Source: an optimization exercise on an open RTL-to-GDS flow (aim: small area, a short achievable clock period and few clock cycles). Production flows keep margins and buffers that such runs may drop. RTL that was checked went through simulation tests only; none was proved equivalent to the original. Some runs may be left out. An edit can pass the tests and still lose a function that they never use. No functional check of the RTL was part of runs 7, 8 and 17. Power and IR drop assume default switching activity.

[flow/run.sh]
#!/bin/bash
# synth_recipe.tcl (not shown) runs the flow's synth.tcl, then flattens the netlist and writes it again
# the make line also repeats each setting of config.mk as NAME=value (left out here)
make -C /OpenROAD-flow-scripts/flow DESIGN_CONFIG=/design/flow/config.mk WORK_HOME=/design/flow/orfs CLKGATE_MAP_FILE= SYNTH_SCRIPT=/design/flow/synth_recipe.tcl finish
[flow/config.mk]
export PLATFORM = sky130hd
export DESIGN_NAME = Calculator_512bit
export DESIGN_NICKNAME = Calculator_512bit
export VERILOG_FILES = /design/flow/design.v
export SDC_FILE = /design/flow/constraint.sdc
export NUM_CORES = 4
export LEC_CHECK = 0
export CAP_MARGIN = 20
export CORE_AREA = 5 5 575 575
export DIE_AREA = 0 0 580 580
export SLEW_MARGIN = 20
[flow/constraint.sdc]
create_clock -name core_clock -period 8.0 [get_ports {iClk}]
set_input_delay 1.6000 -clock core_clock [delete_from_list [all_inputs] [get_ports {iClk}]]
set_output_delay 1.6000 -clock core_clock [all_outputs]
set_load 0.01 [all_outputs]
[flow/design.v]
`timescale 1ns / 1ps
module Calculator_512bit #(
      parameter OPERAND_WIDTH = 512,
      parameter ADDER_WIDTH   = 128,
      parameter N_ITERATIONS  = OPERAND_WIDTH / ADDER_WIDTH
    )
    (
    input  wire                       iClk,
    input  wire                       iRst,
    input  wire                       iStart,
    input  wire [1:0]                 iSel,
    input  wire [OPERAND_WIDTH-1:0]   iOpA,
    input  wire [OPERAND_WIDTH-1:0]   iOpB,
    output wire [OPERAND_WIDTH:0]     oRes,
    output wire                       oDone);
    localparam W   = OPERAND_WIDTH;
    localparam BLK = 4;              
    localparam NB  = W / BLK;        
    wire          wSub = iSel[1];
    wire [W-1:0]  wT   = iOpB ^ {W{wSub}};
    wire [W-1:0]  wG   = iOpA & wT;
    wire [W-1:0]  wP   = iOpA ^ wT;
    reg  [W-1:0]  wLG, wLP;
    reg  [NB-1:0] wBG, wBP;
    integer i, k, l, j;
    always @(*) begin
        for (k = 0; k < NB; k = k + 1) begin
            wLG[k*BLK] = 1'b0;
            wLP[k*BLK] = 1'b1;
            for (j = 1; j < BLK; j = j + 1) begin
                wLG[k*BLK+j] = wG[k*BLK+j-1] | (wP[k*BLK+j-1] & wLG[k*BLK+j-1]);
                wLP[k*BLK+j] = wP[k*BLK+j-1] & wLP[k*BLK+j-1];
            end
            wBG[k] = wG[k*BLK+BLK-1] | (wP[k*BLK+BLK-1] & wLG[k*BLK+BLK-1]);
            wBP[k] = wP[k*BLK+BLK-1] & wLP[k*BLK+BLK-1];
        end
    end
    reg [NB-1:0] wSG, wSP;
    always @(*) begin
        wSG = wBG;
        wSP = wBP;
        for (l = 0; (1 << l) < NB; l = l + 1)
            for (k = 0; k < NB; k = k + 1)
                if (k & (1 << l)) begin
                    j = (k & ~((2 << l) - 1)) + (1 << l) - 1;
                    wSG[k] = wSG[k] | (wSP[k] & wSG[j]);
                    wSP[k] = wSP[k] & wSP[j];
                end
    end
    wire wCout = wSG[NB-1];         
    wire wEq   = wSP[NB-1];         
    wire wEnd  = wSub & wCout;      
    wire [NB-1:0] wC = {wSG[NB-2:0] | (wSP[NB-2:0] & {(NB-1){wEnd}}), wEnd};
    reg [NB-1:0] rC;
    reg          rCout, rEq, rInv, rAdd, rCmp, rDone;
    always @(posedge iClk) begin
        rC    <= wC;
        rCout <= wCout;
        rEq   <= wEq;
        rInv  <= wSub & ~wCout;
        rAdd  <= (iSel == 2'b01);
        rCmp  <= (iSel == 2'b10);
        rDone <= iStart & ~iRst;
    end
    reg [W-1:0] wSum;
    always @(*)
        for (i = 0; i < W; i = i + 1)
            wSum[i] = wP[i] ^ (wLG[i] | (wLP[i] & rC[i / BLK])) ^ rInv;
    localparam [W:0] MSG_A  = {"iOpA is larger", 401'd0};
    localparam [W:0] MSG_B  = {"iOpB is larger", 401'd0};
    localparam [W:0] MSG_EQ = {"iOpA equals to iOpB", 361'd0};
    wire [W:0] wMsg = rCout ? MSG_A : (rEq ? MSG_EQ : MSG_B);
    assign oRes  = rCmp ? wMsg : {rAdd & rCout, wSum};
    assign oDone = rDone;
endmodule
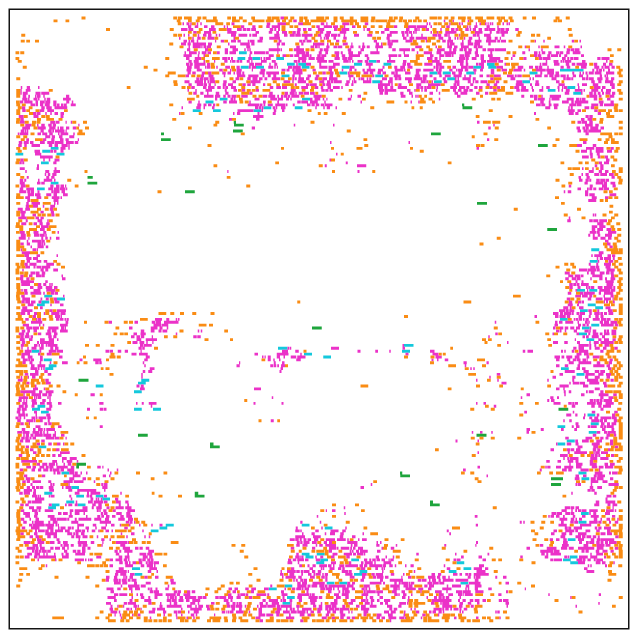
Run 1: placed cells, one colour a class
[cyan] sequential cells | cells: 134
[magenta] combinational and other logic | cells: 4411
[green] clock drivers and dummy loads | cells: 31
[orange] remaining buffers and delay cells | cells: 1636
Layout Utilization: 18.2%
Std-Cell Rows: 209
Final Cell Area: 58900 µm²
core area: 324000 µm²

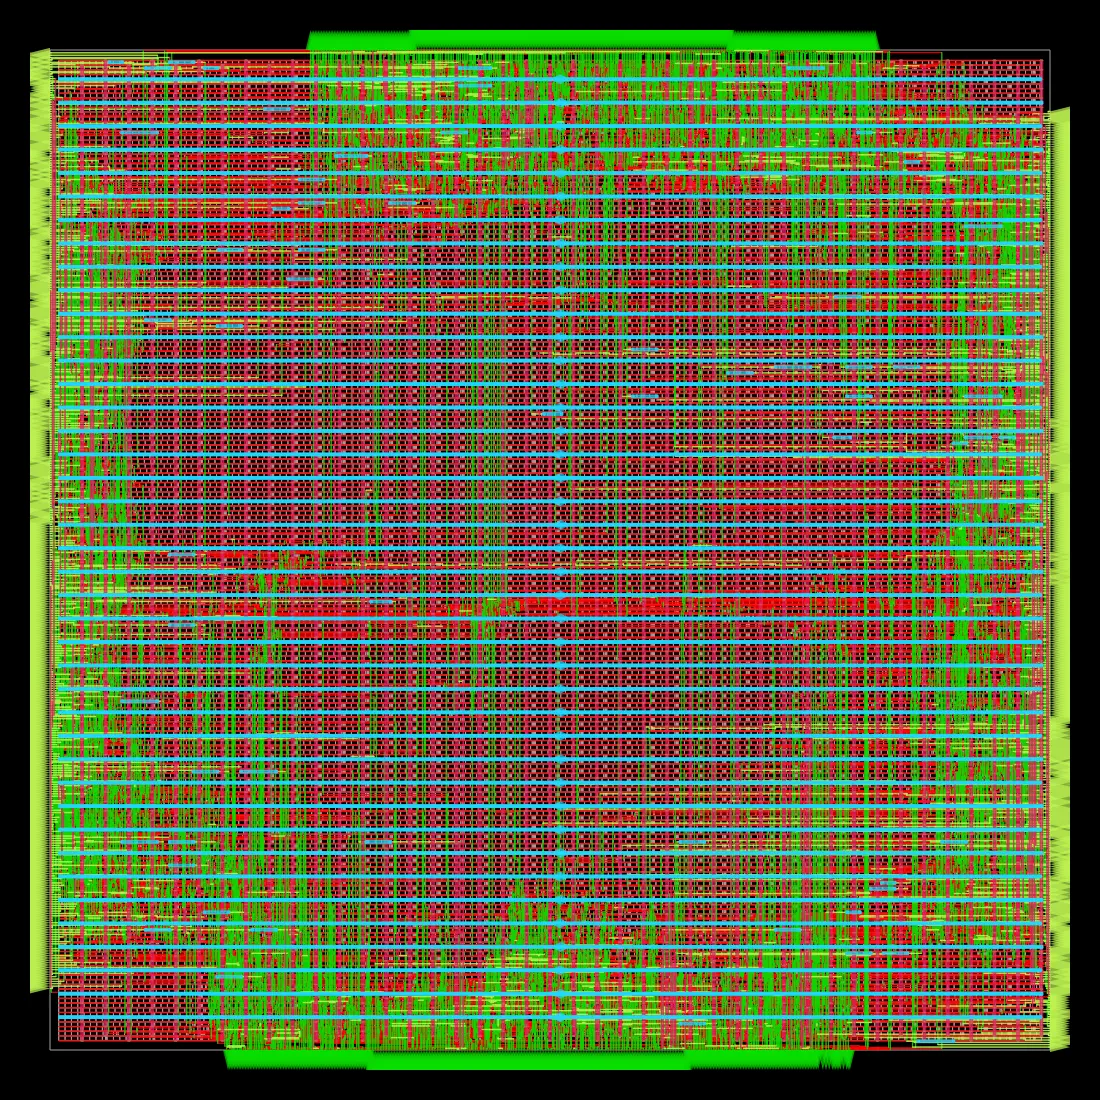
Run 1: top view of the die
I/O pins: 1543
Die ar.: 336000 µm²

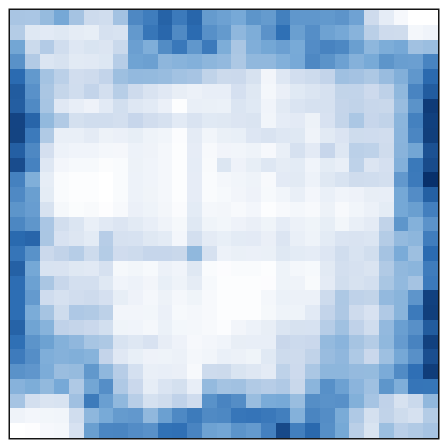
Run 1: signal metal coverage by tile
29 x 29 tiles, from white (low) to dark blue (high), scaled to the fullest tile. Values are wire area over tile area, all layers added.
emptiest ninth of the die: centre
nearly empty tiles: 3.7%
tiles over half the peak: 23%
fullest tile: 0.55
densest ninth of the die: lower right
vias: 40.6k
All-Layer GR Usage: 18.2%
WL/cell: 30.2 µm
Routed WL: 320000 µm

==> impl_metrics.csv, run 1 <==
group,metric,value,unit
timing,finalSetupViolCount,0,
route,top_layer,"met5",
timing,hold_ws,1.45,ns
logic_synthesis,synth-edff-count,0,
global_routing,grt_max_degree,174,
finish,clock_buffers,23,
finish,inverters,368,
die,die_x,580,µm
logic_synthesis,synth_top_area_share,18.1,%
pwr,pg_clk,1040,µW
clocking,path_clk_slew,0.10,ns
logic_synthesis,synthArstFlopShare,0,%
logic_synthesis,synth_fa_ha_area_share,24.2,%
global_routing,grtUsageMet3,7.06,%
outcome,status,"finished clean",
clocking,clockBufferDepth,3,
global_routing,overflow,0,
finish,fin_cells,10600,
logic_synthesis,synthSimpleGateAreaFrac,12.9,%
finish,largest_cell_class,"multi-input gates",
pwr,irDropWorstVdd,0.103,mV
route,wl_met2,150000,µm
route,drt_pre_antenna_iters,5,
finish,fillerInstances,36600,
placed_design,postPlaceCellArea,58200,µm²
Testbench counts for the RTL of run 1, summed over its fixed seeds: cycles 6,400.
==> run 2: changes to the inputs <==
--- a/flow/config.mk
+++ b/flow/config.mk
@@ -10,2 +10,3 @@
 export DIE_AREA = 0 0 580 580
+export SETUP_SLACK_MARGIN = 2.5
 export SLEW_MARGIN = 20
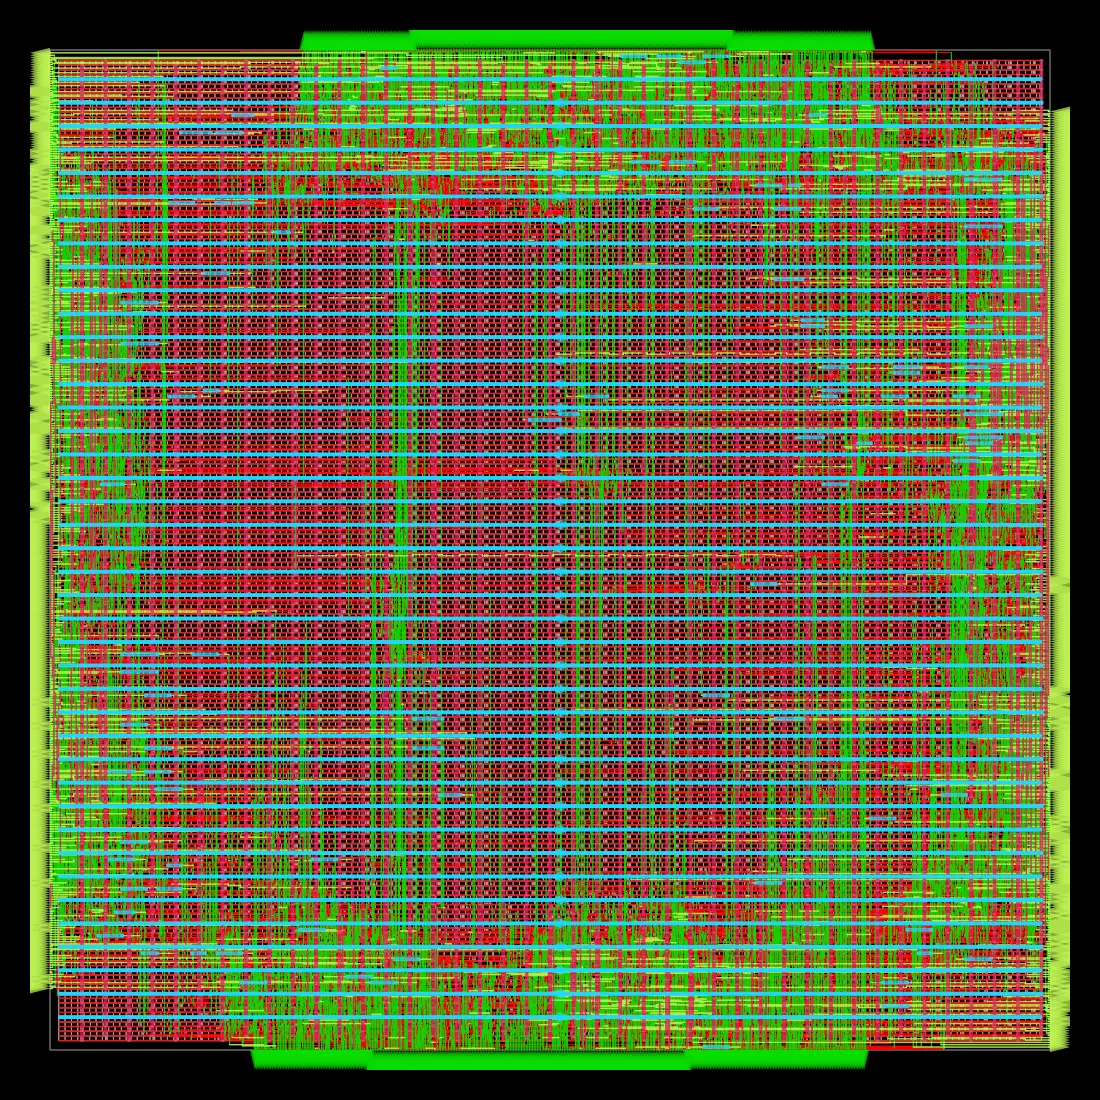
Run 2: top view of the die
fin cells: 10.8k
Final Cell Area: 65900 µm²
die height: 580 µm
Layout Utilization: 20.3%
Routed WL: 334000 µm

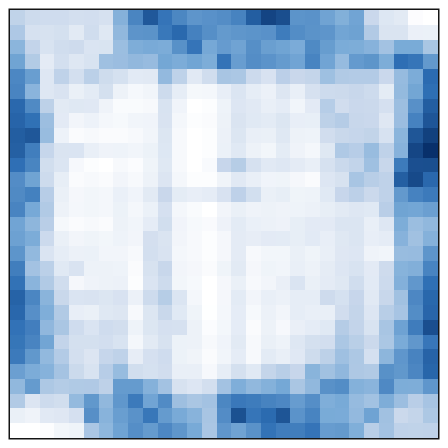
Run 2: signal metal coverage by tile
29 x 29 tiles, from white (low) to dark blue (high), scaled to the fullest tile. Values are wire area over tile area, all layers added.
mean over tiles: 0.17
emptiest ninth of the die: centre
nearly empty tiles: 3.1%

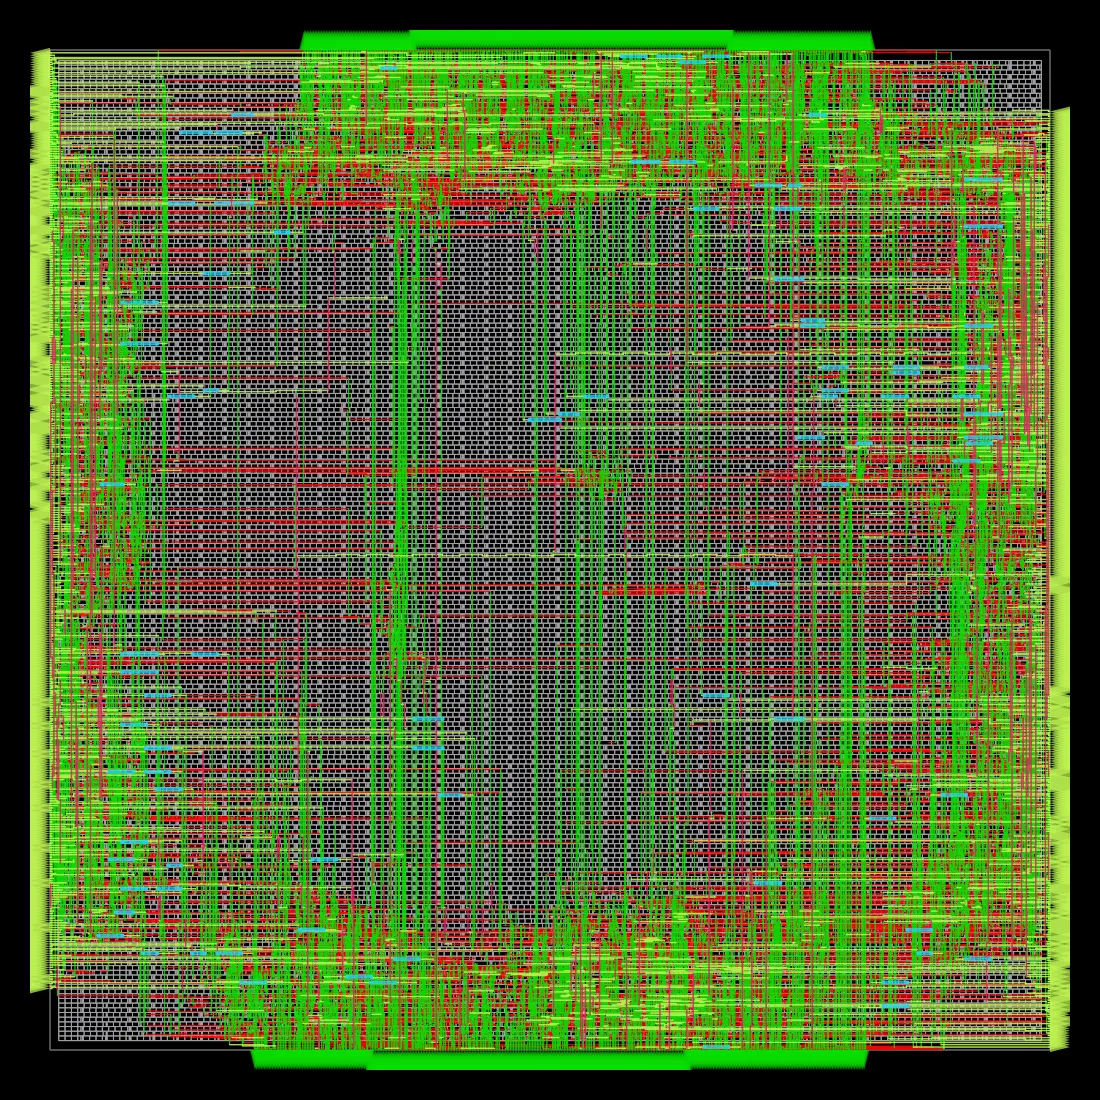
Run 2: wires after detailed routing
Max Used Layer: met5
DR WL met3: 35600 µm

==> impl_metrics.csv, run 2 <==
group,metric,value,unit
pwr,irDropWorstVdd,0.104,mV
die,core,324000,µm²
die,rows,209,
finish,fillerInstances,36000,
route,vias,42600,
timing,hold_ws,1.56,ns
clocking,cts_root_buf,"clkbuf_16",
logic_synthesis,ys.flop_type,"dfxtp_1",
timing,finalSetupViolCount,0,
route,drt_pre_antenna_iters,5,
die,die_x,580,µm
global_routing,grt.total_usage,18.8,%
finish,multi_input_area,37000,µm²
route,wl_met2,158000,µm
logic_synthesis,synth_fa_ha_area_share,24.2,%
clocking,path_clk_slew,0.09,ns
logic_synthesis,synth-edff-count,0,
outcome,status,"finished clean",
finish,inverters,368,
global_routing,overflow,0,
die,ios,1543,
logic_synthesis,ys_ff_latch,134,
placed_design,postPlaceCellArea,58200,µm²
logic_synthesis,synthArstFlopShare,0,%
clocking,post_cts_buffers,89,
worst_setup_path,critical_path.max_fanout,7,
logic_synthesis,synth_top_area_share,18.1,%
logic_synthesis,synthSimpleGateAreaFrac,12.9,%
clocking,cts.sinks,134,
die,die_area,336000,µm²
finish,largest_cell_class,"multi-input gates",
finish,clock_buffers,28,
==> run 3: changes to the inputs <==
--- a/flow/config.mk
+++ b/flow/config.mk
@@ -10,3 +10,3 @@
 export DIE_AREA = 0 0 580 580
-export SETUP_SLACK_MARGIN = 2.5
+export SETUP_SLACK_MARGIN = 3.5
 export SLEW_MARGIN = 20
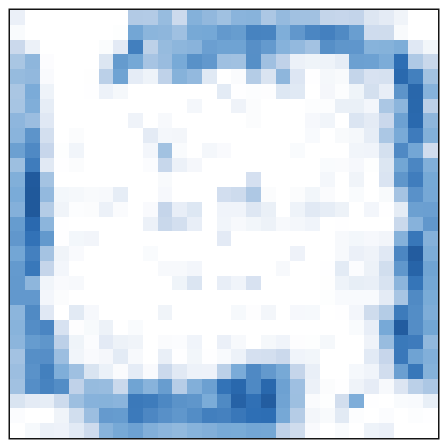
Run 3: cell area per tile
29 x 29 tiles, from white (low) to dark blue (high), 0 to 100% covered.
nearly empty tiles: 37%
emptiest ninth of the die: centre
fullest tile: 84%

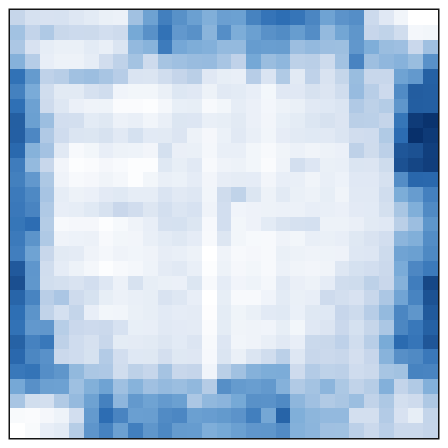
Run 3: signal metal coverage by tile
29 x 29 tiles, from white (low) to dark blue (high), scaled to the fullest tile. Values are wire area over tile area, all layers added.
tiles over half the peak: 21%
fullest tile: 0.60
nearly empty tiles: 1.7%
mean over tiles: 0.17
emptiest ninth of the die: centre
All-Layer GR Usage: 19.2%
vias: 43.2k
Routed WL: 341000 µm
WL/cell: 31.0 µm

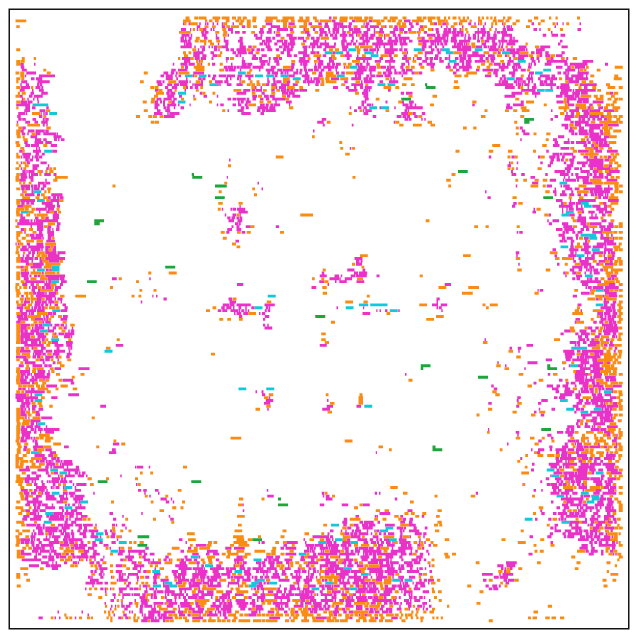
Run 3: placed cells, one colour a class
[cyan] sequential cells | cells: 134
[orange] remaining buffers and delay cells | cells: 2030
[green] clock drivers and dummy loads | cells: 31
[magenta] combinational and other logic | cells: 4411
Seq area share: 3.75%
Final Cell Area: 71800 µm²
Layout Utilization: 22.2%

==> impl_metrics.csv, run 3 <==
group,metric,value,unit
outcome,status,"finished clean",
clocking,cts_root_buf,"clkbuf_16",
global_routing,overflow,0,
finish,fillerInstances,35300,
finish,multi_input_area,40800,µm²
logic_synthesis,synthArstFlopShare,0,%
finish,inverters,368,
route,drt_pre_antenna_iters,5,
global_routing,use_met1,21.0,%
logic_synthesis,synth.cell_area,37000,µm²
route,drc,0,
logic_synthesis,synthSimpleGateAreaFrac,12.9,%
logic_synthesis,ys.flop_type,"dfxtp_1",
pwr,power_sequential,927,µW
pwr,pg_clk,1100,µW
logic_synthesis,synth-edff-count,0,
finish,largest_cell_class,"multi-input gates",
die,num_tap_cells,4325,
die,rows,209,
clocking,postCtsHoldBufs,0,
die,die_x,580,µm
logic_synthesis,synth-xor-area-share,33.3,%
logic_synthesis,ys_ff_latch,134,
min_path,hold_path.class,"primary input to flip-flop",
clocking,cts.htree.levels,4,
timing,finalSetupViolCount,0,
clocking,path_clk_slew,0.09,ns
placed_design,postPlaceCellArea,58600,µm²
clocking,post_cts_buffers,245,
worst_setup_path,crit_start,"iSel[1]",
logic_synthesis,synth_fa_ha_area_share,24.2,%
finish,fin_cells,11000,
route,wl_met2,167000,µm
route,top_layer,"met5",
route,wl_met3,30100,µm
worst_setup_path,critical_path.max_fanout,7,
clocking,cts.sinks,134,
die,start_util,11.4,%
global_routing,grtUsageMet3,6.97,%
die,ios,1543,
timing,hold_ws,1.58,ns
global_routing,grt_max_degree,152,
worst_setup_path,worstSetupEndpoint,"rC[69]",
die,die_area,336000,µm²
clocking,clockBufferDepth,3,
pwr,irDropWorstVdd,0.160,mV
clocking,tritoncts,"yes",
finish,clock_buffers,23,
logic_synthesis,synth_top_family_by_area,"XOR/XNOR gates",
die,core,324000,µm²
==> run 4: changes to the inputs <==
==> flow/flow/run.sh (new file) <==
#!/bin/bash
# The standard ORFS layout, with two changes to how it is made:
#  - port buffers use the smallest buffer cell (buf_1) instead of the default
#    choice; repair_design / repair_timing still resize them where needed;
#  - IO pins may sit on adjacent routing tracks, so a smaller die holds all 1543 pins.
set -euo pipefail
export BUFFER_PORTS_ARGS="-buffer_cell sky130_fd_sc_hd__buf_1"
export PLACE_PINS_ARGS="-min_distance 1 -min_distance_in_tracks"
bash standard.sh > standard.log 2>&1
==> flow/standard.sh (new file) <==
#!/bin/bash
# synth_recipe.tcl (not shown) runs the flow's synth.tcl, then flattens the netlist and writes it again
# the make line also repeats each setting of config.mk as NAME=value (left out here)
make -C /OpenROAD-flow-scripts/flow DESIGN_CONFIG=/design/flow/config.mk WORK_HOME=/design/flow/orfs CLKGATE_MAP_FILE= SYNTH_SCRIPT=/design/flow/synth_recipe.tcl "${@:-finish}"
--- a/flow/config.mk
+++ b/flow/config.mk
@@ -8,5 +8,5 @@
 export CAP_MARGIN = 20
-export CORE_AREA = 5 5 575 575
-export DIE_AREA = 0 0 580 580
-export SETUP_SLACK_MARGIN = 3.5
+export CORE_AREA = 5 5 295 295
+export DIE_AREA = 0 0 300 300
+export SETUP_SLACK_MARGIN = 3
 export SLEW_MARGIN = 20
removed: flow/run.sh
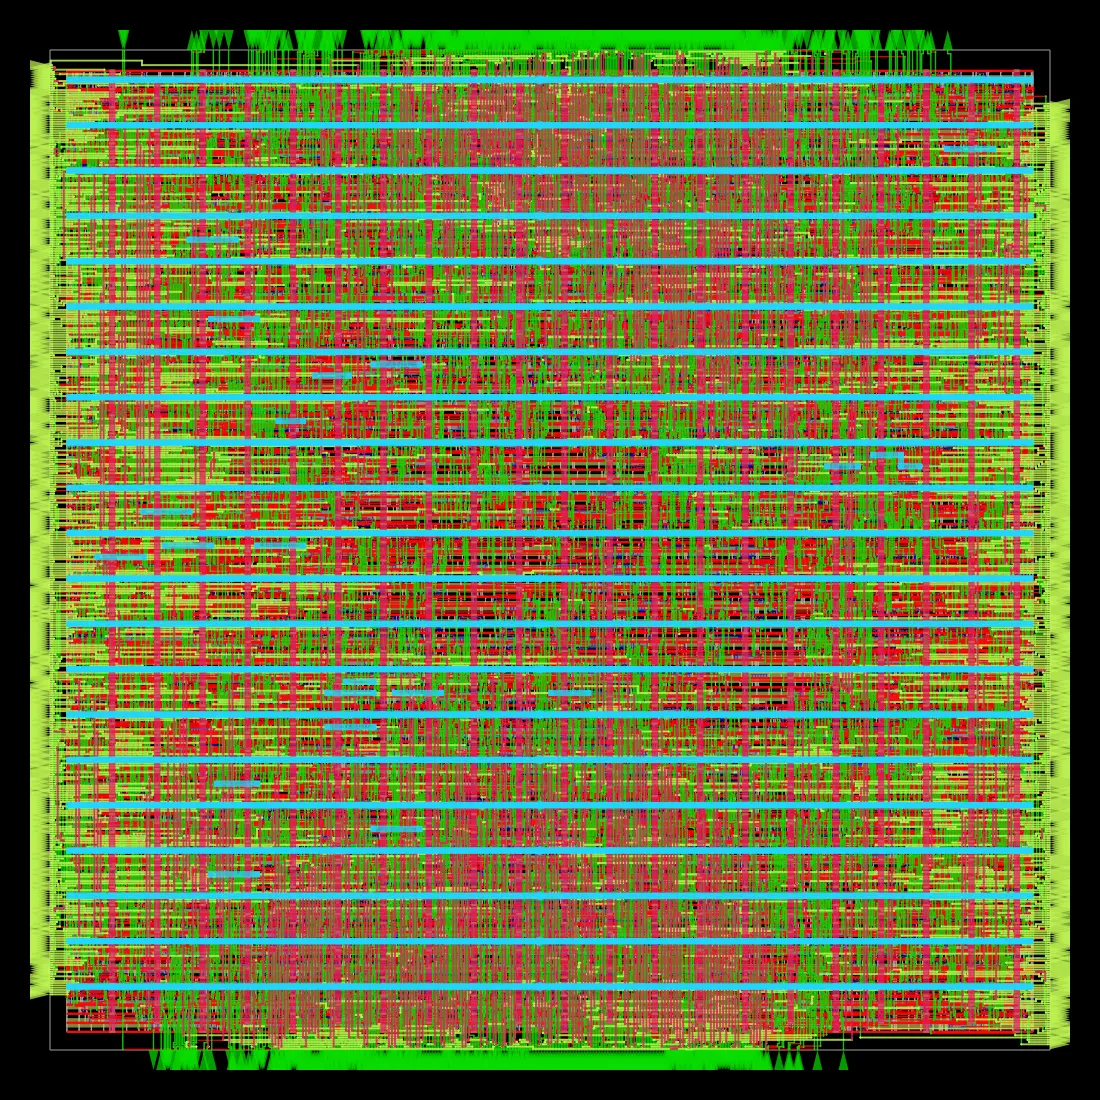
Run 4: top view of the die
Final Cell Area: 57200 µm²
fin cells: 7724
Routed WL: 206000 µm
die height: 300 µm
Die ar.: 90000 µm²

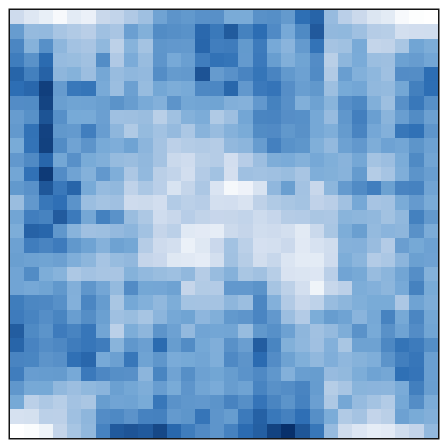
Run 4: signal metal coverage by tile
30 x 30 tiles, from white (low) to dark blue (high), scaled to the fullest tile. Values are wire area over tile area, all layers added.
nearly empty tiles: 0.30%
mean over tiles: 0.42
fullest tile: 0.87
tiles over half the peak: 50%
emptiest ninth of the die: centre

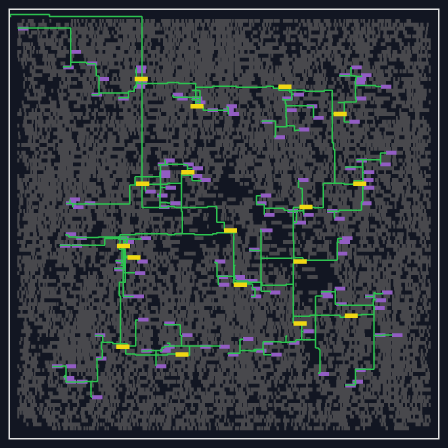
Run 4: routed clock nets over the placement
[yellow] clock drivers | count: 17
[green] clock wires | length: 3010 µm
[purple] flip-flops | count: 134
routed clock nets: 18

==> impl_metrics.csv, run 4 <==
group,metric,value,unit
clocking,postCtsHoldBufs,0,
route,vias,43800,
die,num_tap_cells,1080,
global_routing,use_met1,46.2,%
route,wl_per_cell,26.7,µm
logic_synthesis,ys.flop_type,"dfxtp_1",
finish,inverters,368,
logic_synthesis,synthSimpleGateAreaFrac,12.9,%
die,ios,1543,
clocking,cts_resized,1066,
logic_synthesis,synth-edff-count,0,
finish,multi_input_area,38700,µm²
logic_synthesis,synth_cells,4720,
logic_synthesis,synth-xor-area-share,33.3,%
clocking,tritoncts,"yes",
placed_design,numPlacedInstances,7202,
finish,largest_reg_flops,128,
outcome,status,"finished clean",
clocking,numCtsBuffers,17,
die,start_util,44.3,%
route,top_layer,"met5",
clocking,cts.sinks,134,
min_path,hold_path.class,"primary input to flip-flop",
pwr,pwr-share-comb,82.5,%
finish,fin_util,68.5,%
route,wl_met2,86600,µm
pwr,pg_clk,944,µW
global_routing,grtUsageMet3,18.6,%
route,drc,0,
finish,seq_area_share,4.70,%
timing,finalSetupViolCount,0,
finish,clock_buffers,20,
logic_synthesis,synth.cell_area,37000,µm²
finish,largest_cell_class,"multi-input gates",
clocking,cts_root_buf,"clkbuf_16",
logic_synthesis,synthArstFlopShare,0,%
die,rows,106,
worst_setup_path,worstSetupEndpoint,"rC[110]",
logic_synthesis,synth_top_area_cell,"xor2_1",
timing,max_slew.worst_pin.slew,1.15,ns
global_routing,overflow,0,
logic_synthesis,synth_top_family_by_area,"XOR/XNOR gates",
route,detail_route.vias_per_cell,5.67,
global_routing,grt.total_usage,41.9,%
global_routing,grt_max_degree,211,
worst_setup_path,crit_start,"iSel[1]",
timing,hold_ws,1.23,ns
finish,fillerInstances,7103,
worst_setup_path,critical_path.max_fanout,10,
route,wl_met3,25500,µm
clocking,post_cts_buffers,185,
clocking,path_clk_slew,0.07,ns
finish,drive_gt1_share,27.0,%
logic_synthesis,yosys.cell_count.top_type,"xor2_1",
logic_synthesis,synth_fa_ha_area_share,24.2,%
route,drt_pre_antenna_iters,26,
die,die_x,300,µm
==> run 5: changes to the inputs <==
--- a/flow/config.mk
+++ b/flow/config.mk
@@ -10,3 +10,4 @@
 export DIE_AREA = 0 0 300 300
-export SETUP_SLACK_MARGIN = 3
+export SETUP_SLACK_MARGIN = 3.5
 export SLEW_MARGIN = 20
+export TNS_END_PERCENT = 0
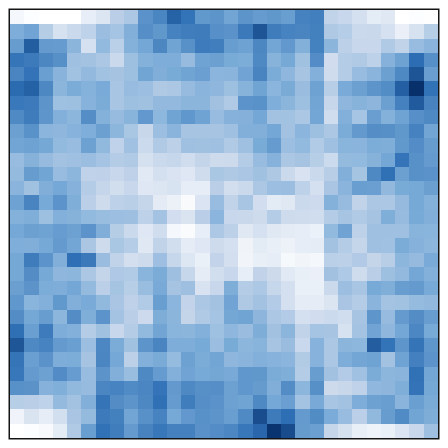
Run 5: signal metal coverage by tile
30 x 30 tiles, from white (low) to dark blue (high), scaled to the fullest tile. Values are wire area over tile area, all layers added.
mean over tiles: 0.38
tiles over half the peak: 34%
fullest tile: 0.89
nearly empty tiles: 1.0%
emptiest ninth of the die: centre

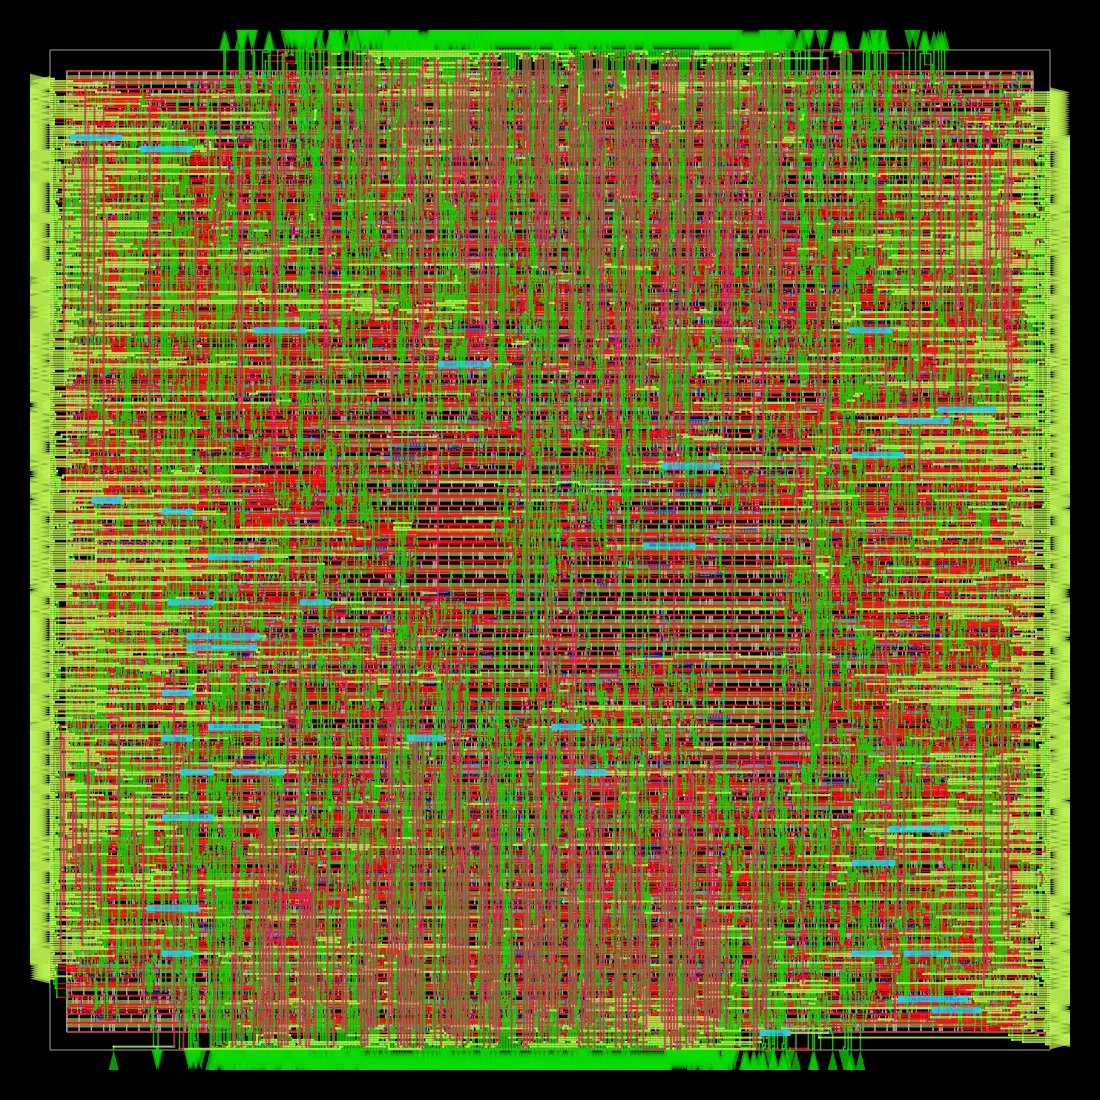
Run 5: wires after detailed routing
metal2 WL: 77600 µm
vias: 40.9k

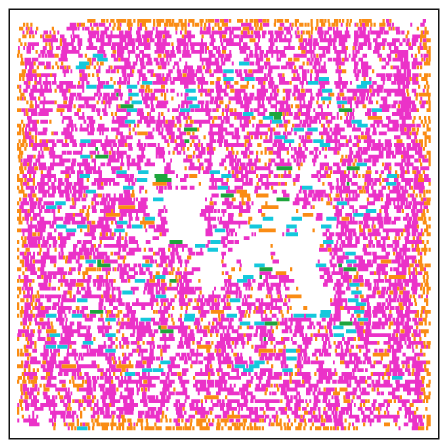
Run 5: placed cells, one colour a class
[magenta] combinational and other logic | cells: 4411
[green] clock drivers and dummy loads | cells: 30
[cyan] sequential cells | cells: 134
[orange] remaining buffers and delay cells | cells: 1670
Layout Utilization: 55.9%
core area: 83600 µm²
Seq area share: 5.76%

==> impl_metrics.csv, run 5 <==
group,metric,value,unit
clocking,cts_resized,159,
clocking,cts.htree.levels,4,
logic_synthesis,synth_top_area_share,18.1,%
timing,finalSetupViolCount,0,
logic_synthesis,ys.flop_type,"dfxtp_1",
die,ios,1543,
clocking,path_clk_slew,0.07,ns
clocking,post_cts_buffers,50,
pwr,irDropWorstVdd,0.229,mV
finish,clock_buffers,21,
route,detail_route.vias_per_cell,5.49,
worst_setup_path,worstSetupEndpoint,"rC[126]",
route,routed_wl,185000,µm
die,start_util,44.3,%
logic_synthesis,synthArstFlopShare,0,%
route,drt_pre_antenna_iters,8,
logic_synthesis,synth.cell_area,37000,µm²
finish,fin_cells,7441,
worst_setup_path,critical_path.max_fanout,14,
route,drc,0,
clocking,tritoncts,"yes",
placed_design,postPlaceCellArea,44100,µm²
logic_synthesis,synth_cells,4720,
clocking,cts.sinks,134,
die,die_area,90000,µm²
logic_synthesis,synth-xor-area-share,33.3,%
logic_synthesis,synth_top_area_cell,"xor2_1",
finish,largest_reg_flops,128,
finish,drive_gt1_share,5.49,%
die,die_y,300,µm
worst_setup_path,crit_start,"iSel[1]",
pwr,pg_clk,846,µW
outcome,status,"finished clean",
placed_design,numPlacedInstances,7216,
global_routing,use_met1,41.5,%
route,top_layer,"met5",
timing,hold_ws,1.25,ns
logic_synthesis,synth-edff-count,0,
logic_synthesis,ys_ff_latch,134,
finish,multi_input_area,33100,µm²
route,wl_met3,21400,µm
logic_synthesis,synthSimpleGateAreaFrac,12.9,%
die,num_tap_cells,1080,
global_routing,grtUsageMet3,17.3,%
clocking,postCtsHoldBufs,0,
==> run 6: changes to the inputs <==
--- a/flow/config.mk
+++ b/flow/config.mk
@@ -8,4 +8,4 @@
 export CAP_MARGIN = 20
-export CORE_AREA = 5 5 295 295
-export DIE_AREA = 0 0 300 300
+export CORE_AREA = 5 5 270 270
+export DIE_AREA = 0 0 275 275
 export SETUP_SLACK_MARGIN = 3.5
==> impl_metrics.csv, run 6 <==
group,metric,value,unit
outcome,status,"did not finish",
outcome,stop_stage,"global routing",
outcome,error_line,"[ERROR GRT-0116] Global routing finished with congestion. Check the congestion regions in the DRC Viewer.",
global_routing,grtUsageMet3,22.8,%
global_routing,grt_max_degree,212,
die,start_util,53.0,%
logic_synthesis,synth_top_family_by_area,"XOR/XNOR gates",
die,rows,97,
placed_design,hpwl,150000,µm
global_routing,overflow,1,
logic_synthesis,ys_top_cells_by_count,"764 x xor2_1, 644 x xnor2_1, 518 x nor2_1, 512 x ha_1, 366 x inv_1",
die,die_y,275,µm
die,ios,1543,
clocking,cts.htree.levels,4,
clocking,clockBufferDepth,2,
logic_synthesis,synth-edff-count,0,
logic_synthesis,synthSimpleGateAreaFrac,12.9,%
global_routing,grt.total_usage,46.3,%
placed_design,postPlaceCellArea,43700,µm²
clocking,post_cts_buffers,23,
placed_design,numPlacedInstances,7053,
logic_synthesis,synth_cells,4720,
logic_synthesis,ys.flop_type,"dfxtp_1",
global_routing,use_met1,48.8,%
logic_synthesis,synth_top_area_share,18.1,%
clocking,cts_root_buf,"clkbuf_16",
logic_synthesis,synth_top_area_cell,"xor2_1",
logic_synthesis,synth.cell_area,37000,µm²
clocking,cts_resized,94,
logic_synthesis,synth-xor-area-share,33.3,%
logic_synthesis,yosys.cell_count.top_type,"xor2_1",
logic_synthesis,synth_fa_ha_area_share,24.2,%
clocking,postCtsHoldBufs,0,
clocking,cts.sinks,134,
clocking,numCtsBuffers,17,
logic_synthesis,synthArstFlopShare,0,%
logic_synthesis,netlist_top_cells_area,"xor2_1 18%, ha_1 17%, xnor2_1 15%",
die,die_x,275,µm
==> run 7: changes to the inputs <==
--- a/flow/design.v
+++ b/flow/design.v
@@ -18,21 +18,17 @@
     localparam NB  = W / BLK;        
+    integer i, k, l, j;
     wire          wSub = iSel[1];
-    wire [W-1:0]  wT   = iOpB ^ {W{wSub}};
-    wire [W-1:0]  wG   = iOpA & wT;
-    wire [W-1:0]  wP   = iOpA ^ wT;
-    reg  [W-1:0]  wLG, wLP;
+    wire [W-1:0]  wX   = iOpA ^ iOpB;
+    wire [W-1:0]  wP   = wX ^ {W{wSub}};
+    wire [W-1:0]  wG   = iOpA & ~wP;
     reg  [NB-1:0] wBG, wBP;
-    integer i, k, l, j;
-    always @(*) begin
+    always @(*)
         for (k = 0; k < NB; k = k + 1) begin
-            wLG[k*BLK] = 1'b0;
-            wLP[k*BLK] = 1'b1;
-            for (j = 1; j < BLK; j = j + 1) begin
-                wLG[k*BLK+j] = wG[k*BLK+j-1] | (wP[k*BLK+j-1] & wLG[k*BLK+j-1]);
-                wLP[k*BLK+j] = wP[k*BLK+j-1] & wLP[k*BLK+j-1];
+            wBG[k] = 1'b0;
+            wBP[k] = 1'b1;
+            for (j = 0; j < BLK; j = j + 1) begin
+                wBG[k] = wG[k*BLK+j] | (wP[k*BLK+j] & wBG[k]);
+                wBP[k] = wP[k*BLK+j] & wBP[k];
             end
-            wBG[k] = wG[k*BLK+BLK-1] | (wP[k*BLK+BLK-1] & wLG[k*BLK+BLK-1]);
-            wBP[k] = wP[k*BLK+BLK-1] & wLP[k*BLK+BLK-1];
         end
-    end
     reg [NB-1:0] wSG, wSP;
@@ -51,11 +47,11 @@
     wire wEq   = wSP[NB-1];         
-    wire wEnd  = wSub & wCout;      
-    wire [NB-1:0] wC = {wSG[NB-2:0] | (wSP[NB-2:0] & {(NB-1){wEnd}}), wEnd};
-    reg [NB-1:0] rC;
-    reg          rCout, rEq, rInv, rAdd, rCmp, rDone;
+    reg [NB-1:1] rG, rP;            
+    reg          rCout, rEq, rSub, rEnd, rAdd, rCmp, rDone;
     always @(posedge iClk) begin
-        rC    <= wC;
+        rG    <= wSG[NB-2:0];
+        rP    <= wSP[NB-2:0];
         rCout <= wCout;
         rEq   <= wEq;
-        rInv  <= wSub & ~wCout;
+        rSub  <= wSub;
+        rEnd  <= wSub & wCout;      
         rAdd  <= (iSel == 2'b01);
@@ -64,6 +60,11 @@
     end
-    reg [W-1:0] wSum;
+    wire [NB-1:0] wC = {rG | (rP & {(NB-1){rEnd}}), rEnd};
+    reg [W-1:0] wCy;
     always @(*)
-        for (i = 0; i < W; i = i + 1)
-            wSum[i] = wP[i] ^ (wLG[i] | (wLP[i] & rC[i / BLK])) ^ rInv;
+        for (k = 0; k < NB; k = k + 1) begin
+            wCy[k*BLK] = wC[k];
+            for (j = 1; j < BLK; j = j + 1)
+                wCy[k*BLK+j] = (wX[k*BLK+j-1] ^ rSub) ? wCy[k*BLK+j-1] : iOpA[k*BLK+j-1];
+        end
+    wire [W-1:0] wSum = wX ^ wCy ^ {W{rEnd}};
     localparam [W:0] MSG_A  = {"iOpA is larger", 401'd0};
--- a/flow/config.mk
+++ b/flow/config.mk
@@ -8,6 +8,5 @@
 export CAP_MARGIN = 20
-export CORE_AREA = 5 5 270 270
-export DIE_AREA = 0 0 275 275
-export SETUP_SLACK_MARGIN = 3.5
+export CORE_AREA = 5 5 295 295
+export DIE_AREA = 0 0 300 300
+export SETUP_SLACK_MARGIN = 3
 export SLEW_MARGIN = 20
-export TNS_END_PERCENT = 0
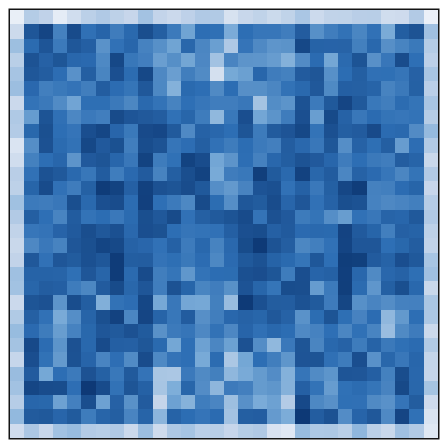
Run 7: cell area per tile
30 x 30 tiles, from white (low) to dark blue (high), 0 to 100% covered.
tiles over 75% full: 45%
fullest tile: 96%
mean over tiles: 68%

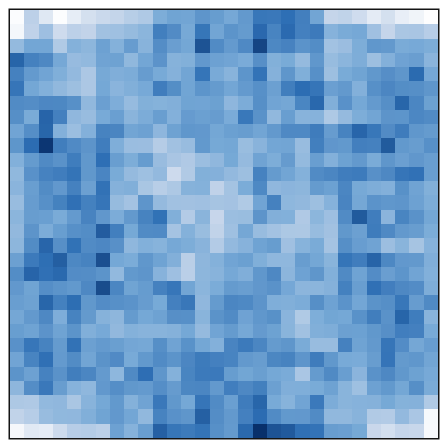
Run 7: signal metal coverage by tile
30 x 30 tiles, from white (low) to dark blue (high), scaled to the fullest tile. Values are wire area over tile area, all layers added.
nearly empty tiles: 0.30%
tiles over half the peak: 63%
mean over tiles: 0.52

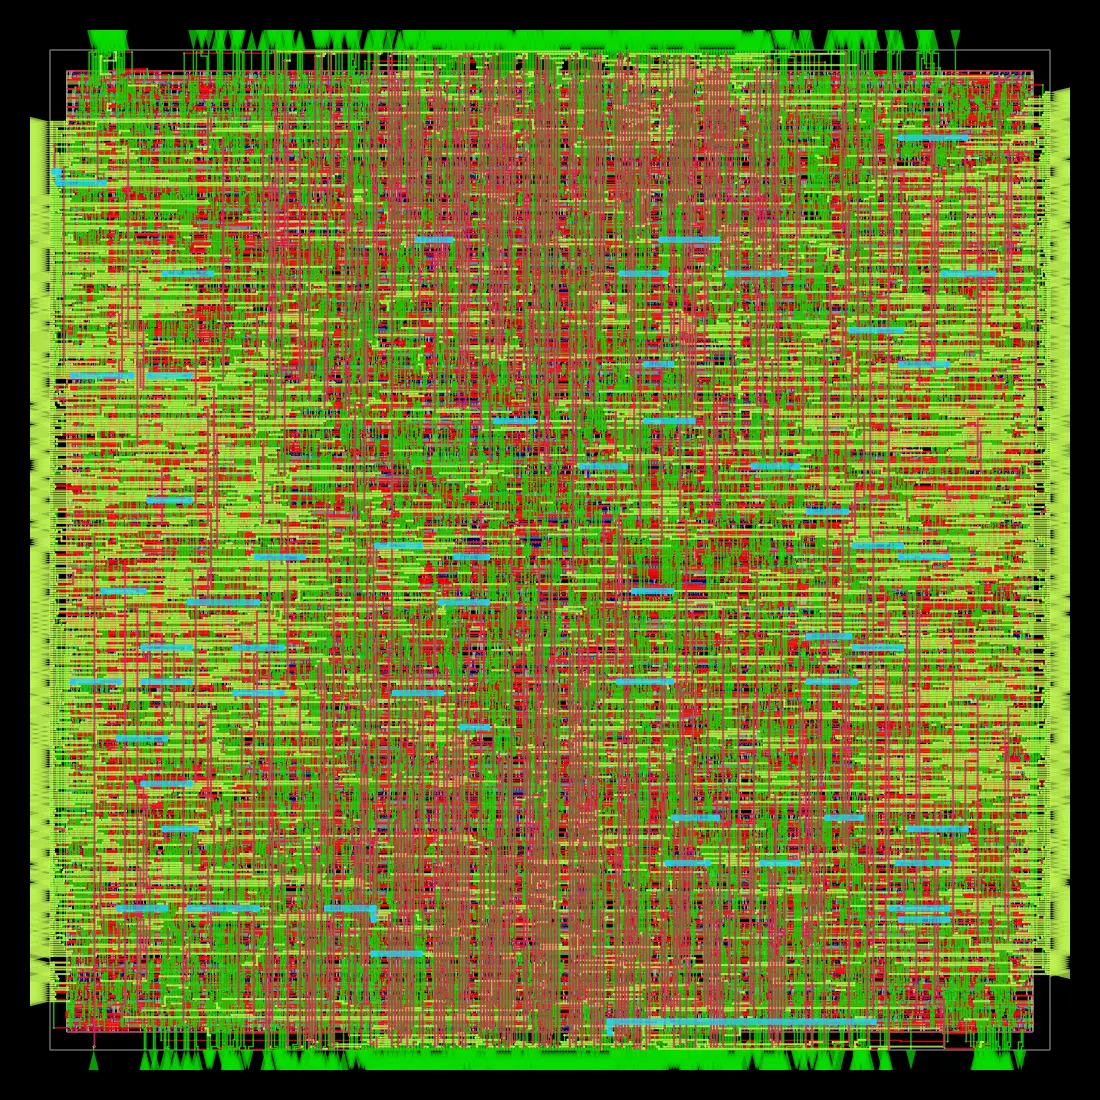
Run 7: wires after detailed routing
vias: 62.6k
metal2 WL: 100000 µm
WL/cell: 24.7 µm
All-Layer GR Usage: 49.5%

==> impl_metrics.csv, run 7 <==
group,metric,value,unit
die,die_area,90000,µm²
pwr,power_sequential,1520,µW
die,core,83600,µm²
global_routing,overflow,0,
clocking,postCtsHoldBufs,0,
logic_synthesis,netlist_top_cells_area,"xor2_1 19%, xnor2_1 17%, dfxtp_1 9.9%",
logic_synthesis,ys.flop_type,"dfxtp_1",
logic_synthesis,synth_top_area_cell,"xor2_1",
timing,max_slew.worst_pin.slew,1.08,ns
die,die_y,300,µm
die,num_tap_cells,1080,
placed_design,hpwl,178000,µm
finish,inverters,166,
logic_synthesis,synth_fa_ha_area_share,7.31,%
pwr,pwr-share-comb,67.5,%
worst_setup_path,worstSetupEndpoint,"oRes[388]",
finish,fillerInstances,6835,
die,rows,106,
timing,finalSetupViolCount,0,
clocking,path_clk_slew,0.07,ns
logic_synthesis,synth-edff-count,0,
placed_design,numPlacedInstances,9417,
logic_synthesis,synth_top_family_by_area,"XOR/XNOR gates",
timing,hold_ws,1.20,ns
clocking,post_cts_buffers,34,
logic_synthesis,synth.cell_area,52600,µm²
route,detail_route.vias_per_cell,6.39,
outcome,status,"finished clean",
logic_synthesis,synthSimpleGateAreaFrac,19.2,%
route,top_layer,"met5",
route,routed_wl,242000,µm
clocking,cts.htree.levels,2,
logic_synthesis,ys_ff_latch,261,
==> run 8: changes to the inputs <==
--- a/flow/config.mk
+++ b/flow/config.mk
@@ -10,3 +10,4 @@
 export DIE_AREA = 0 0 300 300
-export SETUP_SLACK_MARGIN = 3
+export SETUP_SLACK_MARGIN = 3.5
 export SLEW_MARGIN = 20
+export TNS_END_PERCENT = 0
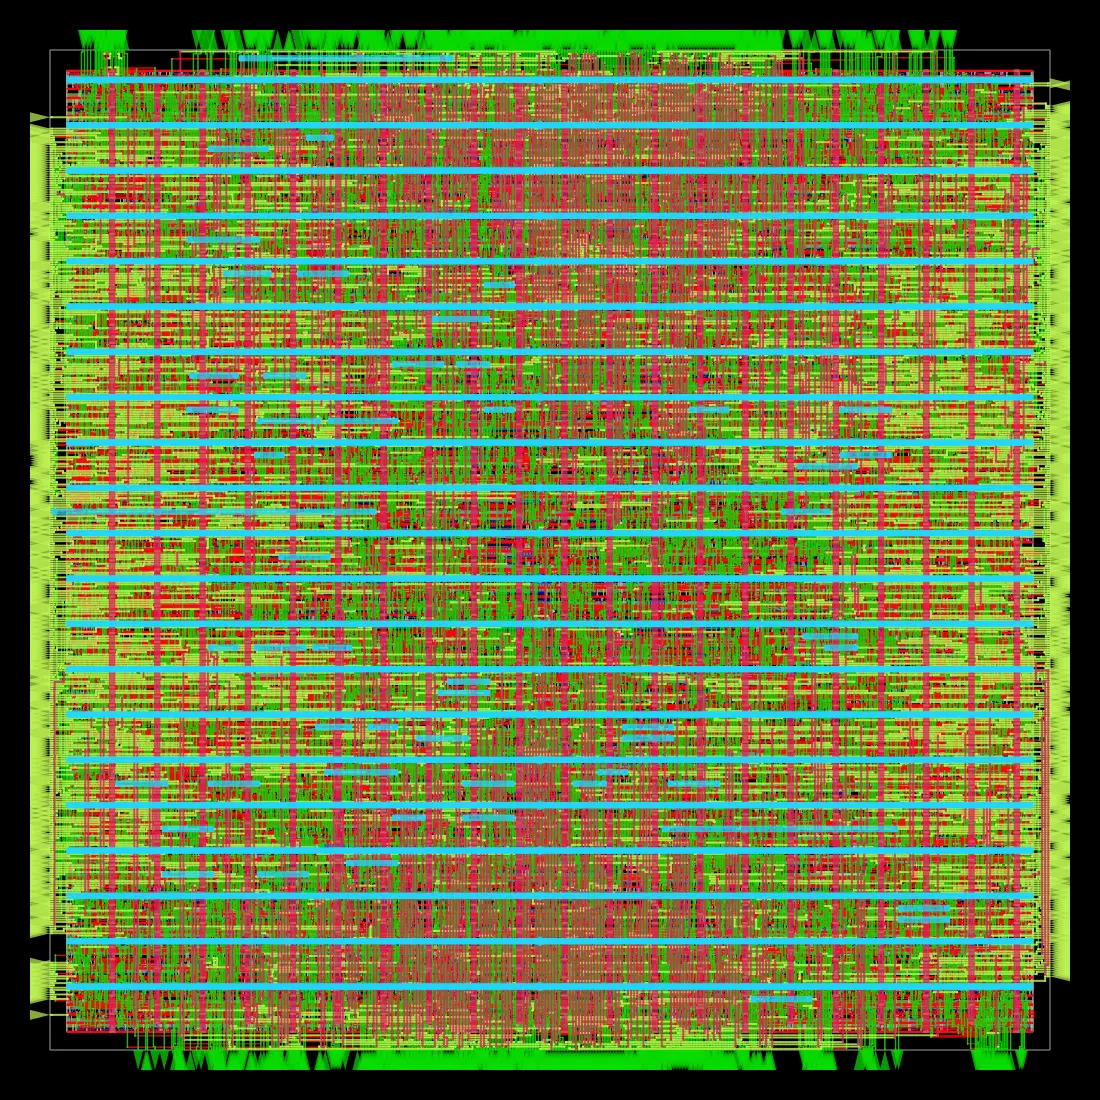
Run 8: top view of the die
Layout Utilization: 75.3%
Routed WL: 240000 µm
fin cells: 9784
Std-Cell Rows: 106

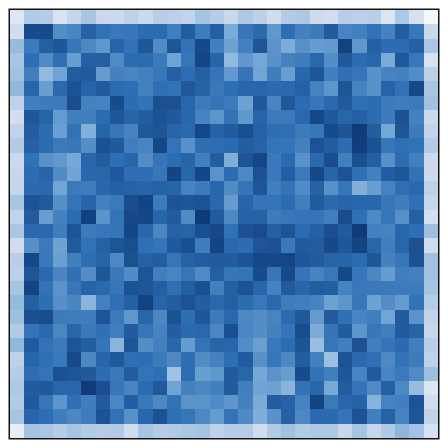
Run 8: cell area per tile
30 x 30 tiles, from white (low) to dark blue (high), 0 to 100% covered.
mean over tiles: 68%
fullest tile: 96%
densest ninth of the die: centre

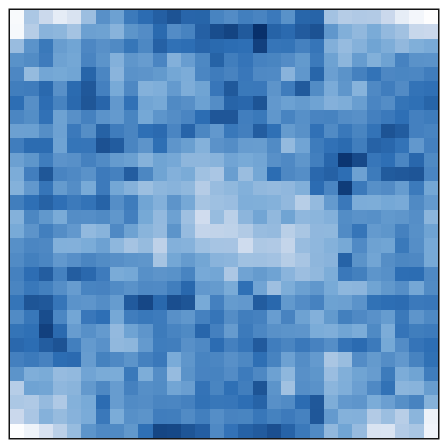
Run 8: signal metal coverage by tile
30 x 30 tiles, from white (low) to dark blue (high), scaled to the fullest tile. Values are wire area over tile area, all layers added.
tiles over half the peak: 75%
emptiest ninth of the die: centre
mean over tiles: 0.51
fullest tile: 0.87
nearly empty tiles: 0.20%
WL/cell: 24.5 µm
vias: 62.4k

==> impl_metrics.csv, run 8 <==
group,metric,value,unit
outcome,status,"finished clean",
logic_synthesis,synth.cell_area,52600,µm²
clocking,cts.htree.levels,2,
route,wl_met2,98200,µm
pwr,pg_clk,1690,µW
finish,multi_input_area,45600,µm²
die,num_tap_cells,1080,
timing,finalSetupViolCount,0,
logic_synthesis,synth_top_family_by_area,"XOR/XNOR gates",
timing,hold_ws,1.19,ns
finish,clock_buffers,52,
clocking,path_clk_slew,0.06,ns
finish,inverters,167,
global_routing,grtUsageMet3,28.1,%
worst_setup_path,crit_start,"iOpB[376]",
logic_synthesis,ys_ff_latch,261,
logic_synthesis,ys.flop_type,"dfxtp_1",
finish,fillerInstances,6964,
timing,max_slew.worst_pin.slew,1.15,ns
global_routing,grt_max_degree,204,
global_routing,grt.total_usage,49.8,%
die,start_util,63.0,%
route,drt_pre_antenna_iters,7,
worst_setup_path,worstSetupEndpoint,"oRes[378]",
die,core,83600,µm²
==> run 9: changes to the inputs <==
--- a/flow/design.v
+++ b/flow/design.v
@@ -18,17 +18,21 @@
     localparam NB  = W / BLK;        
+    wire          wSub = iSel[1];
+    wire [W-1:0]  wT   = iOpB ^ {W{wSub}};
+    wire [W-1:0]  wG   = iOpA & wT;
+    wire [W-1:0]  wP   = iOpA ^ wT;
+    reg  [W-1:0]  wLG, wLP;
+    reg  [NB-1:0] wBG, wBP;
     integer i, k, l, j;
-    wire          wSub = iSel[1];
-    wire [W-1:0]  wX   = iOpA ^ iOpB;
-    wire [W-1:0]  wP   = wX ^ {W{wSub}};
-    wire [W-1:0]  wG   = iOpA & ~wP;
-    reg  [NB-1:0] wBG, wBP;
-    always @(*)
+    always @(*) begin
         for (k = 0; k < NB; k = k + 1) begin
-            wBG[k] = 1'b0;
-            wBP[k] = 1'b1;
-            for (j = 0; j < BLK; j = j + 1) begin
-                wBG[k] = wG[k*BLK+j] | (wP[k*BLK+j] & wBG[k]);
-                wBP[k] = wP[k*BLK+j] & wBP[k];
+            wLG[k*BLK] = 1'b0;
+            wLP[k*BLK] = 1'b1;
+            for (j = 1; j < BLK; j = j + 1) begin
+                wLG[k*BLK+j] = wG[k*BLK+j-1] | (wP[k*BLK+j-1] & wLG[k*BLK+j-1]);
+                wLP[k*BLK+j] = wP[k*BLK+j-1] & wLP[k*BLK+j-1];
             end
+            wBG[k] = wG[k*BLK+BLK-1] | (wP[k*BLK+BLK-1] & wLG[k*BLK+BLK-1]);
+            wBP[k] = wP[k*BLK+BLK-1] & wLP[k*BLK+BLK-1];
         end
+    end
     reg [NB-1:0] wSG, wSP;
@@ -47,11 +51,11 @@
     wire wEq   = wSP[NB-1];         
-    reg [NB-1:1] rG, rP;            
-    reg          rCout, rEq, rSub, rEnd, rAdd, rCmp, rDone;
+    wire wEnd  = wSub & wCout;      
+    wire [NB-1:0] wC = {wSG[NB-2:0] | (wSP[NB-2:0] & {(NB-1){wEnd}}), wEnd};
+    reg [NB-1:0] rC;
+    reg          rCout, rEq, rInv, rAdd, rCmp, rDone;
     always @(posedge iClk) begin
-        rG    <= wSG[NB-2:0];
-        rP    <= wSP[NB-2:0];
+        rC    <= wC;
         rCout <= wCout;
         rEq   <= wEq;
-        rSub  <= wSub;
-        rEnd  <= wSub & wCout;      
+        rInv  <= wSub & ~wCout;
         rAdd  <= (iSel == 2'b01);
@@ -60,11 +64,6 @@
     end
-    wire [NB-1:0] wC = {rG | (rP & {(NB-1){rEnd}}), rEnd};
-    reg [W-1:0] wCy;
+    reg [W-1:0] wSum;
     always @(*)
-        for (k = 0; k < NB; k = k + 1) begin
-            wCy[k*BLK] = wC[k];
-            for (j = 1; j < BLK; j = j + 1)
-                wCy[k*BLK+j] = (wX[k*BLK+j-1] ^ rSub) ? wCy[k*BLK+j-1] : iOpA[k*BLK+j-1];
-        end
-    wire [W-1:0] wSum = wX ^ wCy ^ {W{rEnd}};
+        for (i = 0; i < W; i = i + 1)
+            wSum[i] = wP[i] ^ (wLG[i] | (wLP[i] & rC[i / BLK])) ^ rInv;
     localparam [W:0] MSG_A  = {"iOpA is larger", 401'd0};
==> flow/flow/run.sh (replaced) <==
#!/bin/bash
# The standard ORFS layout, with three changes to how it is made:
#  - synthesis maps the logic with a single-pass ABC script (flow/abc.script:
#    one choice computation and one delay-oriented mapping) in place of the
#    standard five-pass speed script; everything else in synthesis, the
#    registers included, is as synth_recipe.tcl makes it;
#  - port buffers use the smallest buffer cell (buf_1); repair_design and
#    repair_timing still resize them where needed;
#  - IO pins may sit on adjacent routing tracks, so a smaller die holds all pins.
# Each tool's output goes to standard.log here and to the ORFS logs under orfs/logs.
set -euo pipefail
W=$(pwd)
export BUFFER_PORTS_ARGS="-buffer_cell sky130_fd_sc_hd__buf_1"
export PLACE_PINS_ARGS="-min_distance 1 -min_distance_in_tracks"
export FLOW_ABC_SCRIPT="$W/flow/abc.script"
{
  head -n 1 synth_recipe.tcl
  cat <<'TCL'
proc abc {args} {
  set i [lsearch -exact $args -script]
  if {$i >= 0} { lset args [expr {$i + 1}] $::env(FLOW_ABC_SCRIPT) }
  yosys abc {*}$args
}
TCL
  tail -n +2 synth_recipe.tcl
} > flow_synth.tcl
sed "s#SYNTH_SCRIPT=[^ ]*#SYNTH_SCRIPT=$W/flow_synth.tcl#" standard.sh > flow_standard.sh
grep -q "SYNTH_SCRIPT=$W/flow_synth.tcl" flow_standard.sh
bash flow_standard.sh > standard.log 2>&1
==> flow/flow/abc.script (new file) <==
&get -n
&st
&dch
&nf
&put
buffer -c
topo
stime -c
upsize -c
dnsize -c
--- a/flow/config.mk
+++ b/flow/config.mk
@@ -8,4 +8,5 @@
 export CAP_MARGIN = 20
-export CORE_AREA = 5 5 295 295
-export DIE_AREA = 0 0 300 300
+export CORE_AREA = 5 5 315 315
+export DIE_AREA = 0 0 320 320
+export GPL_ROUTABILITY_DRIVEN = 0
 export SETUP_SLACK_MARGIN = 3.5
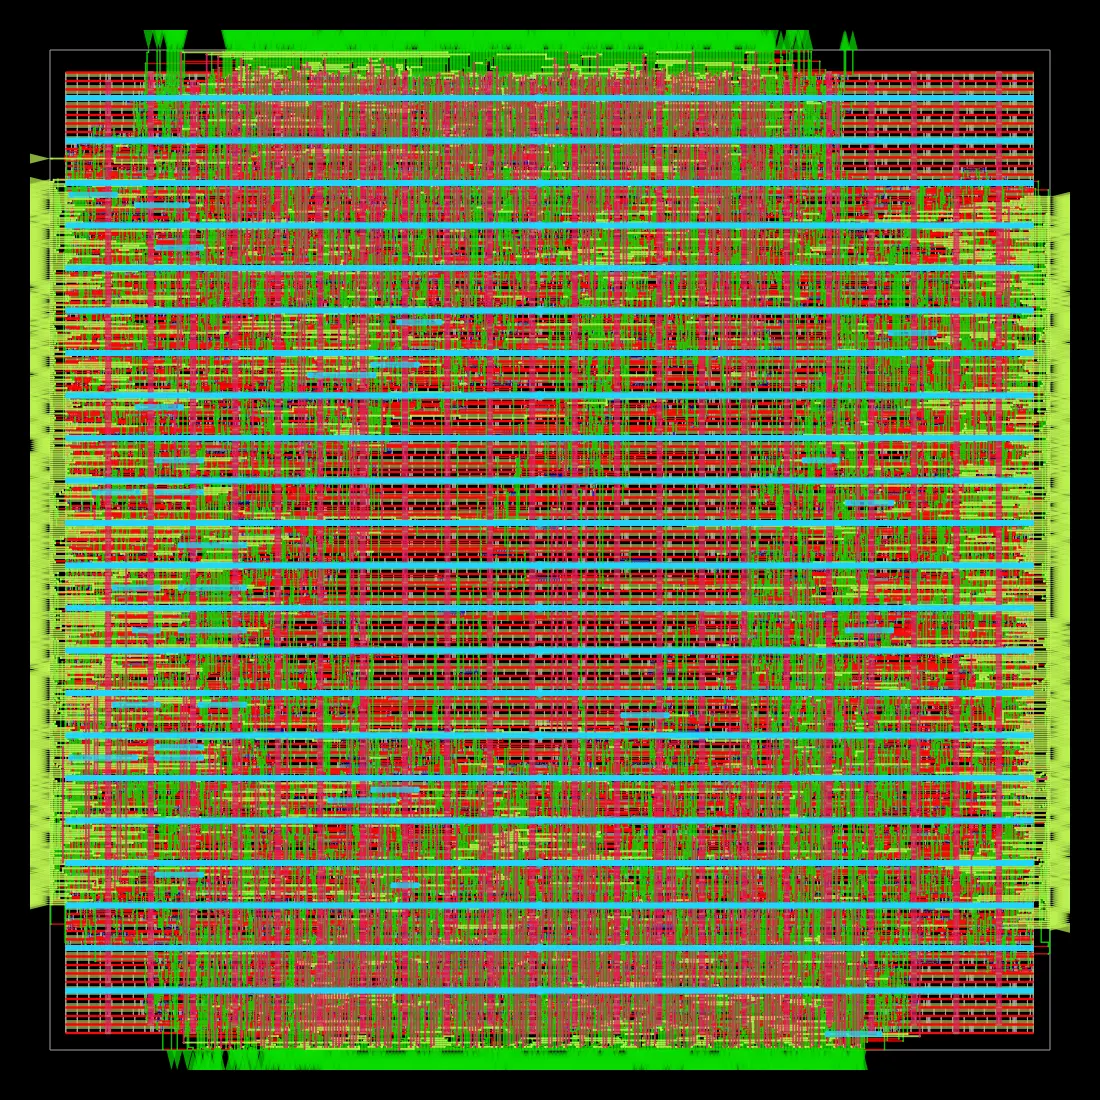
Run 9: top view of the die
Routed WL: 187000 µm
Std-Cell Rows: 113
fin cells: 7848
Die ar.: 102000 µm²
die width: 320 µm

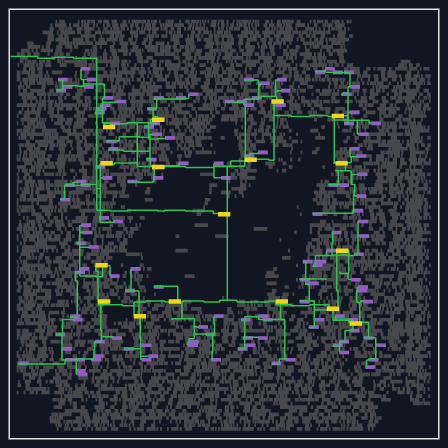
Run 9: routed clock nets over the placement
[yellow] clock drivers | count: 17
[purple] flip-flops | count: 134
[green] clock wires | length: 3090 µm
flops lie: widely spread

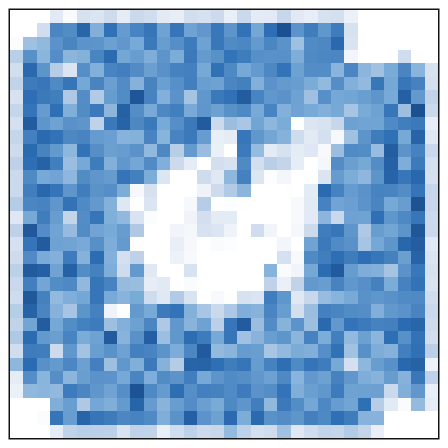
Run 9: cell area per tile
32 x 32 tiles, from white (low) to dark blue (high), 0 to 100% covered.
emptiest ninth of the die: centre
tiles over 75% full: 6.2%
fullest tile: 87%
nearly empty tiles: 11%
mean over tiles: 44%
core area: 95200 µm²
Initial Utilization: 39.5%

==> impl_metrics.csv, run 9 <==
group,metric,value,unit
timing,finalSetupViolCount,0,
worst_setup_path,worstSetupEndpoint,"oRes[374]",
logic_synthesis,ys.flop_type,"dfxtp_1",
logic_synthesis,synth_cells,4993,
clocking,cts.htree.levels,4,
clocking,tritoncts,"yes",
placed_design,hpwl,149000,µm
placed_design,postPlaceCellArea,44700,µm²
clocking,cts_resized,174,
logic_synthesis,synth_top_family_by_area,"XOR/XNOR gates",
logic_synthesis,synthSimpleGateAreaFrac,15.3,%
global_routing,overflow,0,
global_routing,grt.total_usage,34.2,%
logic_synthesis,ys_top_cells_by_count,"737 x xor2_1, 646 x xnor2_1, 563 x nor2_1, 512 x ha_1, 446 x a21oi_1",
clocking,cts.sinks,134,
finish,multi_input_area,33300,µm²
pwr,power_sequential,909,µW
logic_synthesis,synthArstFlopShare,0,%
clocking,clockBufferDepth,2,
logic_synthesis,synth-edff-count,0,
finish,seq_area_share,5.69,%
finish,drive_gt1_share,5.58,%
route,wl_per_cell,23.8,µm
pwr,pwr-share-comb,80.0,%
route,drt_pre_antenna_iters,6,
worst_setup_path,critical_path.max_fanout,12,
global_routing,grt_max_degree,198,
pwr,irDropWorstVdd,0.152,mV
logic_synthesis,ys_ff_latch,134,
finish,inverters,359,
pwr,pg_clk,826,µW
finish,fillerInstances,9940,
route,wl_met2,80000,µm
finish,clock_buffers,19,
global_routing,use_met1,37.4,%
logic_synthesis,netlist_top_cells_area,"xor2_1 17%, ha_1 17%, xnor2_1 15%",
placed_design,numPlacedInstances,7641,
clocking,numCtsBuffers,17,
finish,largest_reg_flops,128,
timing,max_slew.worst_pin.slew,1.08,ns
logic_synthesis,synth_top_area_cell,"xor2_1",
clocking,post_cts_buffers,22,
outcome,status,"finished clean",
global_routing,grtUsageMet3,11.8,%
logic_synthesis,synth-xor-area-share,32.2,%
worst_setup_path,crit_start,"iSel[1]",
die,ios,1543,
logic_synthesis,synth.cell_area,37600,µm²
finish,largest_cell_class,"multi-input gates",
logic_synthesis,yosys.cell_count.top_type,"xor2_1",
logic_synthesis,synth_top_area_share,17.2,%
route,vias,42800,
route,wl_met3,18500,µm
Testbench counts for the RTL of run 9, summed over its fixed seeds: cycles 6,400.
==> run 10: changes to the inputs <==
--- a/flow/config.mk
+++ b/flow/config.mk
@@ -10,3 +10,2 @@
 export DIE_AREA = 0 0 320 320
-export GPL_ROUTABILITY_DRIVEN = 0
 export SETUP_SLACK_MARGIN = 3.5
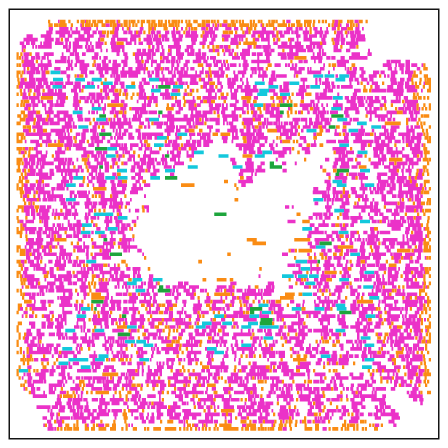
Run 10: placed cells, one colour a class
[orange] remaining buffers and delay cells | cells: 1654
[cyan] sequential cells | cells: 134
[magenta] combinational and other logic | cells: 4657
[green] clock drivers and dummy loads | cells: 32
Layout Utilization: 49.8%
Seq area share: 5.68%

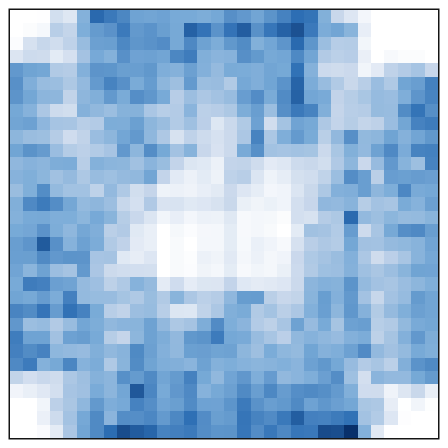
Run 10: signal metal coverage by tile
32 x 32 tiles, from white (low) to dark blue (high), scaled to the fullest tile. Values are wire area over tile area, all layers added.
fullest tile: 0.84
tiles over half the peak: 34%
nearly empty tiles: 4.7%
Routed WL: 191000 µm
All-Layer GR Usage: 34.7%
WL/cell: 24.2 µm

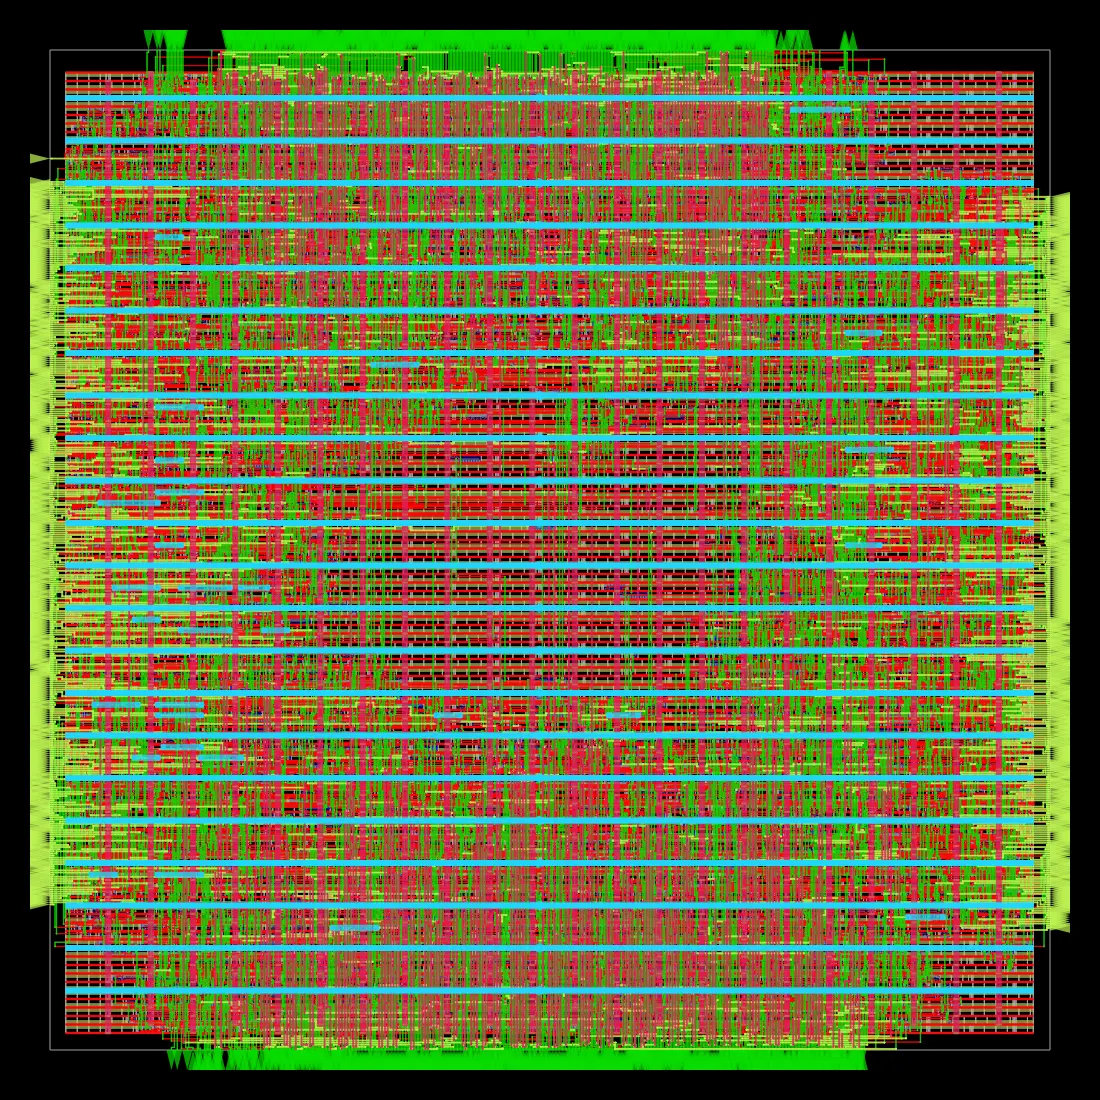
Run 10: top view of the die
die height: 320 µm
Final Cell Area: 47400 µm²
fin cells: 7882

==> impl_metrics.csv, run 10 <==
group,metric,value,unit
outcome,status,"finished clean",
logic_synthesis,ys_top_cells_by_count,"737 x xor2_1, 646 x xnor2_1, 563 x nor2_1, 512 x ha_1, 446 x a21oi_1",
route,drt_pre_antenna_iters,6,
global_routing,use_met1,38.0,%
logic_synthesis,synthSimpleGateAreaFrac,15.3,%
logic_synthesis,yosys.cell_count.top_type,"xor2_1",
finish,largest_reg_flops,128,
pwr,power_sequential,912,µW
route,vias,42500,
clocking,cts_root_buf,"clkbuf_16",
clocking,cts_resized,133,
route,wl_met2,82300,µm
finish,largest_cell_class,"multi-input gates",
finish,multi_input_area,33400,µm²
die,die_x,320,µm
global_routing,grt_max_degree,94,
logic_synthesis,ys_ff_latch,134,
placed_design,numPlacedInstances,7652,
timing,hold_ws,1.27,ns
worst_setup_path,crit_start,"iSel[1]",
clocking,numCtsBuffers,17,
pwr,pg_clk,826,µW
clocking,postCtsHoldBufs,0,
logic_synthesis,netlist_top_cells_area,"xor2_1 17%, ha_1 17%, xnor2_1 15%",
timing,max_slew.worst_pin.slew,1.08,ns
clocking,path_clk_slew,0.06,ns
logic_synthesis,synthArstFlopShare,0,%
timing,finalSetupViolCount,0,
die,start_util,39.5,%
finish,drive_gt1_share,5.90,%
placed_design,hpwl,156000,µm
clocking,clockBufferDepth,2,
logic_synthesis,synth_fa_ha_area_share,23.8,%
route,wl_met3,17500,µm
min_path,hold_path.class,"primary input to flip-flop",
worst_setup_path,critical_path.max_fanout,20,
logic_synthesis,synth_top_family_by_area,"XOR/XNOR gates",
==> run 11: changes to the inputs <==
--- a/flow/config.mk
+++ b/flow/config.mk
@@ -10,3 +10,3 @@
 export DIE_AREA = 0 0 320 320
-export SETUP_SLACK_MARGIN = 3.5
+export SETUP_SLACK_MARGIN = 5
 export SLEW_MARGIN = 20
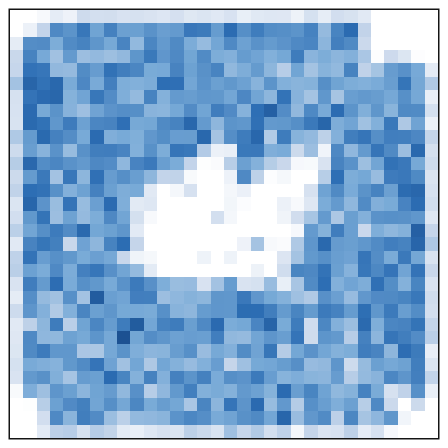
Run 11: cell area per tile
32 x 32 tiles, from white (low) to dark blue (high), 0 to 100% covered.
tiles over 75% full: 4.3%
emptiest ninth of the die: centre
mean over tiles: 44%

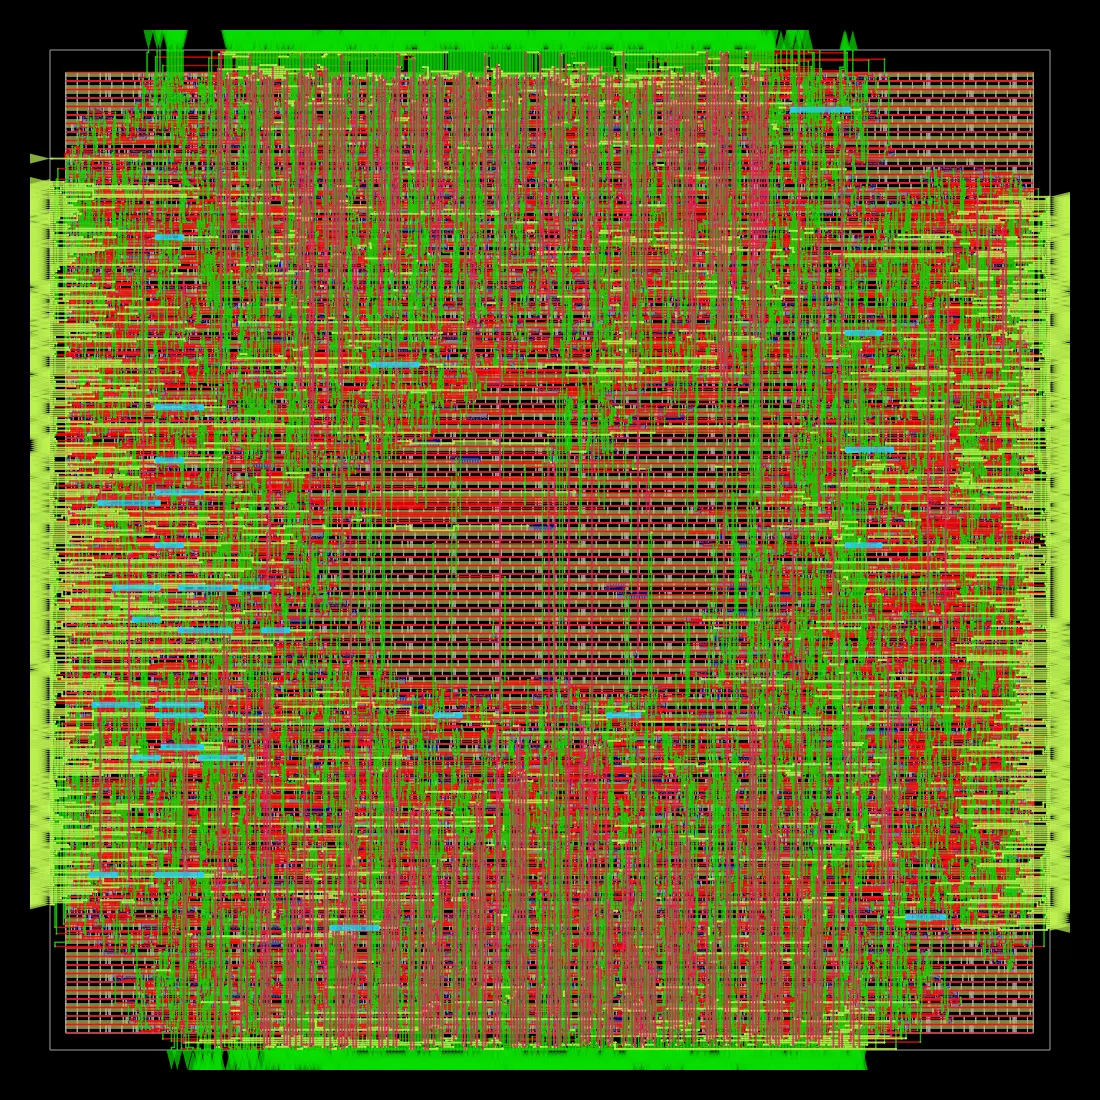
Run 11: wires after detailed routing
metal2 WL: 82300 µm
vias: 42.5k
DR WL met3: 17500 µm
Met1 Wirelength: 70100 µm

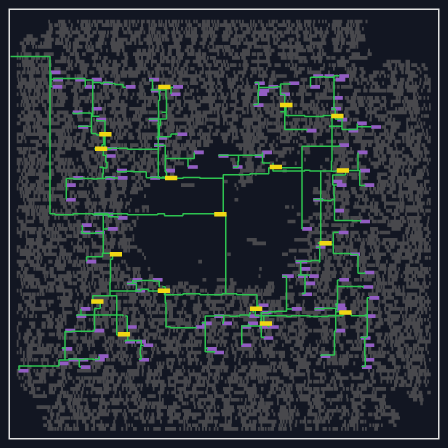
Run 11: routed clock nets over the placement
[purple] flip-flops | count: 134
[yellow] clock drivers | count: 17
[green] clock wires | length: 3130 µm
routed clock nets: 18
flops lie: widely spread
clock group power: 826 µW
Clock power frac: 9.5%

==> impl_metrics.csv, run 11 <==
group,metric,value,unit
finish,seq_area_share,5.68,%
outcome,status,"finished clean",
finish,fin_util,49.8,%
placed_design,hpwl,156000,µm
logic_synthesis,synth-edff-count,0,
clocking,clockBufferDepth,2,
logic_synthesis,ys_top_cells_by_count,"737 x xor2_1, 646 x xnor2_1, 563 x nor2_1, 512 x ha_1, 446 x a21oi_1",
die,die_area,102000,µm²
clocking,postCtsHoldBufs,0,
clocking,cts.sinks,134,
global_routing,grt_max_degree,94,
finish,largest_cell_class,"multi-input gates",
worst_setup_path,crit_start,"iSel[1]",
die,rows,113,
global_routing,use_met1,38.0,%
logic_synthesis,netlist_top_cells_area,"xor2_1 17%, ha_1 17%, xnor2_1 15%",
logic_synthesis,yosys.cell_count.top_type,"xor2_1",
finish,stdcell_area,47400,µm²
die,die_x,320,µm
global_routing,grtUsageMet3,11.8,%
route,drt_pre_antenna_iters,6,
finish,clock_buffers,20,
logic_synthesis,synth-xor-area-share,32.2,%
logic_synthesis,synth_top_family_by_area,"XOR/XNOR gates",
min_path,hold_path.class,"primary input to flip-flop",
die,die_y,320,µm
placed_design,postPlaceCellArea,44800,µm²
global_routing,overflow,0,
logic_synthesis,ys_ff_latch,134,
pwr,pwr-share-comb,80.0,%
clocking,cts.htree.levels,4,
die,ios,1543,
route,routed_wl,191000,µm
pwr,power_sequential,912,µW
finish,drive_gt1_share,5.90,%
route,detail_route.vias_per_cell,5.40,
==> run 12: changes to the inputs <==
--- a/flow/config.mk
+++ b/flow/config.mk
@@ -8,5 +8,5 @@
 export CAP_MARGIN = 20
-export CORE_AREA = 5 5 315 315
-export DIE_AREA = 0 0 320 320
-export SETUP_SLACK_MARGIN = 5
+export CORE_AREA = 5 5 300 300
+export DIE_AREA = 0 0 305 305
+export SETUP_SLACK_MARGIN = 3.5
 export SLEW_MARGIN = 20
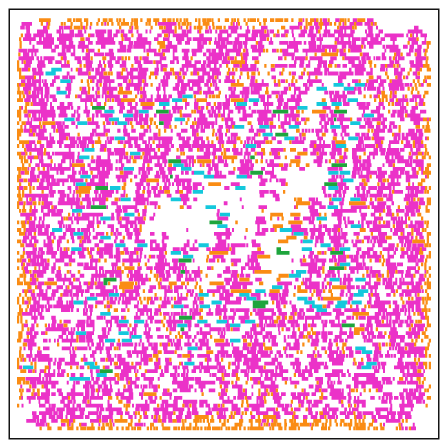
Run 12: placed cells, one colour a class
[magenta] combinational and other logic | cells: 4657
[cyan] sequential cells | cells: 134
[orange] remaining buffers and delay cells | cells: 1665
[green] clock drivers and dummy loads | cells: 30

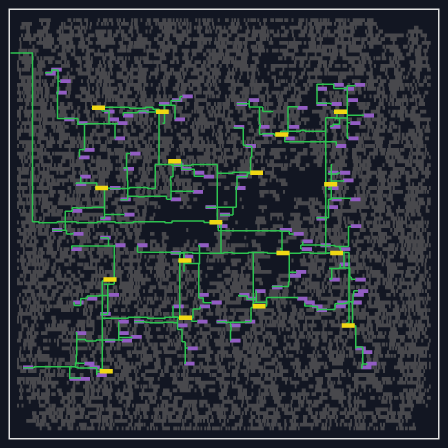
Run 12: routed clock nets over the placement
[green] clock wires | length: 3140 µm
[purple] flip-flops | count: 134
[yellow] clock drivers | count: 17
routed clock nets: 18

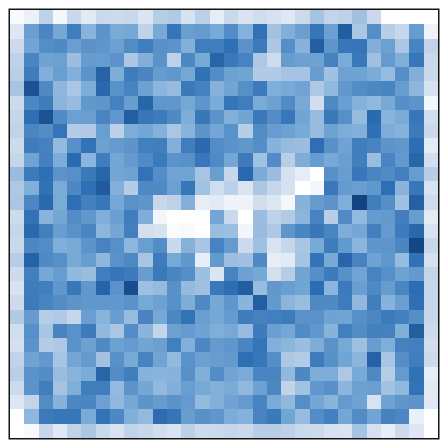
Run 12: cell area per tile
30 x 30 tiles, from white (low) to dark blue (high), 0 to 100% covered.
emptiest ninth of the die: centre
tiles over 75% full: 4.1%
mean over tiles: 50%
fullest tile: 92%
nearly empty tiles: 1.7%
core area: 86600 µm²
Initial Utilization: 43.4%
Layout Utilization: 55.4%

==> impl_metrics.csv, run 12 <==
group,metric,value,unit
finish,largest_reg_flops,128,
clocking,cts_resized,102,
clocking,postCtsHoldBufs,0,
logic_synthesis,synth_cells,4993,
logic_synthesis,ys_ff_latch,134,
worst_setup_path,critical_path.max_fanout,7,
global_routing,grtUsageMet3,14.2,%
die,num_tap_cells,1155,
logic_synthesis,synth-xor-area-share,32.2,%
die,ios,1543,
finish,seq_area_share,5.60,%
finish,clock_buffers,18,
timing,finalSetupViolCount,0,
timing,hold_ws,1.23,ns
worst_setup_path,crit_start,"iSel[1]",
logic_synthesis,synthArstFlopShare,0,%
logic_synthesis,synth_fa_ha_area_share,23.8,%
logic_synthesis,synth_top_family_by_area,"XOR/XNOR gates",
pwr,clkPwrFrac,10.4,%
finish,inverters,359,
logic_synthesis,synthSimpleGateAreaFrac,15.3,%
timing,max_slew.worst_pin.slew,1.38,ns
pwr,irDropWorstVdd,0.158,mV
route,top_layer,"met5",
finish,fillerInstances,8912,
route,detail_route.vias_per_cell,5.57,
worst_setup_path,worstSetupEndpoint,"oRes[140]",
clocking,cts_root_buf,"clkbuf_16",
global_routing,overflow,0,
route,wl_met1,70300,µm
route,routed_wl,194000,µm
min_path,hold_path.class,"primary input to flip-flop",
finish,multi_input_area,33800,µm²
route,wl_per_cell,25.0,µm
pwr,pg_clk,934,µW
route,drt_pre_antenna_iters,7,
route,wl_met3,18600,µm
logic_synthesis,synth_top_area_cell,"xor2_1",
die,die_x,305,µm
logic_synthesis,synth_top_area_share,17.2,%
logic_synthesis,synth-edff-count,0,
outcome,status,"finished clean",
route,vias,43300,
pwr,power_sequential,920,µW
finish,drive_gt1_share,7.65,%
global_routing,grt_max_degree,213,
logic_synthesis,netlist_top_cells_area,"xor2_1 17%, ha_1 17%, xnor2_1 15%",
pwr,pwr-share-comb,79.3,%
die,rows,108,
die,die_area,93000,µm²
timing,finalMaxSlewViolations,0,
global_routing,grt.total_usage,38.6,%
finish,stdcell_area,48000,µm²
logic_synthesis,synth.cell_area,37600,µm²
logic_synthesis,ys_top_cells_by_count,"737 x xor2_1, 646 x xnor2_1, 563 x nor2_1, 512 x ha_1, 446 x a21oi_1",
finish,fin_cells,7773,
route,wl_met2,83700,µm
==> run 13: changes to the inputs <==
--- a/flow/config.mk
+++ b/flow/config.mk
@@ -8,4 +8,4 @@
 export CAP_MARGIN = 20
-export CORE_AREA = 5 5 300 300
-export DIE_AREA = 0 0 305 305
+export CORE_AREA = 5 5 310 310
+export DIE_AREA = 0 0 315 315
 export SETUP_SLACK_MARGIN = 3.5
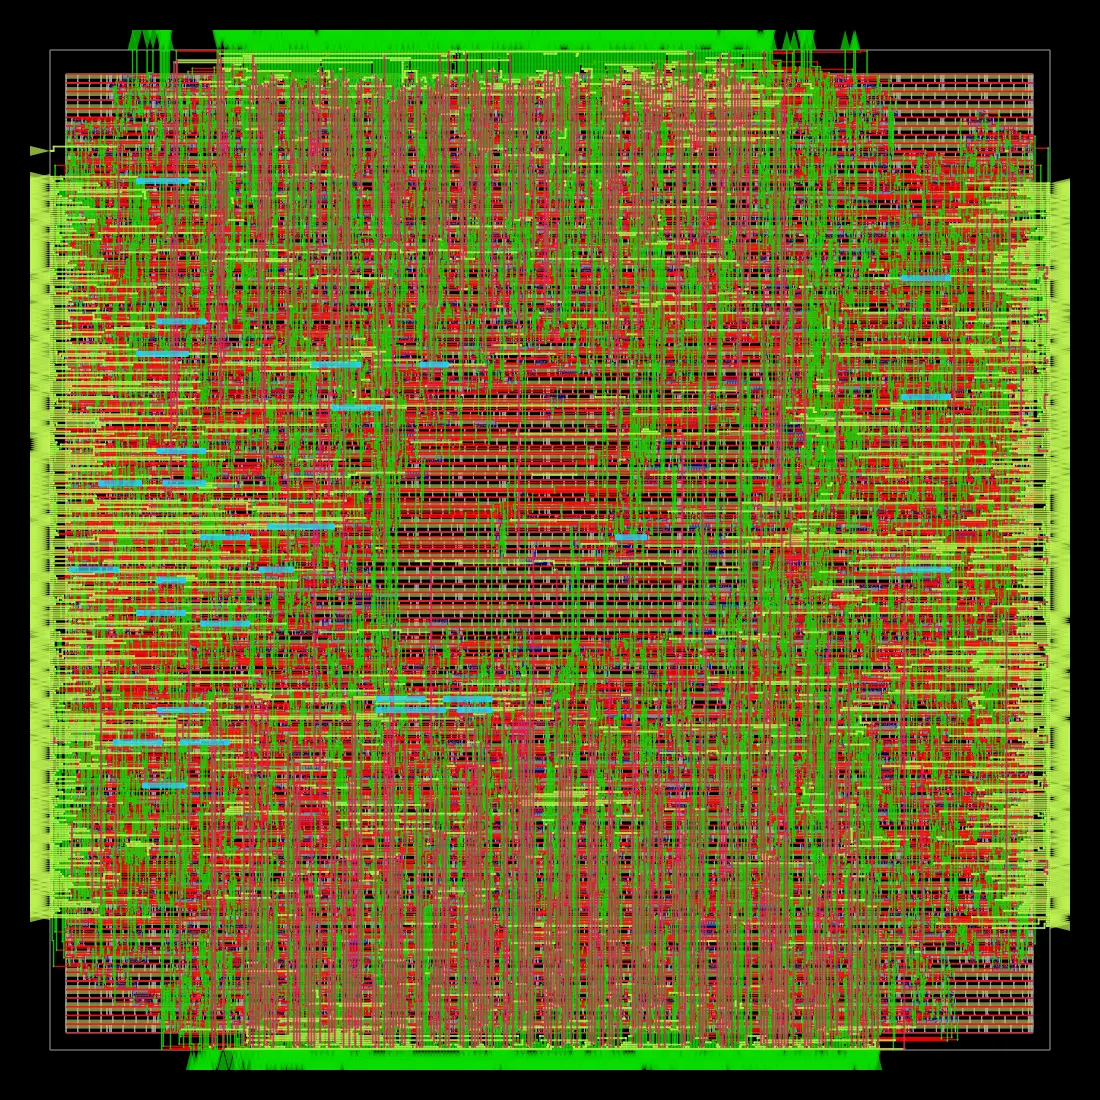
Run 13: wires after detailed routing
DR WL met3: 18500 µm
metal2 WL: 84500 µm
Routed WL: 196000 µm
Met1 Wirelength: 70700 µm

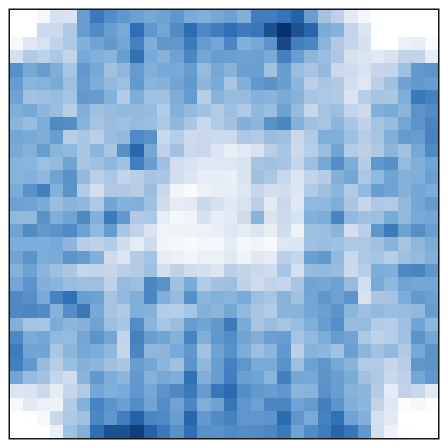
Run 13: signal metal coverage by tile
32 x 32 tiles, from white (low) to dark blue (high), scaled to the fullest tile. Values are wire area over tile area, all layers added.
mean over tiles: 0.36
nearly empty tiles: 2.8%
emptiest ninth of the die: centre
fullest tile: 0.86
densest ninth of the die: bottom centre
tiles over half the peak: 34%
vias: 42.8k
All-Layer GR Usage: 37.2%
WL/cell: 25.0 µm

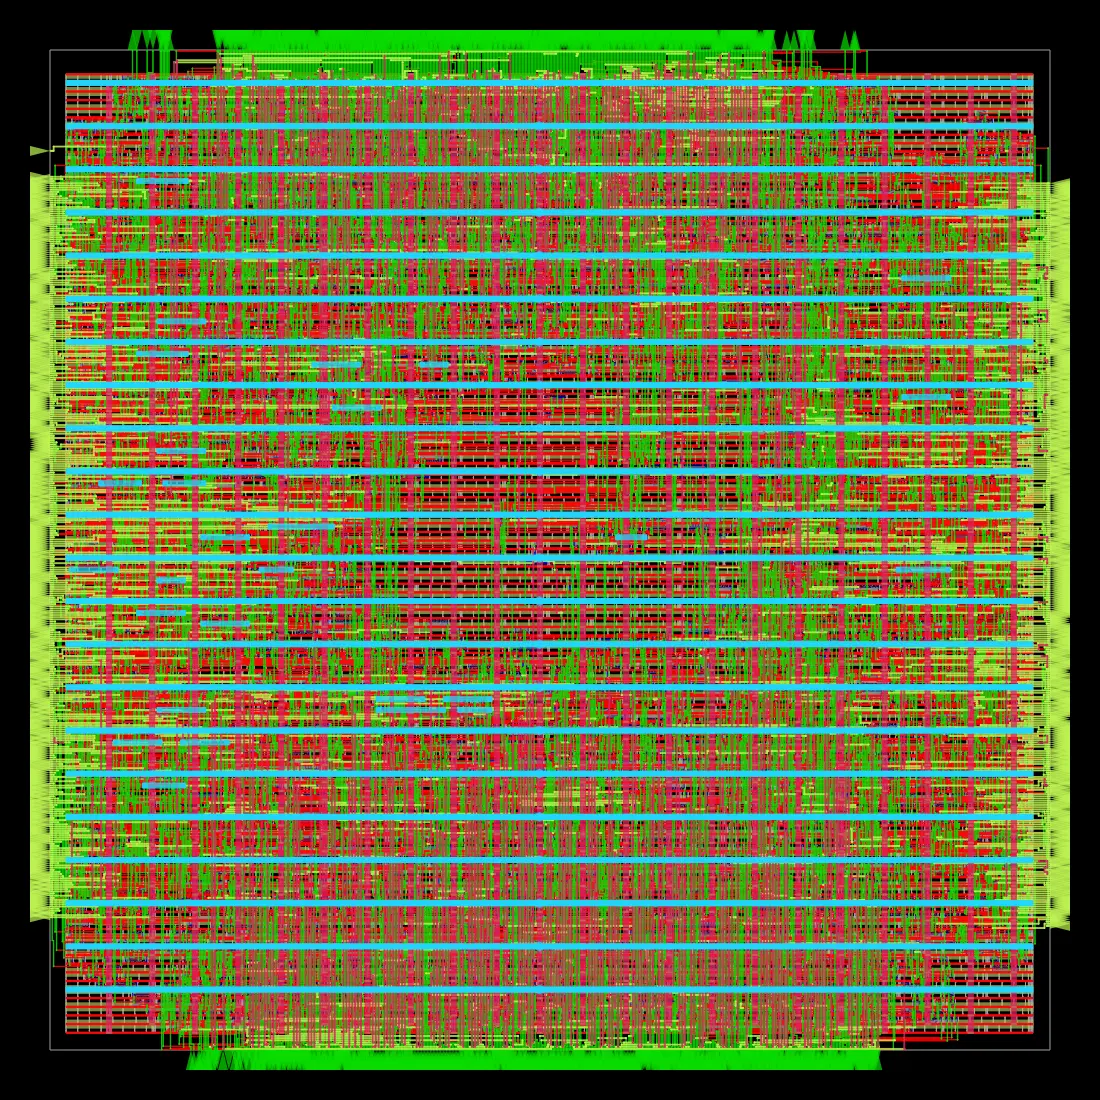
Run 13: top view of the die
Final Cell Area: 47700 µm²
die height: 315 µm
Std-Cell Rows: 111

==> impl_metrics.csv, run 13 <==
group,metric,value,unit
outcome,status,"finished clean",
finish,fin_util,51.9,%
global_routing,use_met1,40.5,%
logic_synthesis,ys.flop_type,"dfxtp_1",
global_routing,overflow,0,
die,start_util,40.9,%
die,ios,1543,
global_routing,grt_max_degree,194,
finish,multi_input_area,33700,µm²
pwr,clkPwrFrac,10.2,%
finish,largest_cell_class,"multi-input gates",
logic_synthesis,ys_ff_latch,134,
clocking,numCtsBuffers,17,
timing,hold_ws,1.25,ns
worst_setup_path,crit_start,"iSel[1]",
finish,fin_cells,7828,
logic_synthesis,synth_top_family_by_area,"XOR/XNOR gates",
timing,finalMaxSlewViolations,0,
pwr,pg_clk,916,µW
logic_synthesis,synth_top_area_cell,"xor2_1",
finish,largest_reg_flops,128,
route,drt_pre_antenna_iters,6,
finish,inverters,359,
logic_synthesis,synth_top_area_share,17.2,%
die,die_area,99200,µm²
logic_synthesis,yosys.cell_count.top_type,"xor2_1",
die,die_x,315,µm
min_path,hold_path.class,"primary input to flip-flop",
clocking,cts.sinks,134,
worst_setup_path,worstSetupEndpoint,"oRes[55]",
clocking,postCtsHoldBufs,0,
clocking,cts.htree.levels,4,
clocking,cts_resized,217,
finish,fillerInstances,9483,
die,core,91900,µm²
logic_synthesis,synth.cell_area,37600,µm²
route,drc,0,
logic_synthesis,synth-xor-area-share,32.2,%
finish,drive_gt1_share,6.65,%
pwr,power_sequential,921,µW
clocking,clockBufferDepth,2,
timing,finalSetupViolCount,0,
clocking,tritoncts,"yes",
logic_synthesis,synthSimpleGateAreaFrac,15.3,%
placed_design,numPlacedInstances,7609,
finish,seq_area_share,5.63,%
pwr,pwr-share-comb,79.4,%
logic_synthesis,synthArstFlopShare,0,%
placed_design,hpwl,156000,µm
logic_synthesis,ys_top_cells_by_count,"737 x xor2_1, 646 x xnor2_1, 563 x nor2_1, 512 x ha_1, 446 x a21oi_1",
logic_synthesis,synth-edff-count,0,
==> run 14: changes to the inputs <==
--- a/flow/config.mk
+++ b/flow/config.mk
@@ -8,4 +8,4 @@
 export CAP_MARGIN = 20
-export CORE_AREA = 5 5 310 310
-export DIE_AREA = 0 0 315 315
+export CORE_AREA = 5 5 305 305
+export DIE_AREA = 0 0 310 310
 export SETUP_SLACK_MARGIN = 3.5
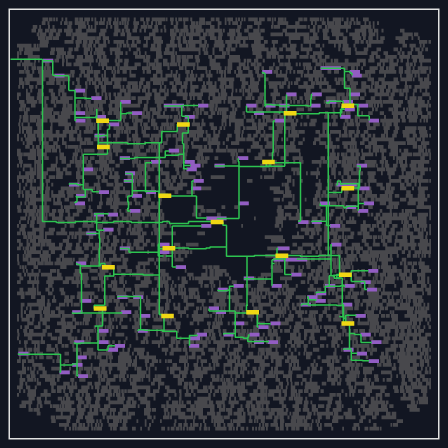
Run 14: routed clock nets over the placement
[purple] flip-flops | count: 134
[yellow] clock drivers | count: 17
[green] clock wires | length: 3240 µm
routed clock nets: 18
clock group power: 856 µW
Clock power frac: 9.7%

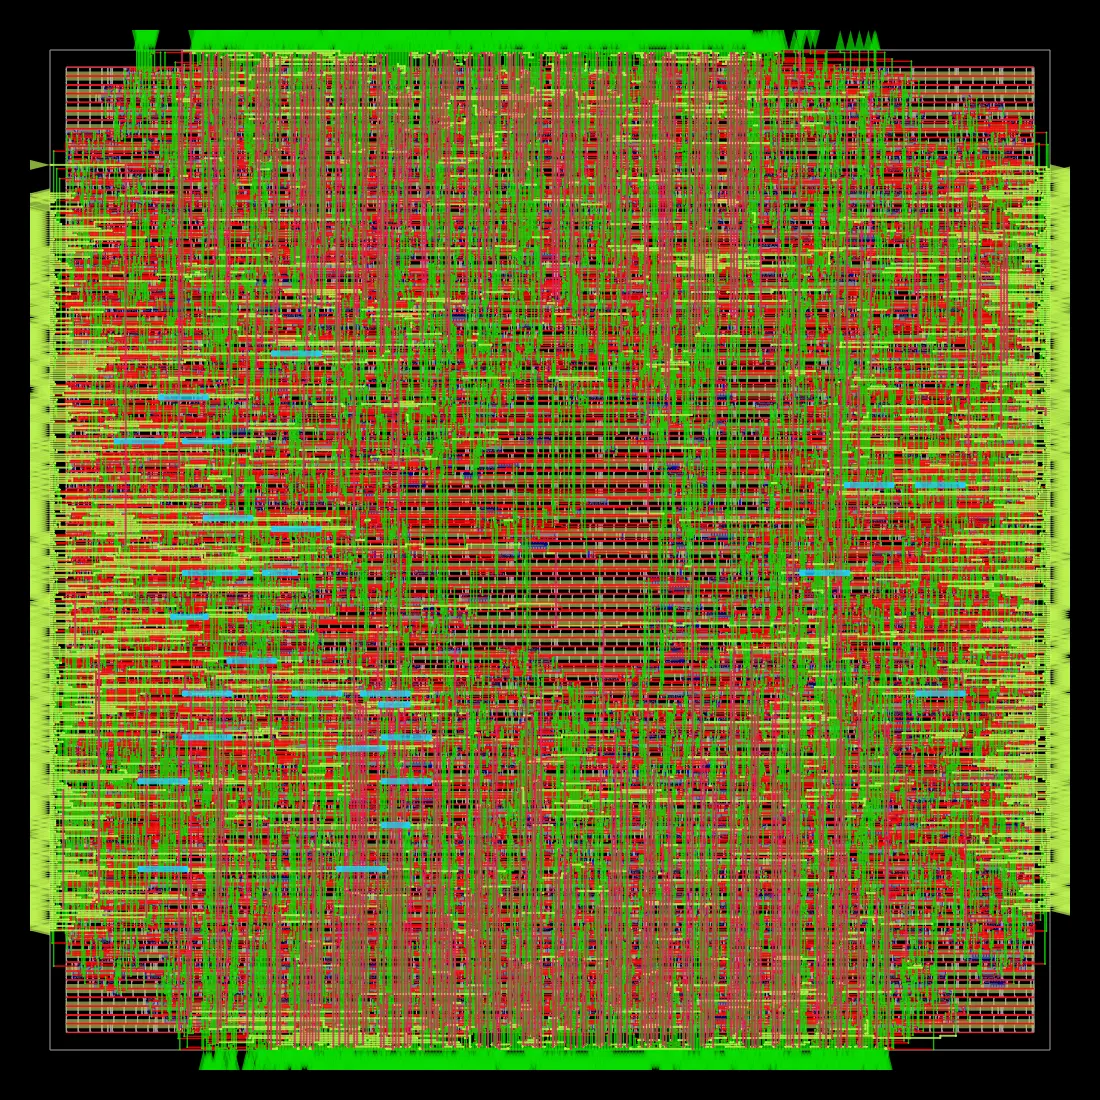
Run 14: wires after detailed routing
vias: 42.7k
Met1 Wirelength: 70700 µm
Routed WL: 191000 µm
WL/cell: 24.5 µm

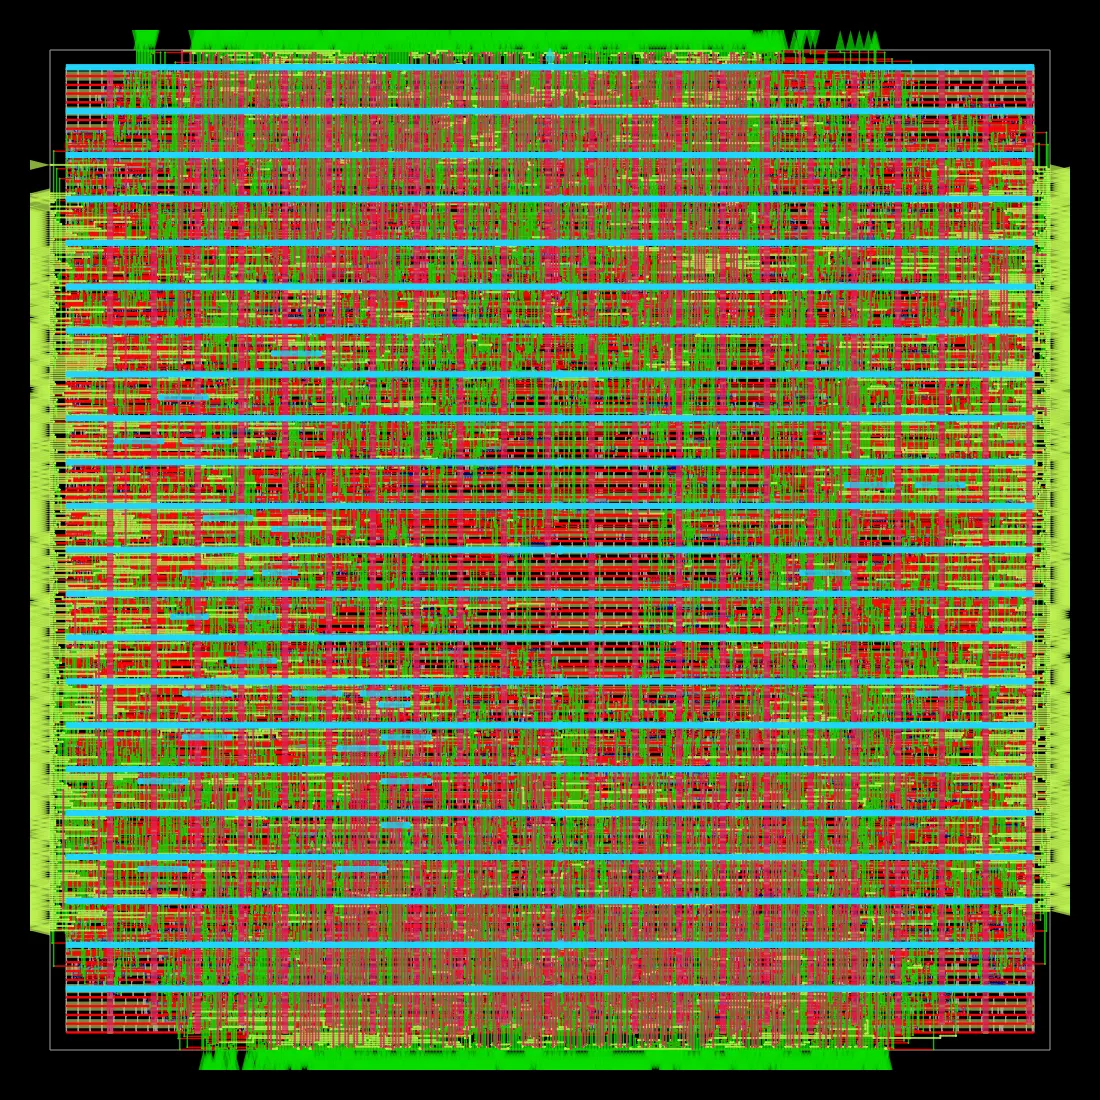
Run 14: top view of the die
die height: 310 µm
Final Cell Area: 47700 µm²
die width: 310 µm
Std-Cell Rows: 110

==> impl_metrics.csv, run 14 <==
group,metric,value,unit
route,drc,0,
global_routing,grt_max_degree,219,
worst_setup_path,worstSetupEndpoint,"oRes[506]",
finish,seq_area_share,5.64,%
min_path,hold_path.class,"primary input to flip-flop",
finish,clock_buffers,23,
die,start_util,41.9,%
logic_synthesis,synth_top_family_by_area,"XOR/XNOR gates",
logic_synthesis,synth-edff-count,0,
clocking,tritoncts,"yes",
logic_synthesis,synthArstFlopShare,0,%
global_routing,overflow,0,
global_routing,use_met1,41.6,%
route,detail_route.vias_per_cell,5.47,
finish,drive_gt1_share,7.06,%
finish,largest_reg_flops,128,
timing,hold_ws,1.26,ns
worst_setup_path,critical_path.max_fanout,7,
logic_synthesis,yosys.cell_count.top_type,"xor2_1",
logic_synthesis,synthSimpleGateAreaFrac,15.3,%
logic_synthesis,ys_top_cells_by_count,"737 x xor2_1, 646 x xnor2_1, 563 x nor2_1, 512 x ha_1, 446 x a21oi_1",
die,ios,1543,
logic_synthesis,synth-xor-area-share,32.2,%
clocking,cts.htree.levels,4,
route,wl_met3,17100,µm
clocking,numCtsBuffers,17,
logic_synthesis,synth.cell_area,37600,µm²
global_routing,grtUsageMet3,12.2,%
clocking,cts.sinks,134,
placed_design,postPlaceCellArea,44700,µm²
die,core,89700,µm²
outcome,status,"finished clean",
clocking,clockBufferDepth,2,
finish,multi_input_area,33500,µm²
route,wl_met2,82500,µm
finish,largest_cell_class,"multi-input gates",
logic_synthesis,netlist_top_cells_area,"xor2_1 17%, ha_1 17%, xnor2_1 15%",
logic_synthesis,synth_fa_ha_area_share,23.8,%
die,num_tap_cells,1176,
pwr,pwr-share-comb,79.9,%
clocking,postCtsHoldBufs,0,
finish,fillerInstances,9346,
pwr,power_sequential,916,µW
global_routing,grt.total_usage,37.2,%
finish,fin_util,53.1,%
timing,max_slew.worst_pin.slew,1.29,ns
worst_setup_path,crit_start,"iSel[1]",
logic_synthesis,ys_ff_latch,134,
finish,fin_cells,7807,
die,die_area,96100,µm²
finish,inverters,359,
route,drt_pre_antenna_iters,6,
logic_synthesis,synth_top_area_cell,"xor2_1",
logic_synthesis,ys.flop_type,"dfxtp_1",
timing,finalSetupViolCount,0,
logic_synthesis,synth_cells,4993,
==> run 15: changes to the inputs <==
--- a/flow/config.mk
+++ b/flow/config.mk
@@ -12,2 +12,2 @@
 export SLEW_MARGIN = 20
-export TNS_END_PERCENT = 0
+export TNS_END_PERCENT = 2
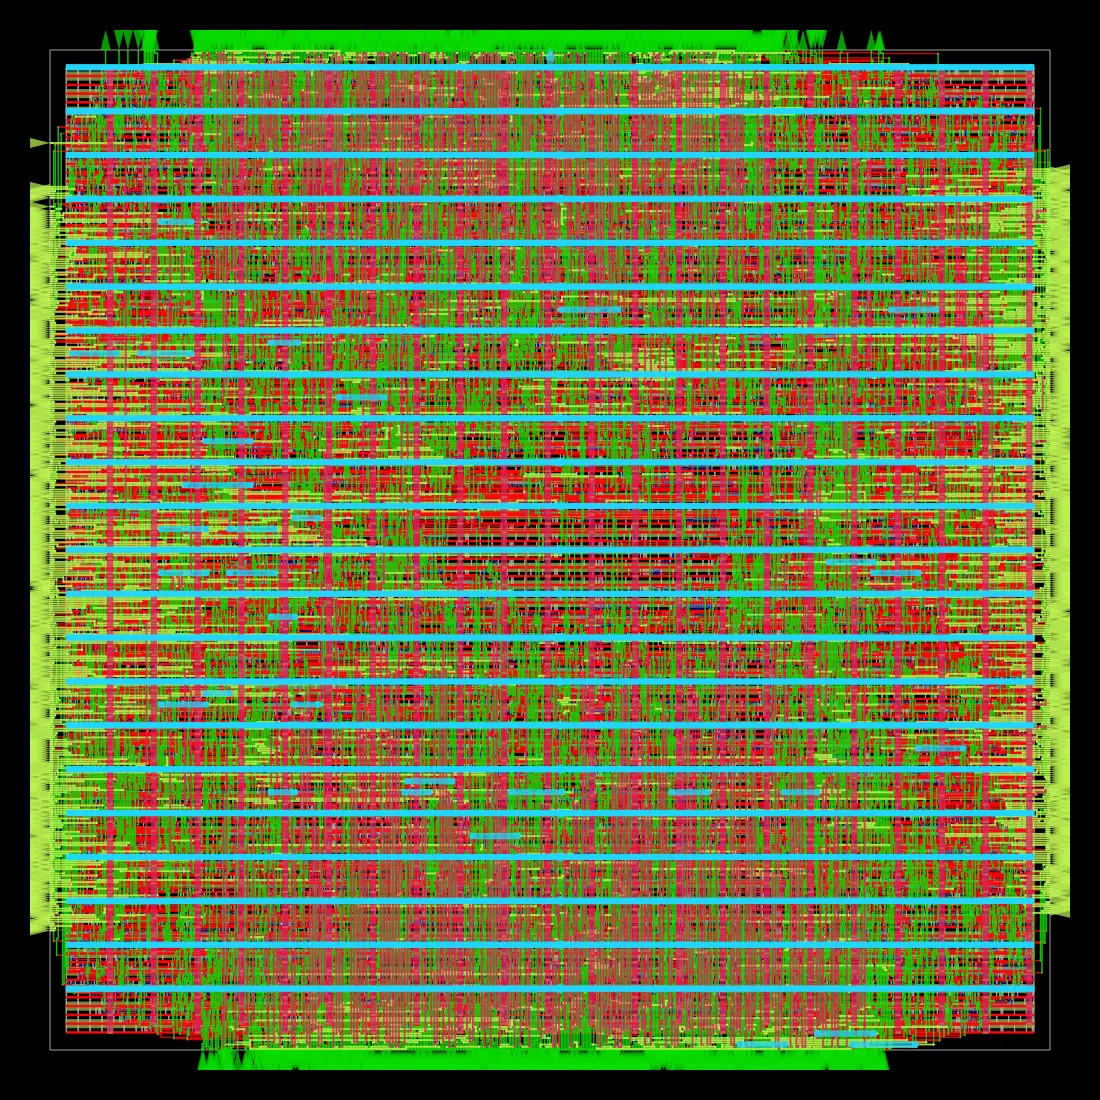
Run 15: top view of the die
Final Cell Area: 47800 µm²
fin cells: 7776
Die ar.: 96100 µm²
Layout Utilization: 53.3%

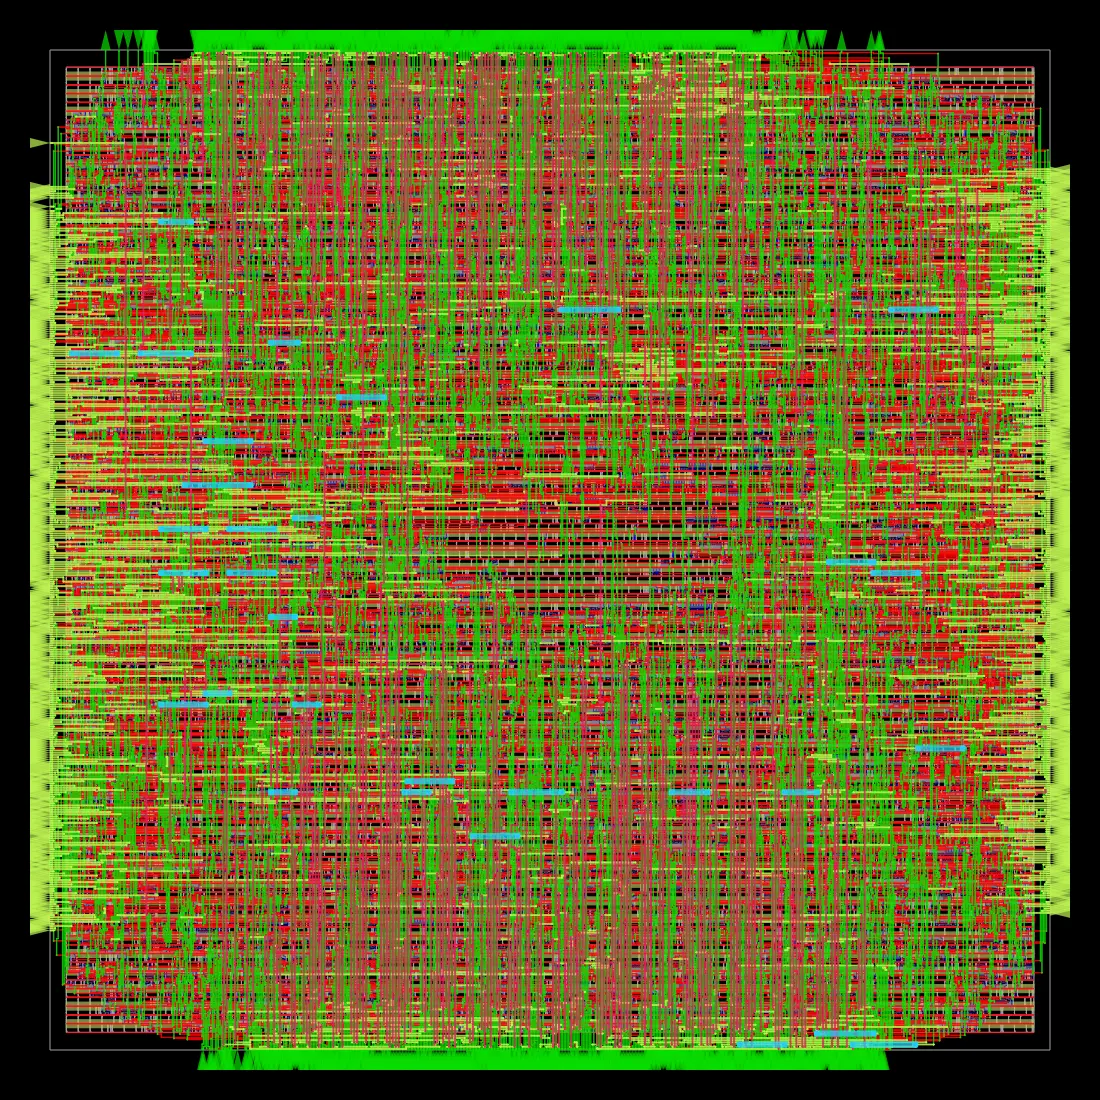
Run 15: wires after detailed routing
vias: 42.9k
All-Layer GR Usage: 38.5%
metal2 WL: 86300 µm
Routed WL: 197000 µm

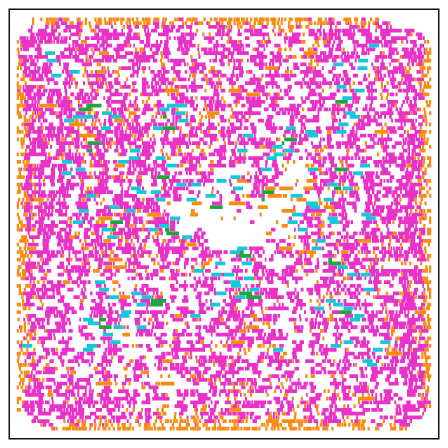
Run 15: placed cells, one colour a class
[cyan] sequential cells | cells: 134
[magenta] combinational and other logic | cells: 4661
[green] clock drivers and dummy loads | cells: 30
[orange] remaining buffers and delay cells | cells: 1680

==> impl_metrics.csv, run 15 <==
group,metric,value,unit
outcome,status,"finished clean",
placed_design,postPlaceCellArea,44700,µm²
min_path,hold_path.class,"primary input to flip-flop",
die,ios,1543,
clocking,path_clk_slew,0.07,ns
logic_synthesis,ys_top_cells_by_count,"737 x xor2_1, 646 x xnor2_1, 563 x nor2_1, 512 x ha_1, 446 x a21oi_1",
die,die_y,310,µm
finish,clock_buffers,19,
finish,drive_gt1_share,7.27,%
logic_synthesis,synth_top_area_cell,"xor2_1",
route,wl_per_cell,25.4,µm
clocking,tritoncts,"yes",
logic_synthesis,synth_top_family_by_area,"XOR/XNOR gates",
logic_synthesis,synth_top_area_share,17.2,%
timing,finalMaxSlewViolations,0,
logic_synthesis,synth-edff-count,0,
clocking,cts.sinks,134,
timing,max_slew.worst_pin.slew,1.07,ns
timing,hold_ws,1.25,ns
route,detail_route.vias_per_cell,5.52,
route,wl_met1,71000,µm
pwr,irDropWorstVdd,0.184,mV
die,core,89700,µm²
logic_synthesis,synth-xor-area-share,32.2,%
route,top_layer,"met5",
route,drc,0,
finish,multi_input_area,33600,µm²
clocking,numCtsBuffers,17,
route,drt_pre_antenna_iters,8,
logic_synthesis,yosys.cell_count.top_type,"xor2_1",
clocking,cts_root_buf,"clkbuf_16",
logic_synthesis,synth_cells,4993,
pwr,pwr-share-comb,79.8,%
logic_synthesis,ys.flop_type,"dfxtp_1",
clocking,cts.htree.levels,4,
placed_design,hpwl,160000,µm
pwr,clkPwrFrac,9.9,%
die,die_x,310,µm
finish,largest_cell_class,"multi-input gates",
clocking,cts_resized,239,
logic_synthesis,synthSimpleGateAreaFrac,15.3,%
logic_synthesis,netlist_top_cells_area,"xor2_1 17%, ha_1 17%, xnor2_1 15%",
==> run 16: changes to the inputs <==
--- a/flow/config.mk
+++ b/flow/config.mk
@@ -10,4 +10,4 @@
 export DIE_AREA = 0 0 310 310
-export SETUP_SLACK_MARGIN = 3.5
+export SETUP_SLACK_MARGIN = 3.0
 export SLEW_MARGIN = 20
-export TNS_END_PERCENT = 2
+export TNS_END_PERCENT = 0
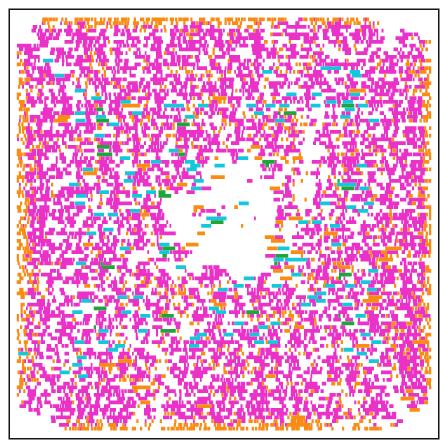
Run 16: placed cells, one colour a class
[magenta] combinational and other logic | cells: 4659
[green] clock drivers and dummy loads | cells: 31
[orange] remaining buffers and delay cells | cells: 1673
[cyan] sequential cells | cells: 134
Layout Utilization: 53.1%
Final Cell Area: 47700 µm²
Seq area share: 5.64%
core area: 89700 µm²

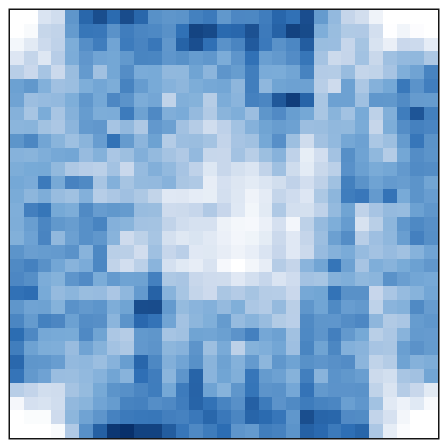
Run 16: signal metal coverage by tile
31 x 31 tiles, from white (low) to dark blue (high), scaled to the fullest tile. Values are wire area over tile area, all layers added.
mean over tiles: 0.36
emptiest ninth of the die: centre
fullest tile: 0.78
nearly empty tiles: 2.0%
All-Layer GR Usage: 37.2%
vias: 42.7k
Routed WL: 191000 µm

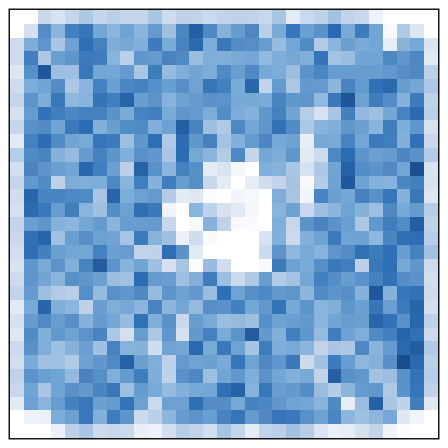
Run 16: cell area per tile
31 x 31 tiles, from white (low) to dark blue (high), 0 to 100% covered.
emptiest ninth of the die: centre
tiles over 75% full: 4.9%
mean over tiles: 48%
fullest tile: 89%
nearly empty tiles: 3.5%
Initial Utilization: 41.9%

==> impl_metrics.csv, run 16 <==
group,metric,value,unit
route,wl_met1,70700,µm
logic_synthesis,synth-xor-area-share,32.2,%
finish,fillerInstances,9346,
logic_synthesis,synth_top_family_by_area,"XOR/XNOR gates",
timing,max_slew.worst_pin.slew,1.29,ns
finish,multi_input_area,33500,µm²
clocking,tritoncts,"yes",
route,wl_met2,82500,µm
logic_synthesis,ys_ff_latch,134,
worst_setup_path,crit_start,"iSel[1]",
clocking,numCtsBuffers,17,
placed_design,postPlaceCellArea,44700,µm²
outcome,status,"finished clean",
die,die_y,310,µm
pwr,pg_clk,856,µW
route,drc,0,
clocking,cts_root_buf,"clkbuf_16",
logic_synthesis,netlist_top_cells_area,"xor2_1 17%, ha_1 17%, xnor2_1 15%",
finish,clock_buffers,23,
die,num_tap_cells,1176,
route,drt_pre_antenna_iters,6,
pwr,clkPwrFrac,9.7,%
global_routing,grtUsageMet3,12.2,%
clocking,post_cts_buffers,37,
clocking,cts.htree.levels,4,
finish,inverters,359,
worst_setup_path,worstSetupEndpoint,"oRes[506]",
placed_design,numPlacedInstances,7562,
die,die_x,310,µm
logic_synthesis,ys.flop_type,"dfxtp_1",
==> run 17: changes to the inputs <==
--- a/flow/design.v
+++ b/flow/design.v
@@ -56,3 +56,3 @@
     always @(posedge iClk) begin
-        rC    <= wC;
+        rC    <= wC ^ {NB{wSub & ~wCout}};    
         rCout <= wCout;
@@ -64,6 +64,12 @@
     end
-    reg [W-1:0] wSum;
+    reg [W-1:0] wCy, wSum;
+    always @(*)
+        for (k = 0; k < NB; k = k + 1) begin
+            wCy[k*BLK] = rC[k];
+            for (j = 1; j < BLK; j = j + 1)
+                wCy[k*BLK+j] = wP[k*BLK+j-1] ? wCy[k*BLK+j-1] : (iOpA[k*BLK+j-1] ^ rInv);
+        end
     always @(*)
         for (i = 0; i < W; i = i + 1)
-            wSum[i] = wP[i] ^ (wLG[i] | (wLP[i] & rC[i / BLK])) ^ rInv;
+            wSum[i] = wP[i] ^ wCy[i];
     localparam [W:0] MSG_A  = {"iOpA is larger", 401'd0};
--- a/flow/config.mk
+++ b/flow/config.mk
@@ -10,3 +10,3 @@
 export DIE_AREA = 0 0 310 310
-export SETUP_SLACK_MARGIN = 3.0
+export SETUP_SLACK_MARGIN = 3.5
 export SLEW_MARGIN = 20
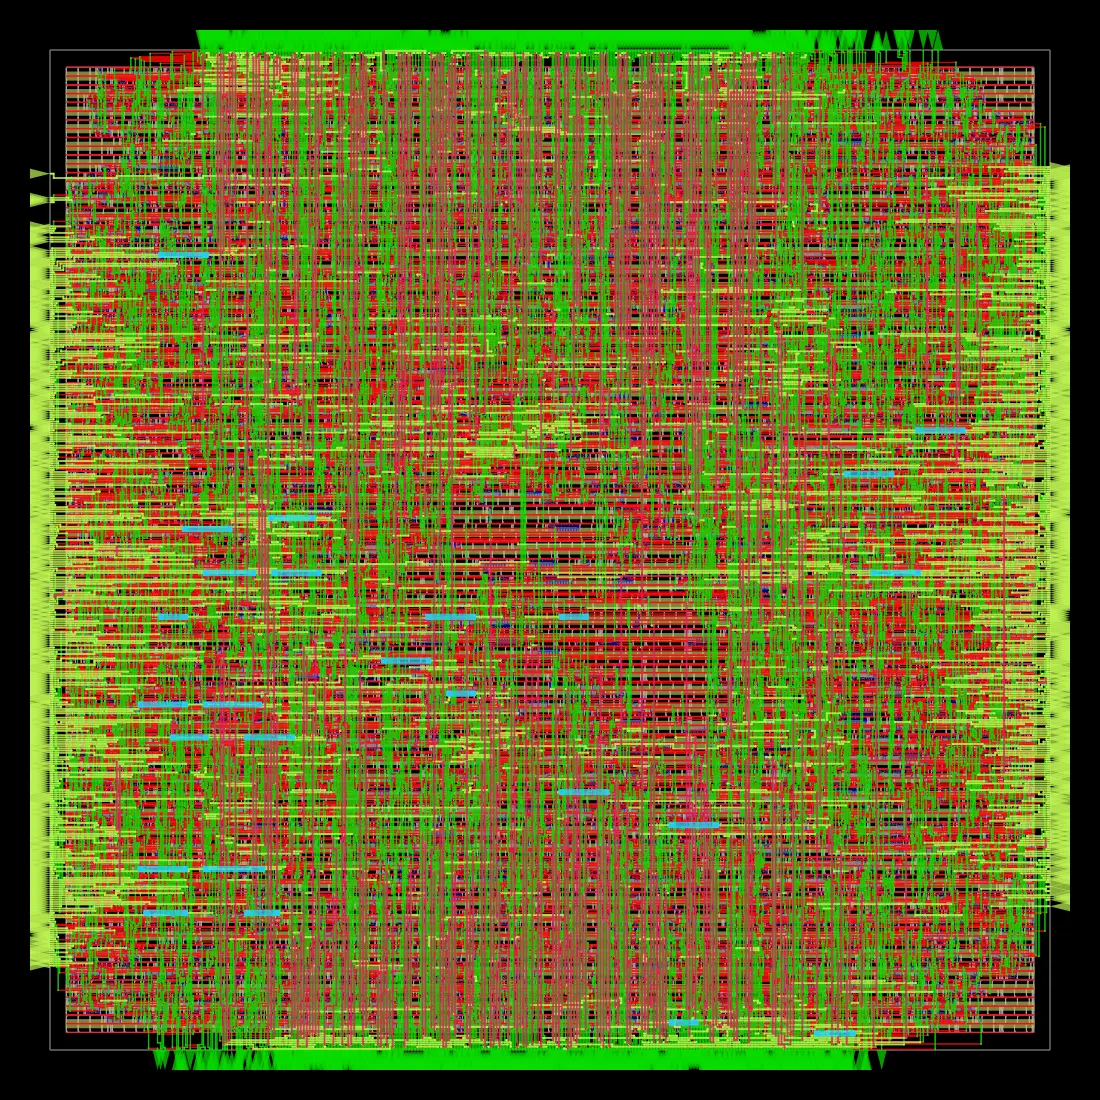
Run 17: wires after detailed routing
All-Layer GR Usage: 39.3%
DR WL met3: 19300 µm
Routed WL: 204000 µm

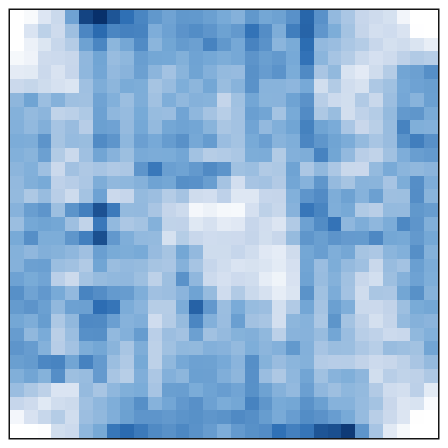
Run 17: signal metal coverage by tile
31 x 31 tiles, from white (low) to dark blue (high), scaled to the fullest tile. Values are wire area over tile area, all layers added.
tiles over half the peak: 33%
emptiest ninth of the die: centre
mean over tiles: 0.38
fullest tile: 0.90
nearly empty tiles: 1.5%
vias: 45.8k
WL/cell: 25.2 µm

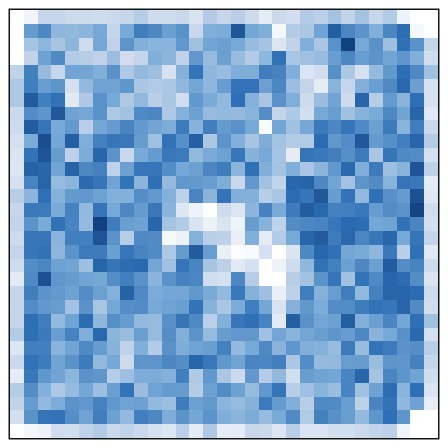
Run 17: cell area per tile
31 x 31 tiles, from white (low) to dark blue (high), 0 to 100% covered.
nearly empty tiles: 1.9%
fullest tile: 93%
mean over tiles: 49%
tiles over 75% full: 6.7%
Layout Utilization: 54.3%
Initial Utilization: 41.5%

==> impl_metrics.csv, run 17 <==
group,metric,value,unit
logic_synthesis,netlist_top_cells_area,"xnor2_1 18%, ha_1 17%, xor2_1 16%",
logic_synthesis,synth_cells,5207,
global_routing,use_met1,43.0,%
clocking,numCtsBuffers,17,
clocking,clockBufferDepth,2,
route,drt_pre_antenna_iters,6,
route,detail_route.vias_per_cell,5.65,
global_routing,overflow,0,
min_path,hold_path.class,"primary input to flip-flop",
placed_design,numPlacedInstances,7777,
pwr,irDropWorstVdd,0.197,mV
logic_synthesis,synthSimpleGateAreaFrac,18.8,%
finish,stdcell_area,48700,µm²
logic_synthesis,synth_top_area_share,17.6,%
outcome,status,"finished clean",
timing,finalMaxSlewViolations,0,
finish,fillerInstances,9290,
logic_synthesis,synth-edff-count,0,
finish,inverters,67,
worst_setup_path,critical_path.max_fanout,8,
die,core,89700,µm²
logic_synthesis,ys_ff_latch,134,
clocking,tritoncts,"yes",
logic_synthesis,ys_top_cells_by_count,"746 x xnor2_1, 721 x nor2_1, 675 x xor2_1, 512 x ha_1, 486 x o21ai_0",
logic_synthesis,synth-xor-area-share,33.5,%
clocking,cts.htree.levels,4,
pwr,pwr-share-comb,78.5,%
timing,finalSetupViolCount,0,
pwr,clkPwrFrac,9.4,%
pwr,pg_clk,848,µW

separate check: timing with driven ports:
The flow's constraints put no driver on any port. The routed layouts listed below were extracted and timed again, unchanged, in two steps.
Step 1: set_driving_cell puts a clkbuf_16 on iClk and a buf_2 on each other input, an assumption about the parent block.
Step 2 also shifts input and output timing later by t, the mid clock arrival at the registers, as if the neighbouring blocks saw the same clock.
a / b / c = ideal ports / drivers / drivers and shift; a / b = the first two.
run	t, ns	slack for setup (ns)
run 1	0.641	0.561 / 0.576 / -0.065
run 2	0.643	2.100 / 1.797 / 1.202
run 3	0.639	1.867 / 1.698 / 1.060
run 4	0.567	2.434 / 2.239 / 1.684
run 5	0.562	2.467 / 2.281 / 1.743
run 7	0.633	2.835 / 2.758 / 2.201
run 8	0.639	2.895 / 2.741 / 2.102
run 9	0.557	2.691 / 2.435 / 1.975
run 10	0.561	2.674 / 2.469 / 2.062
run 11	0.561	2.674 / 2.469 / 2.062
run 12	0.575	2.441 / 2.189 / 2.029
run 13	0.560	2.707 / 2.415 / 1.976
run 14	0.558	2.737 / 2.455 / 2.040
run 15	0.567	2.656 / 2.387 / 1.990
run 16	0.558	2.737 / 2.455 / 2.040
run 17	0.564	2.451 / 2.224 / 1.736
With both steps, setup timing fails in run 1, where it was met with ideal ports.
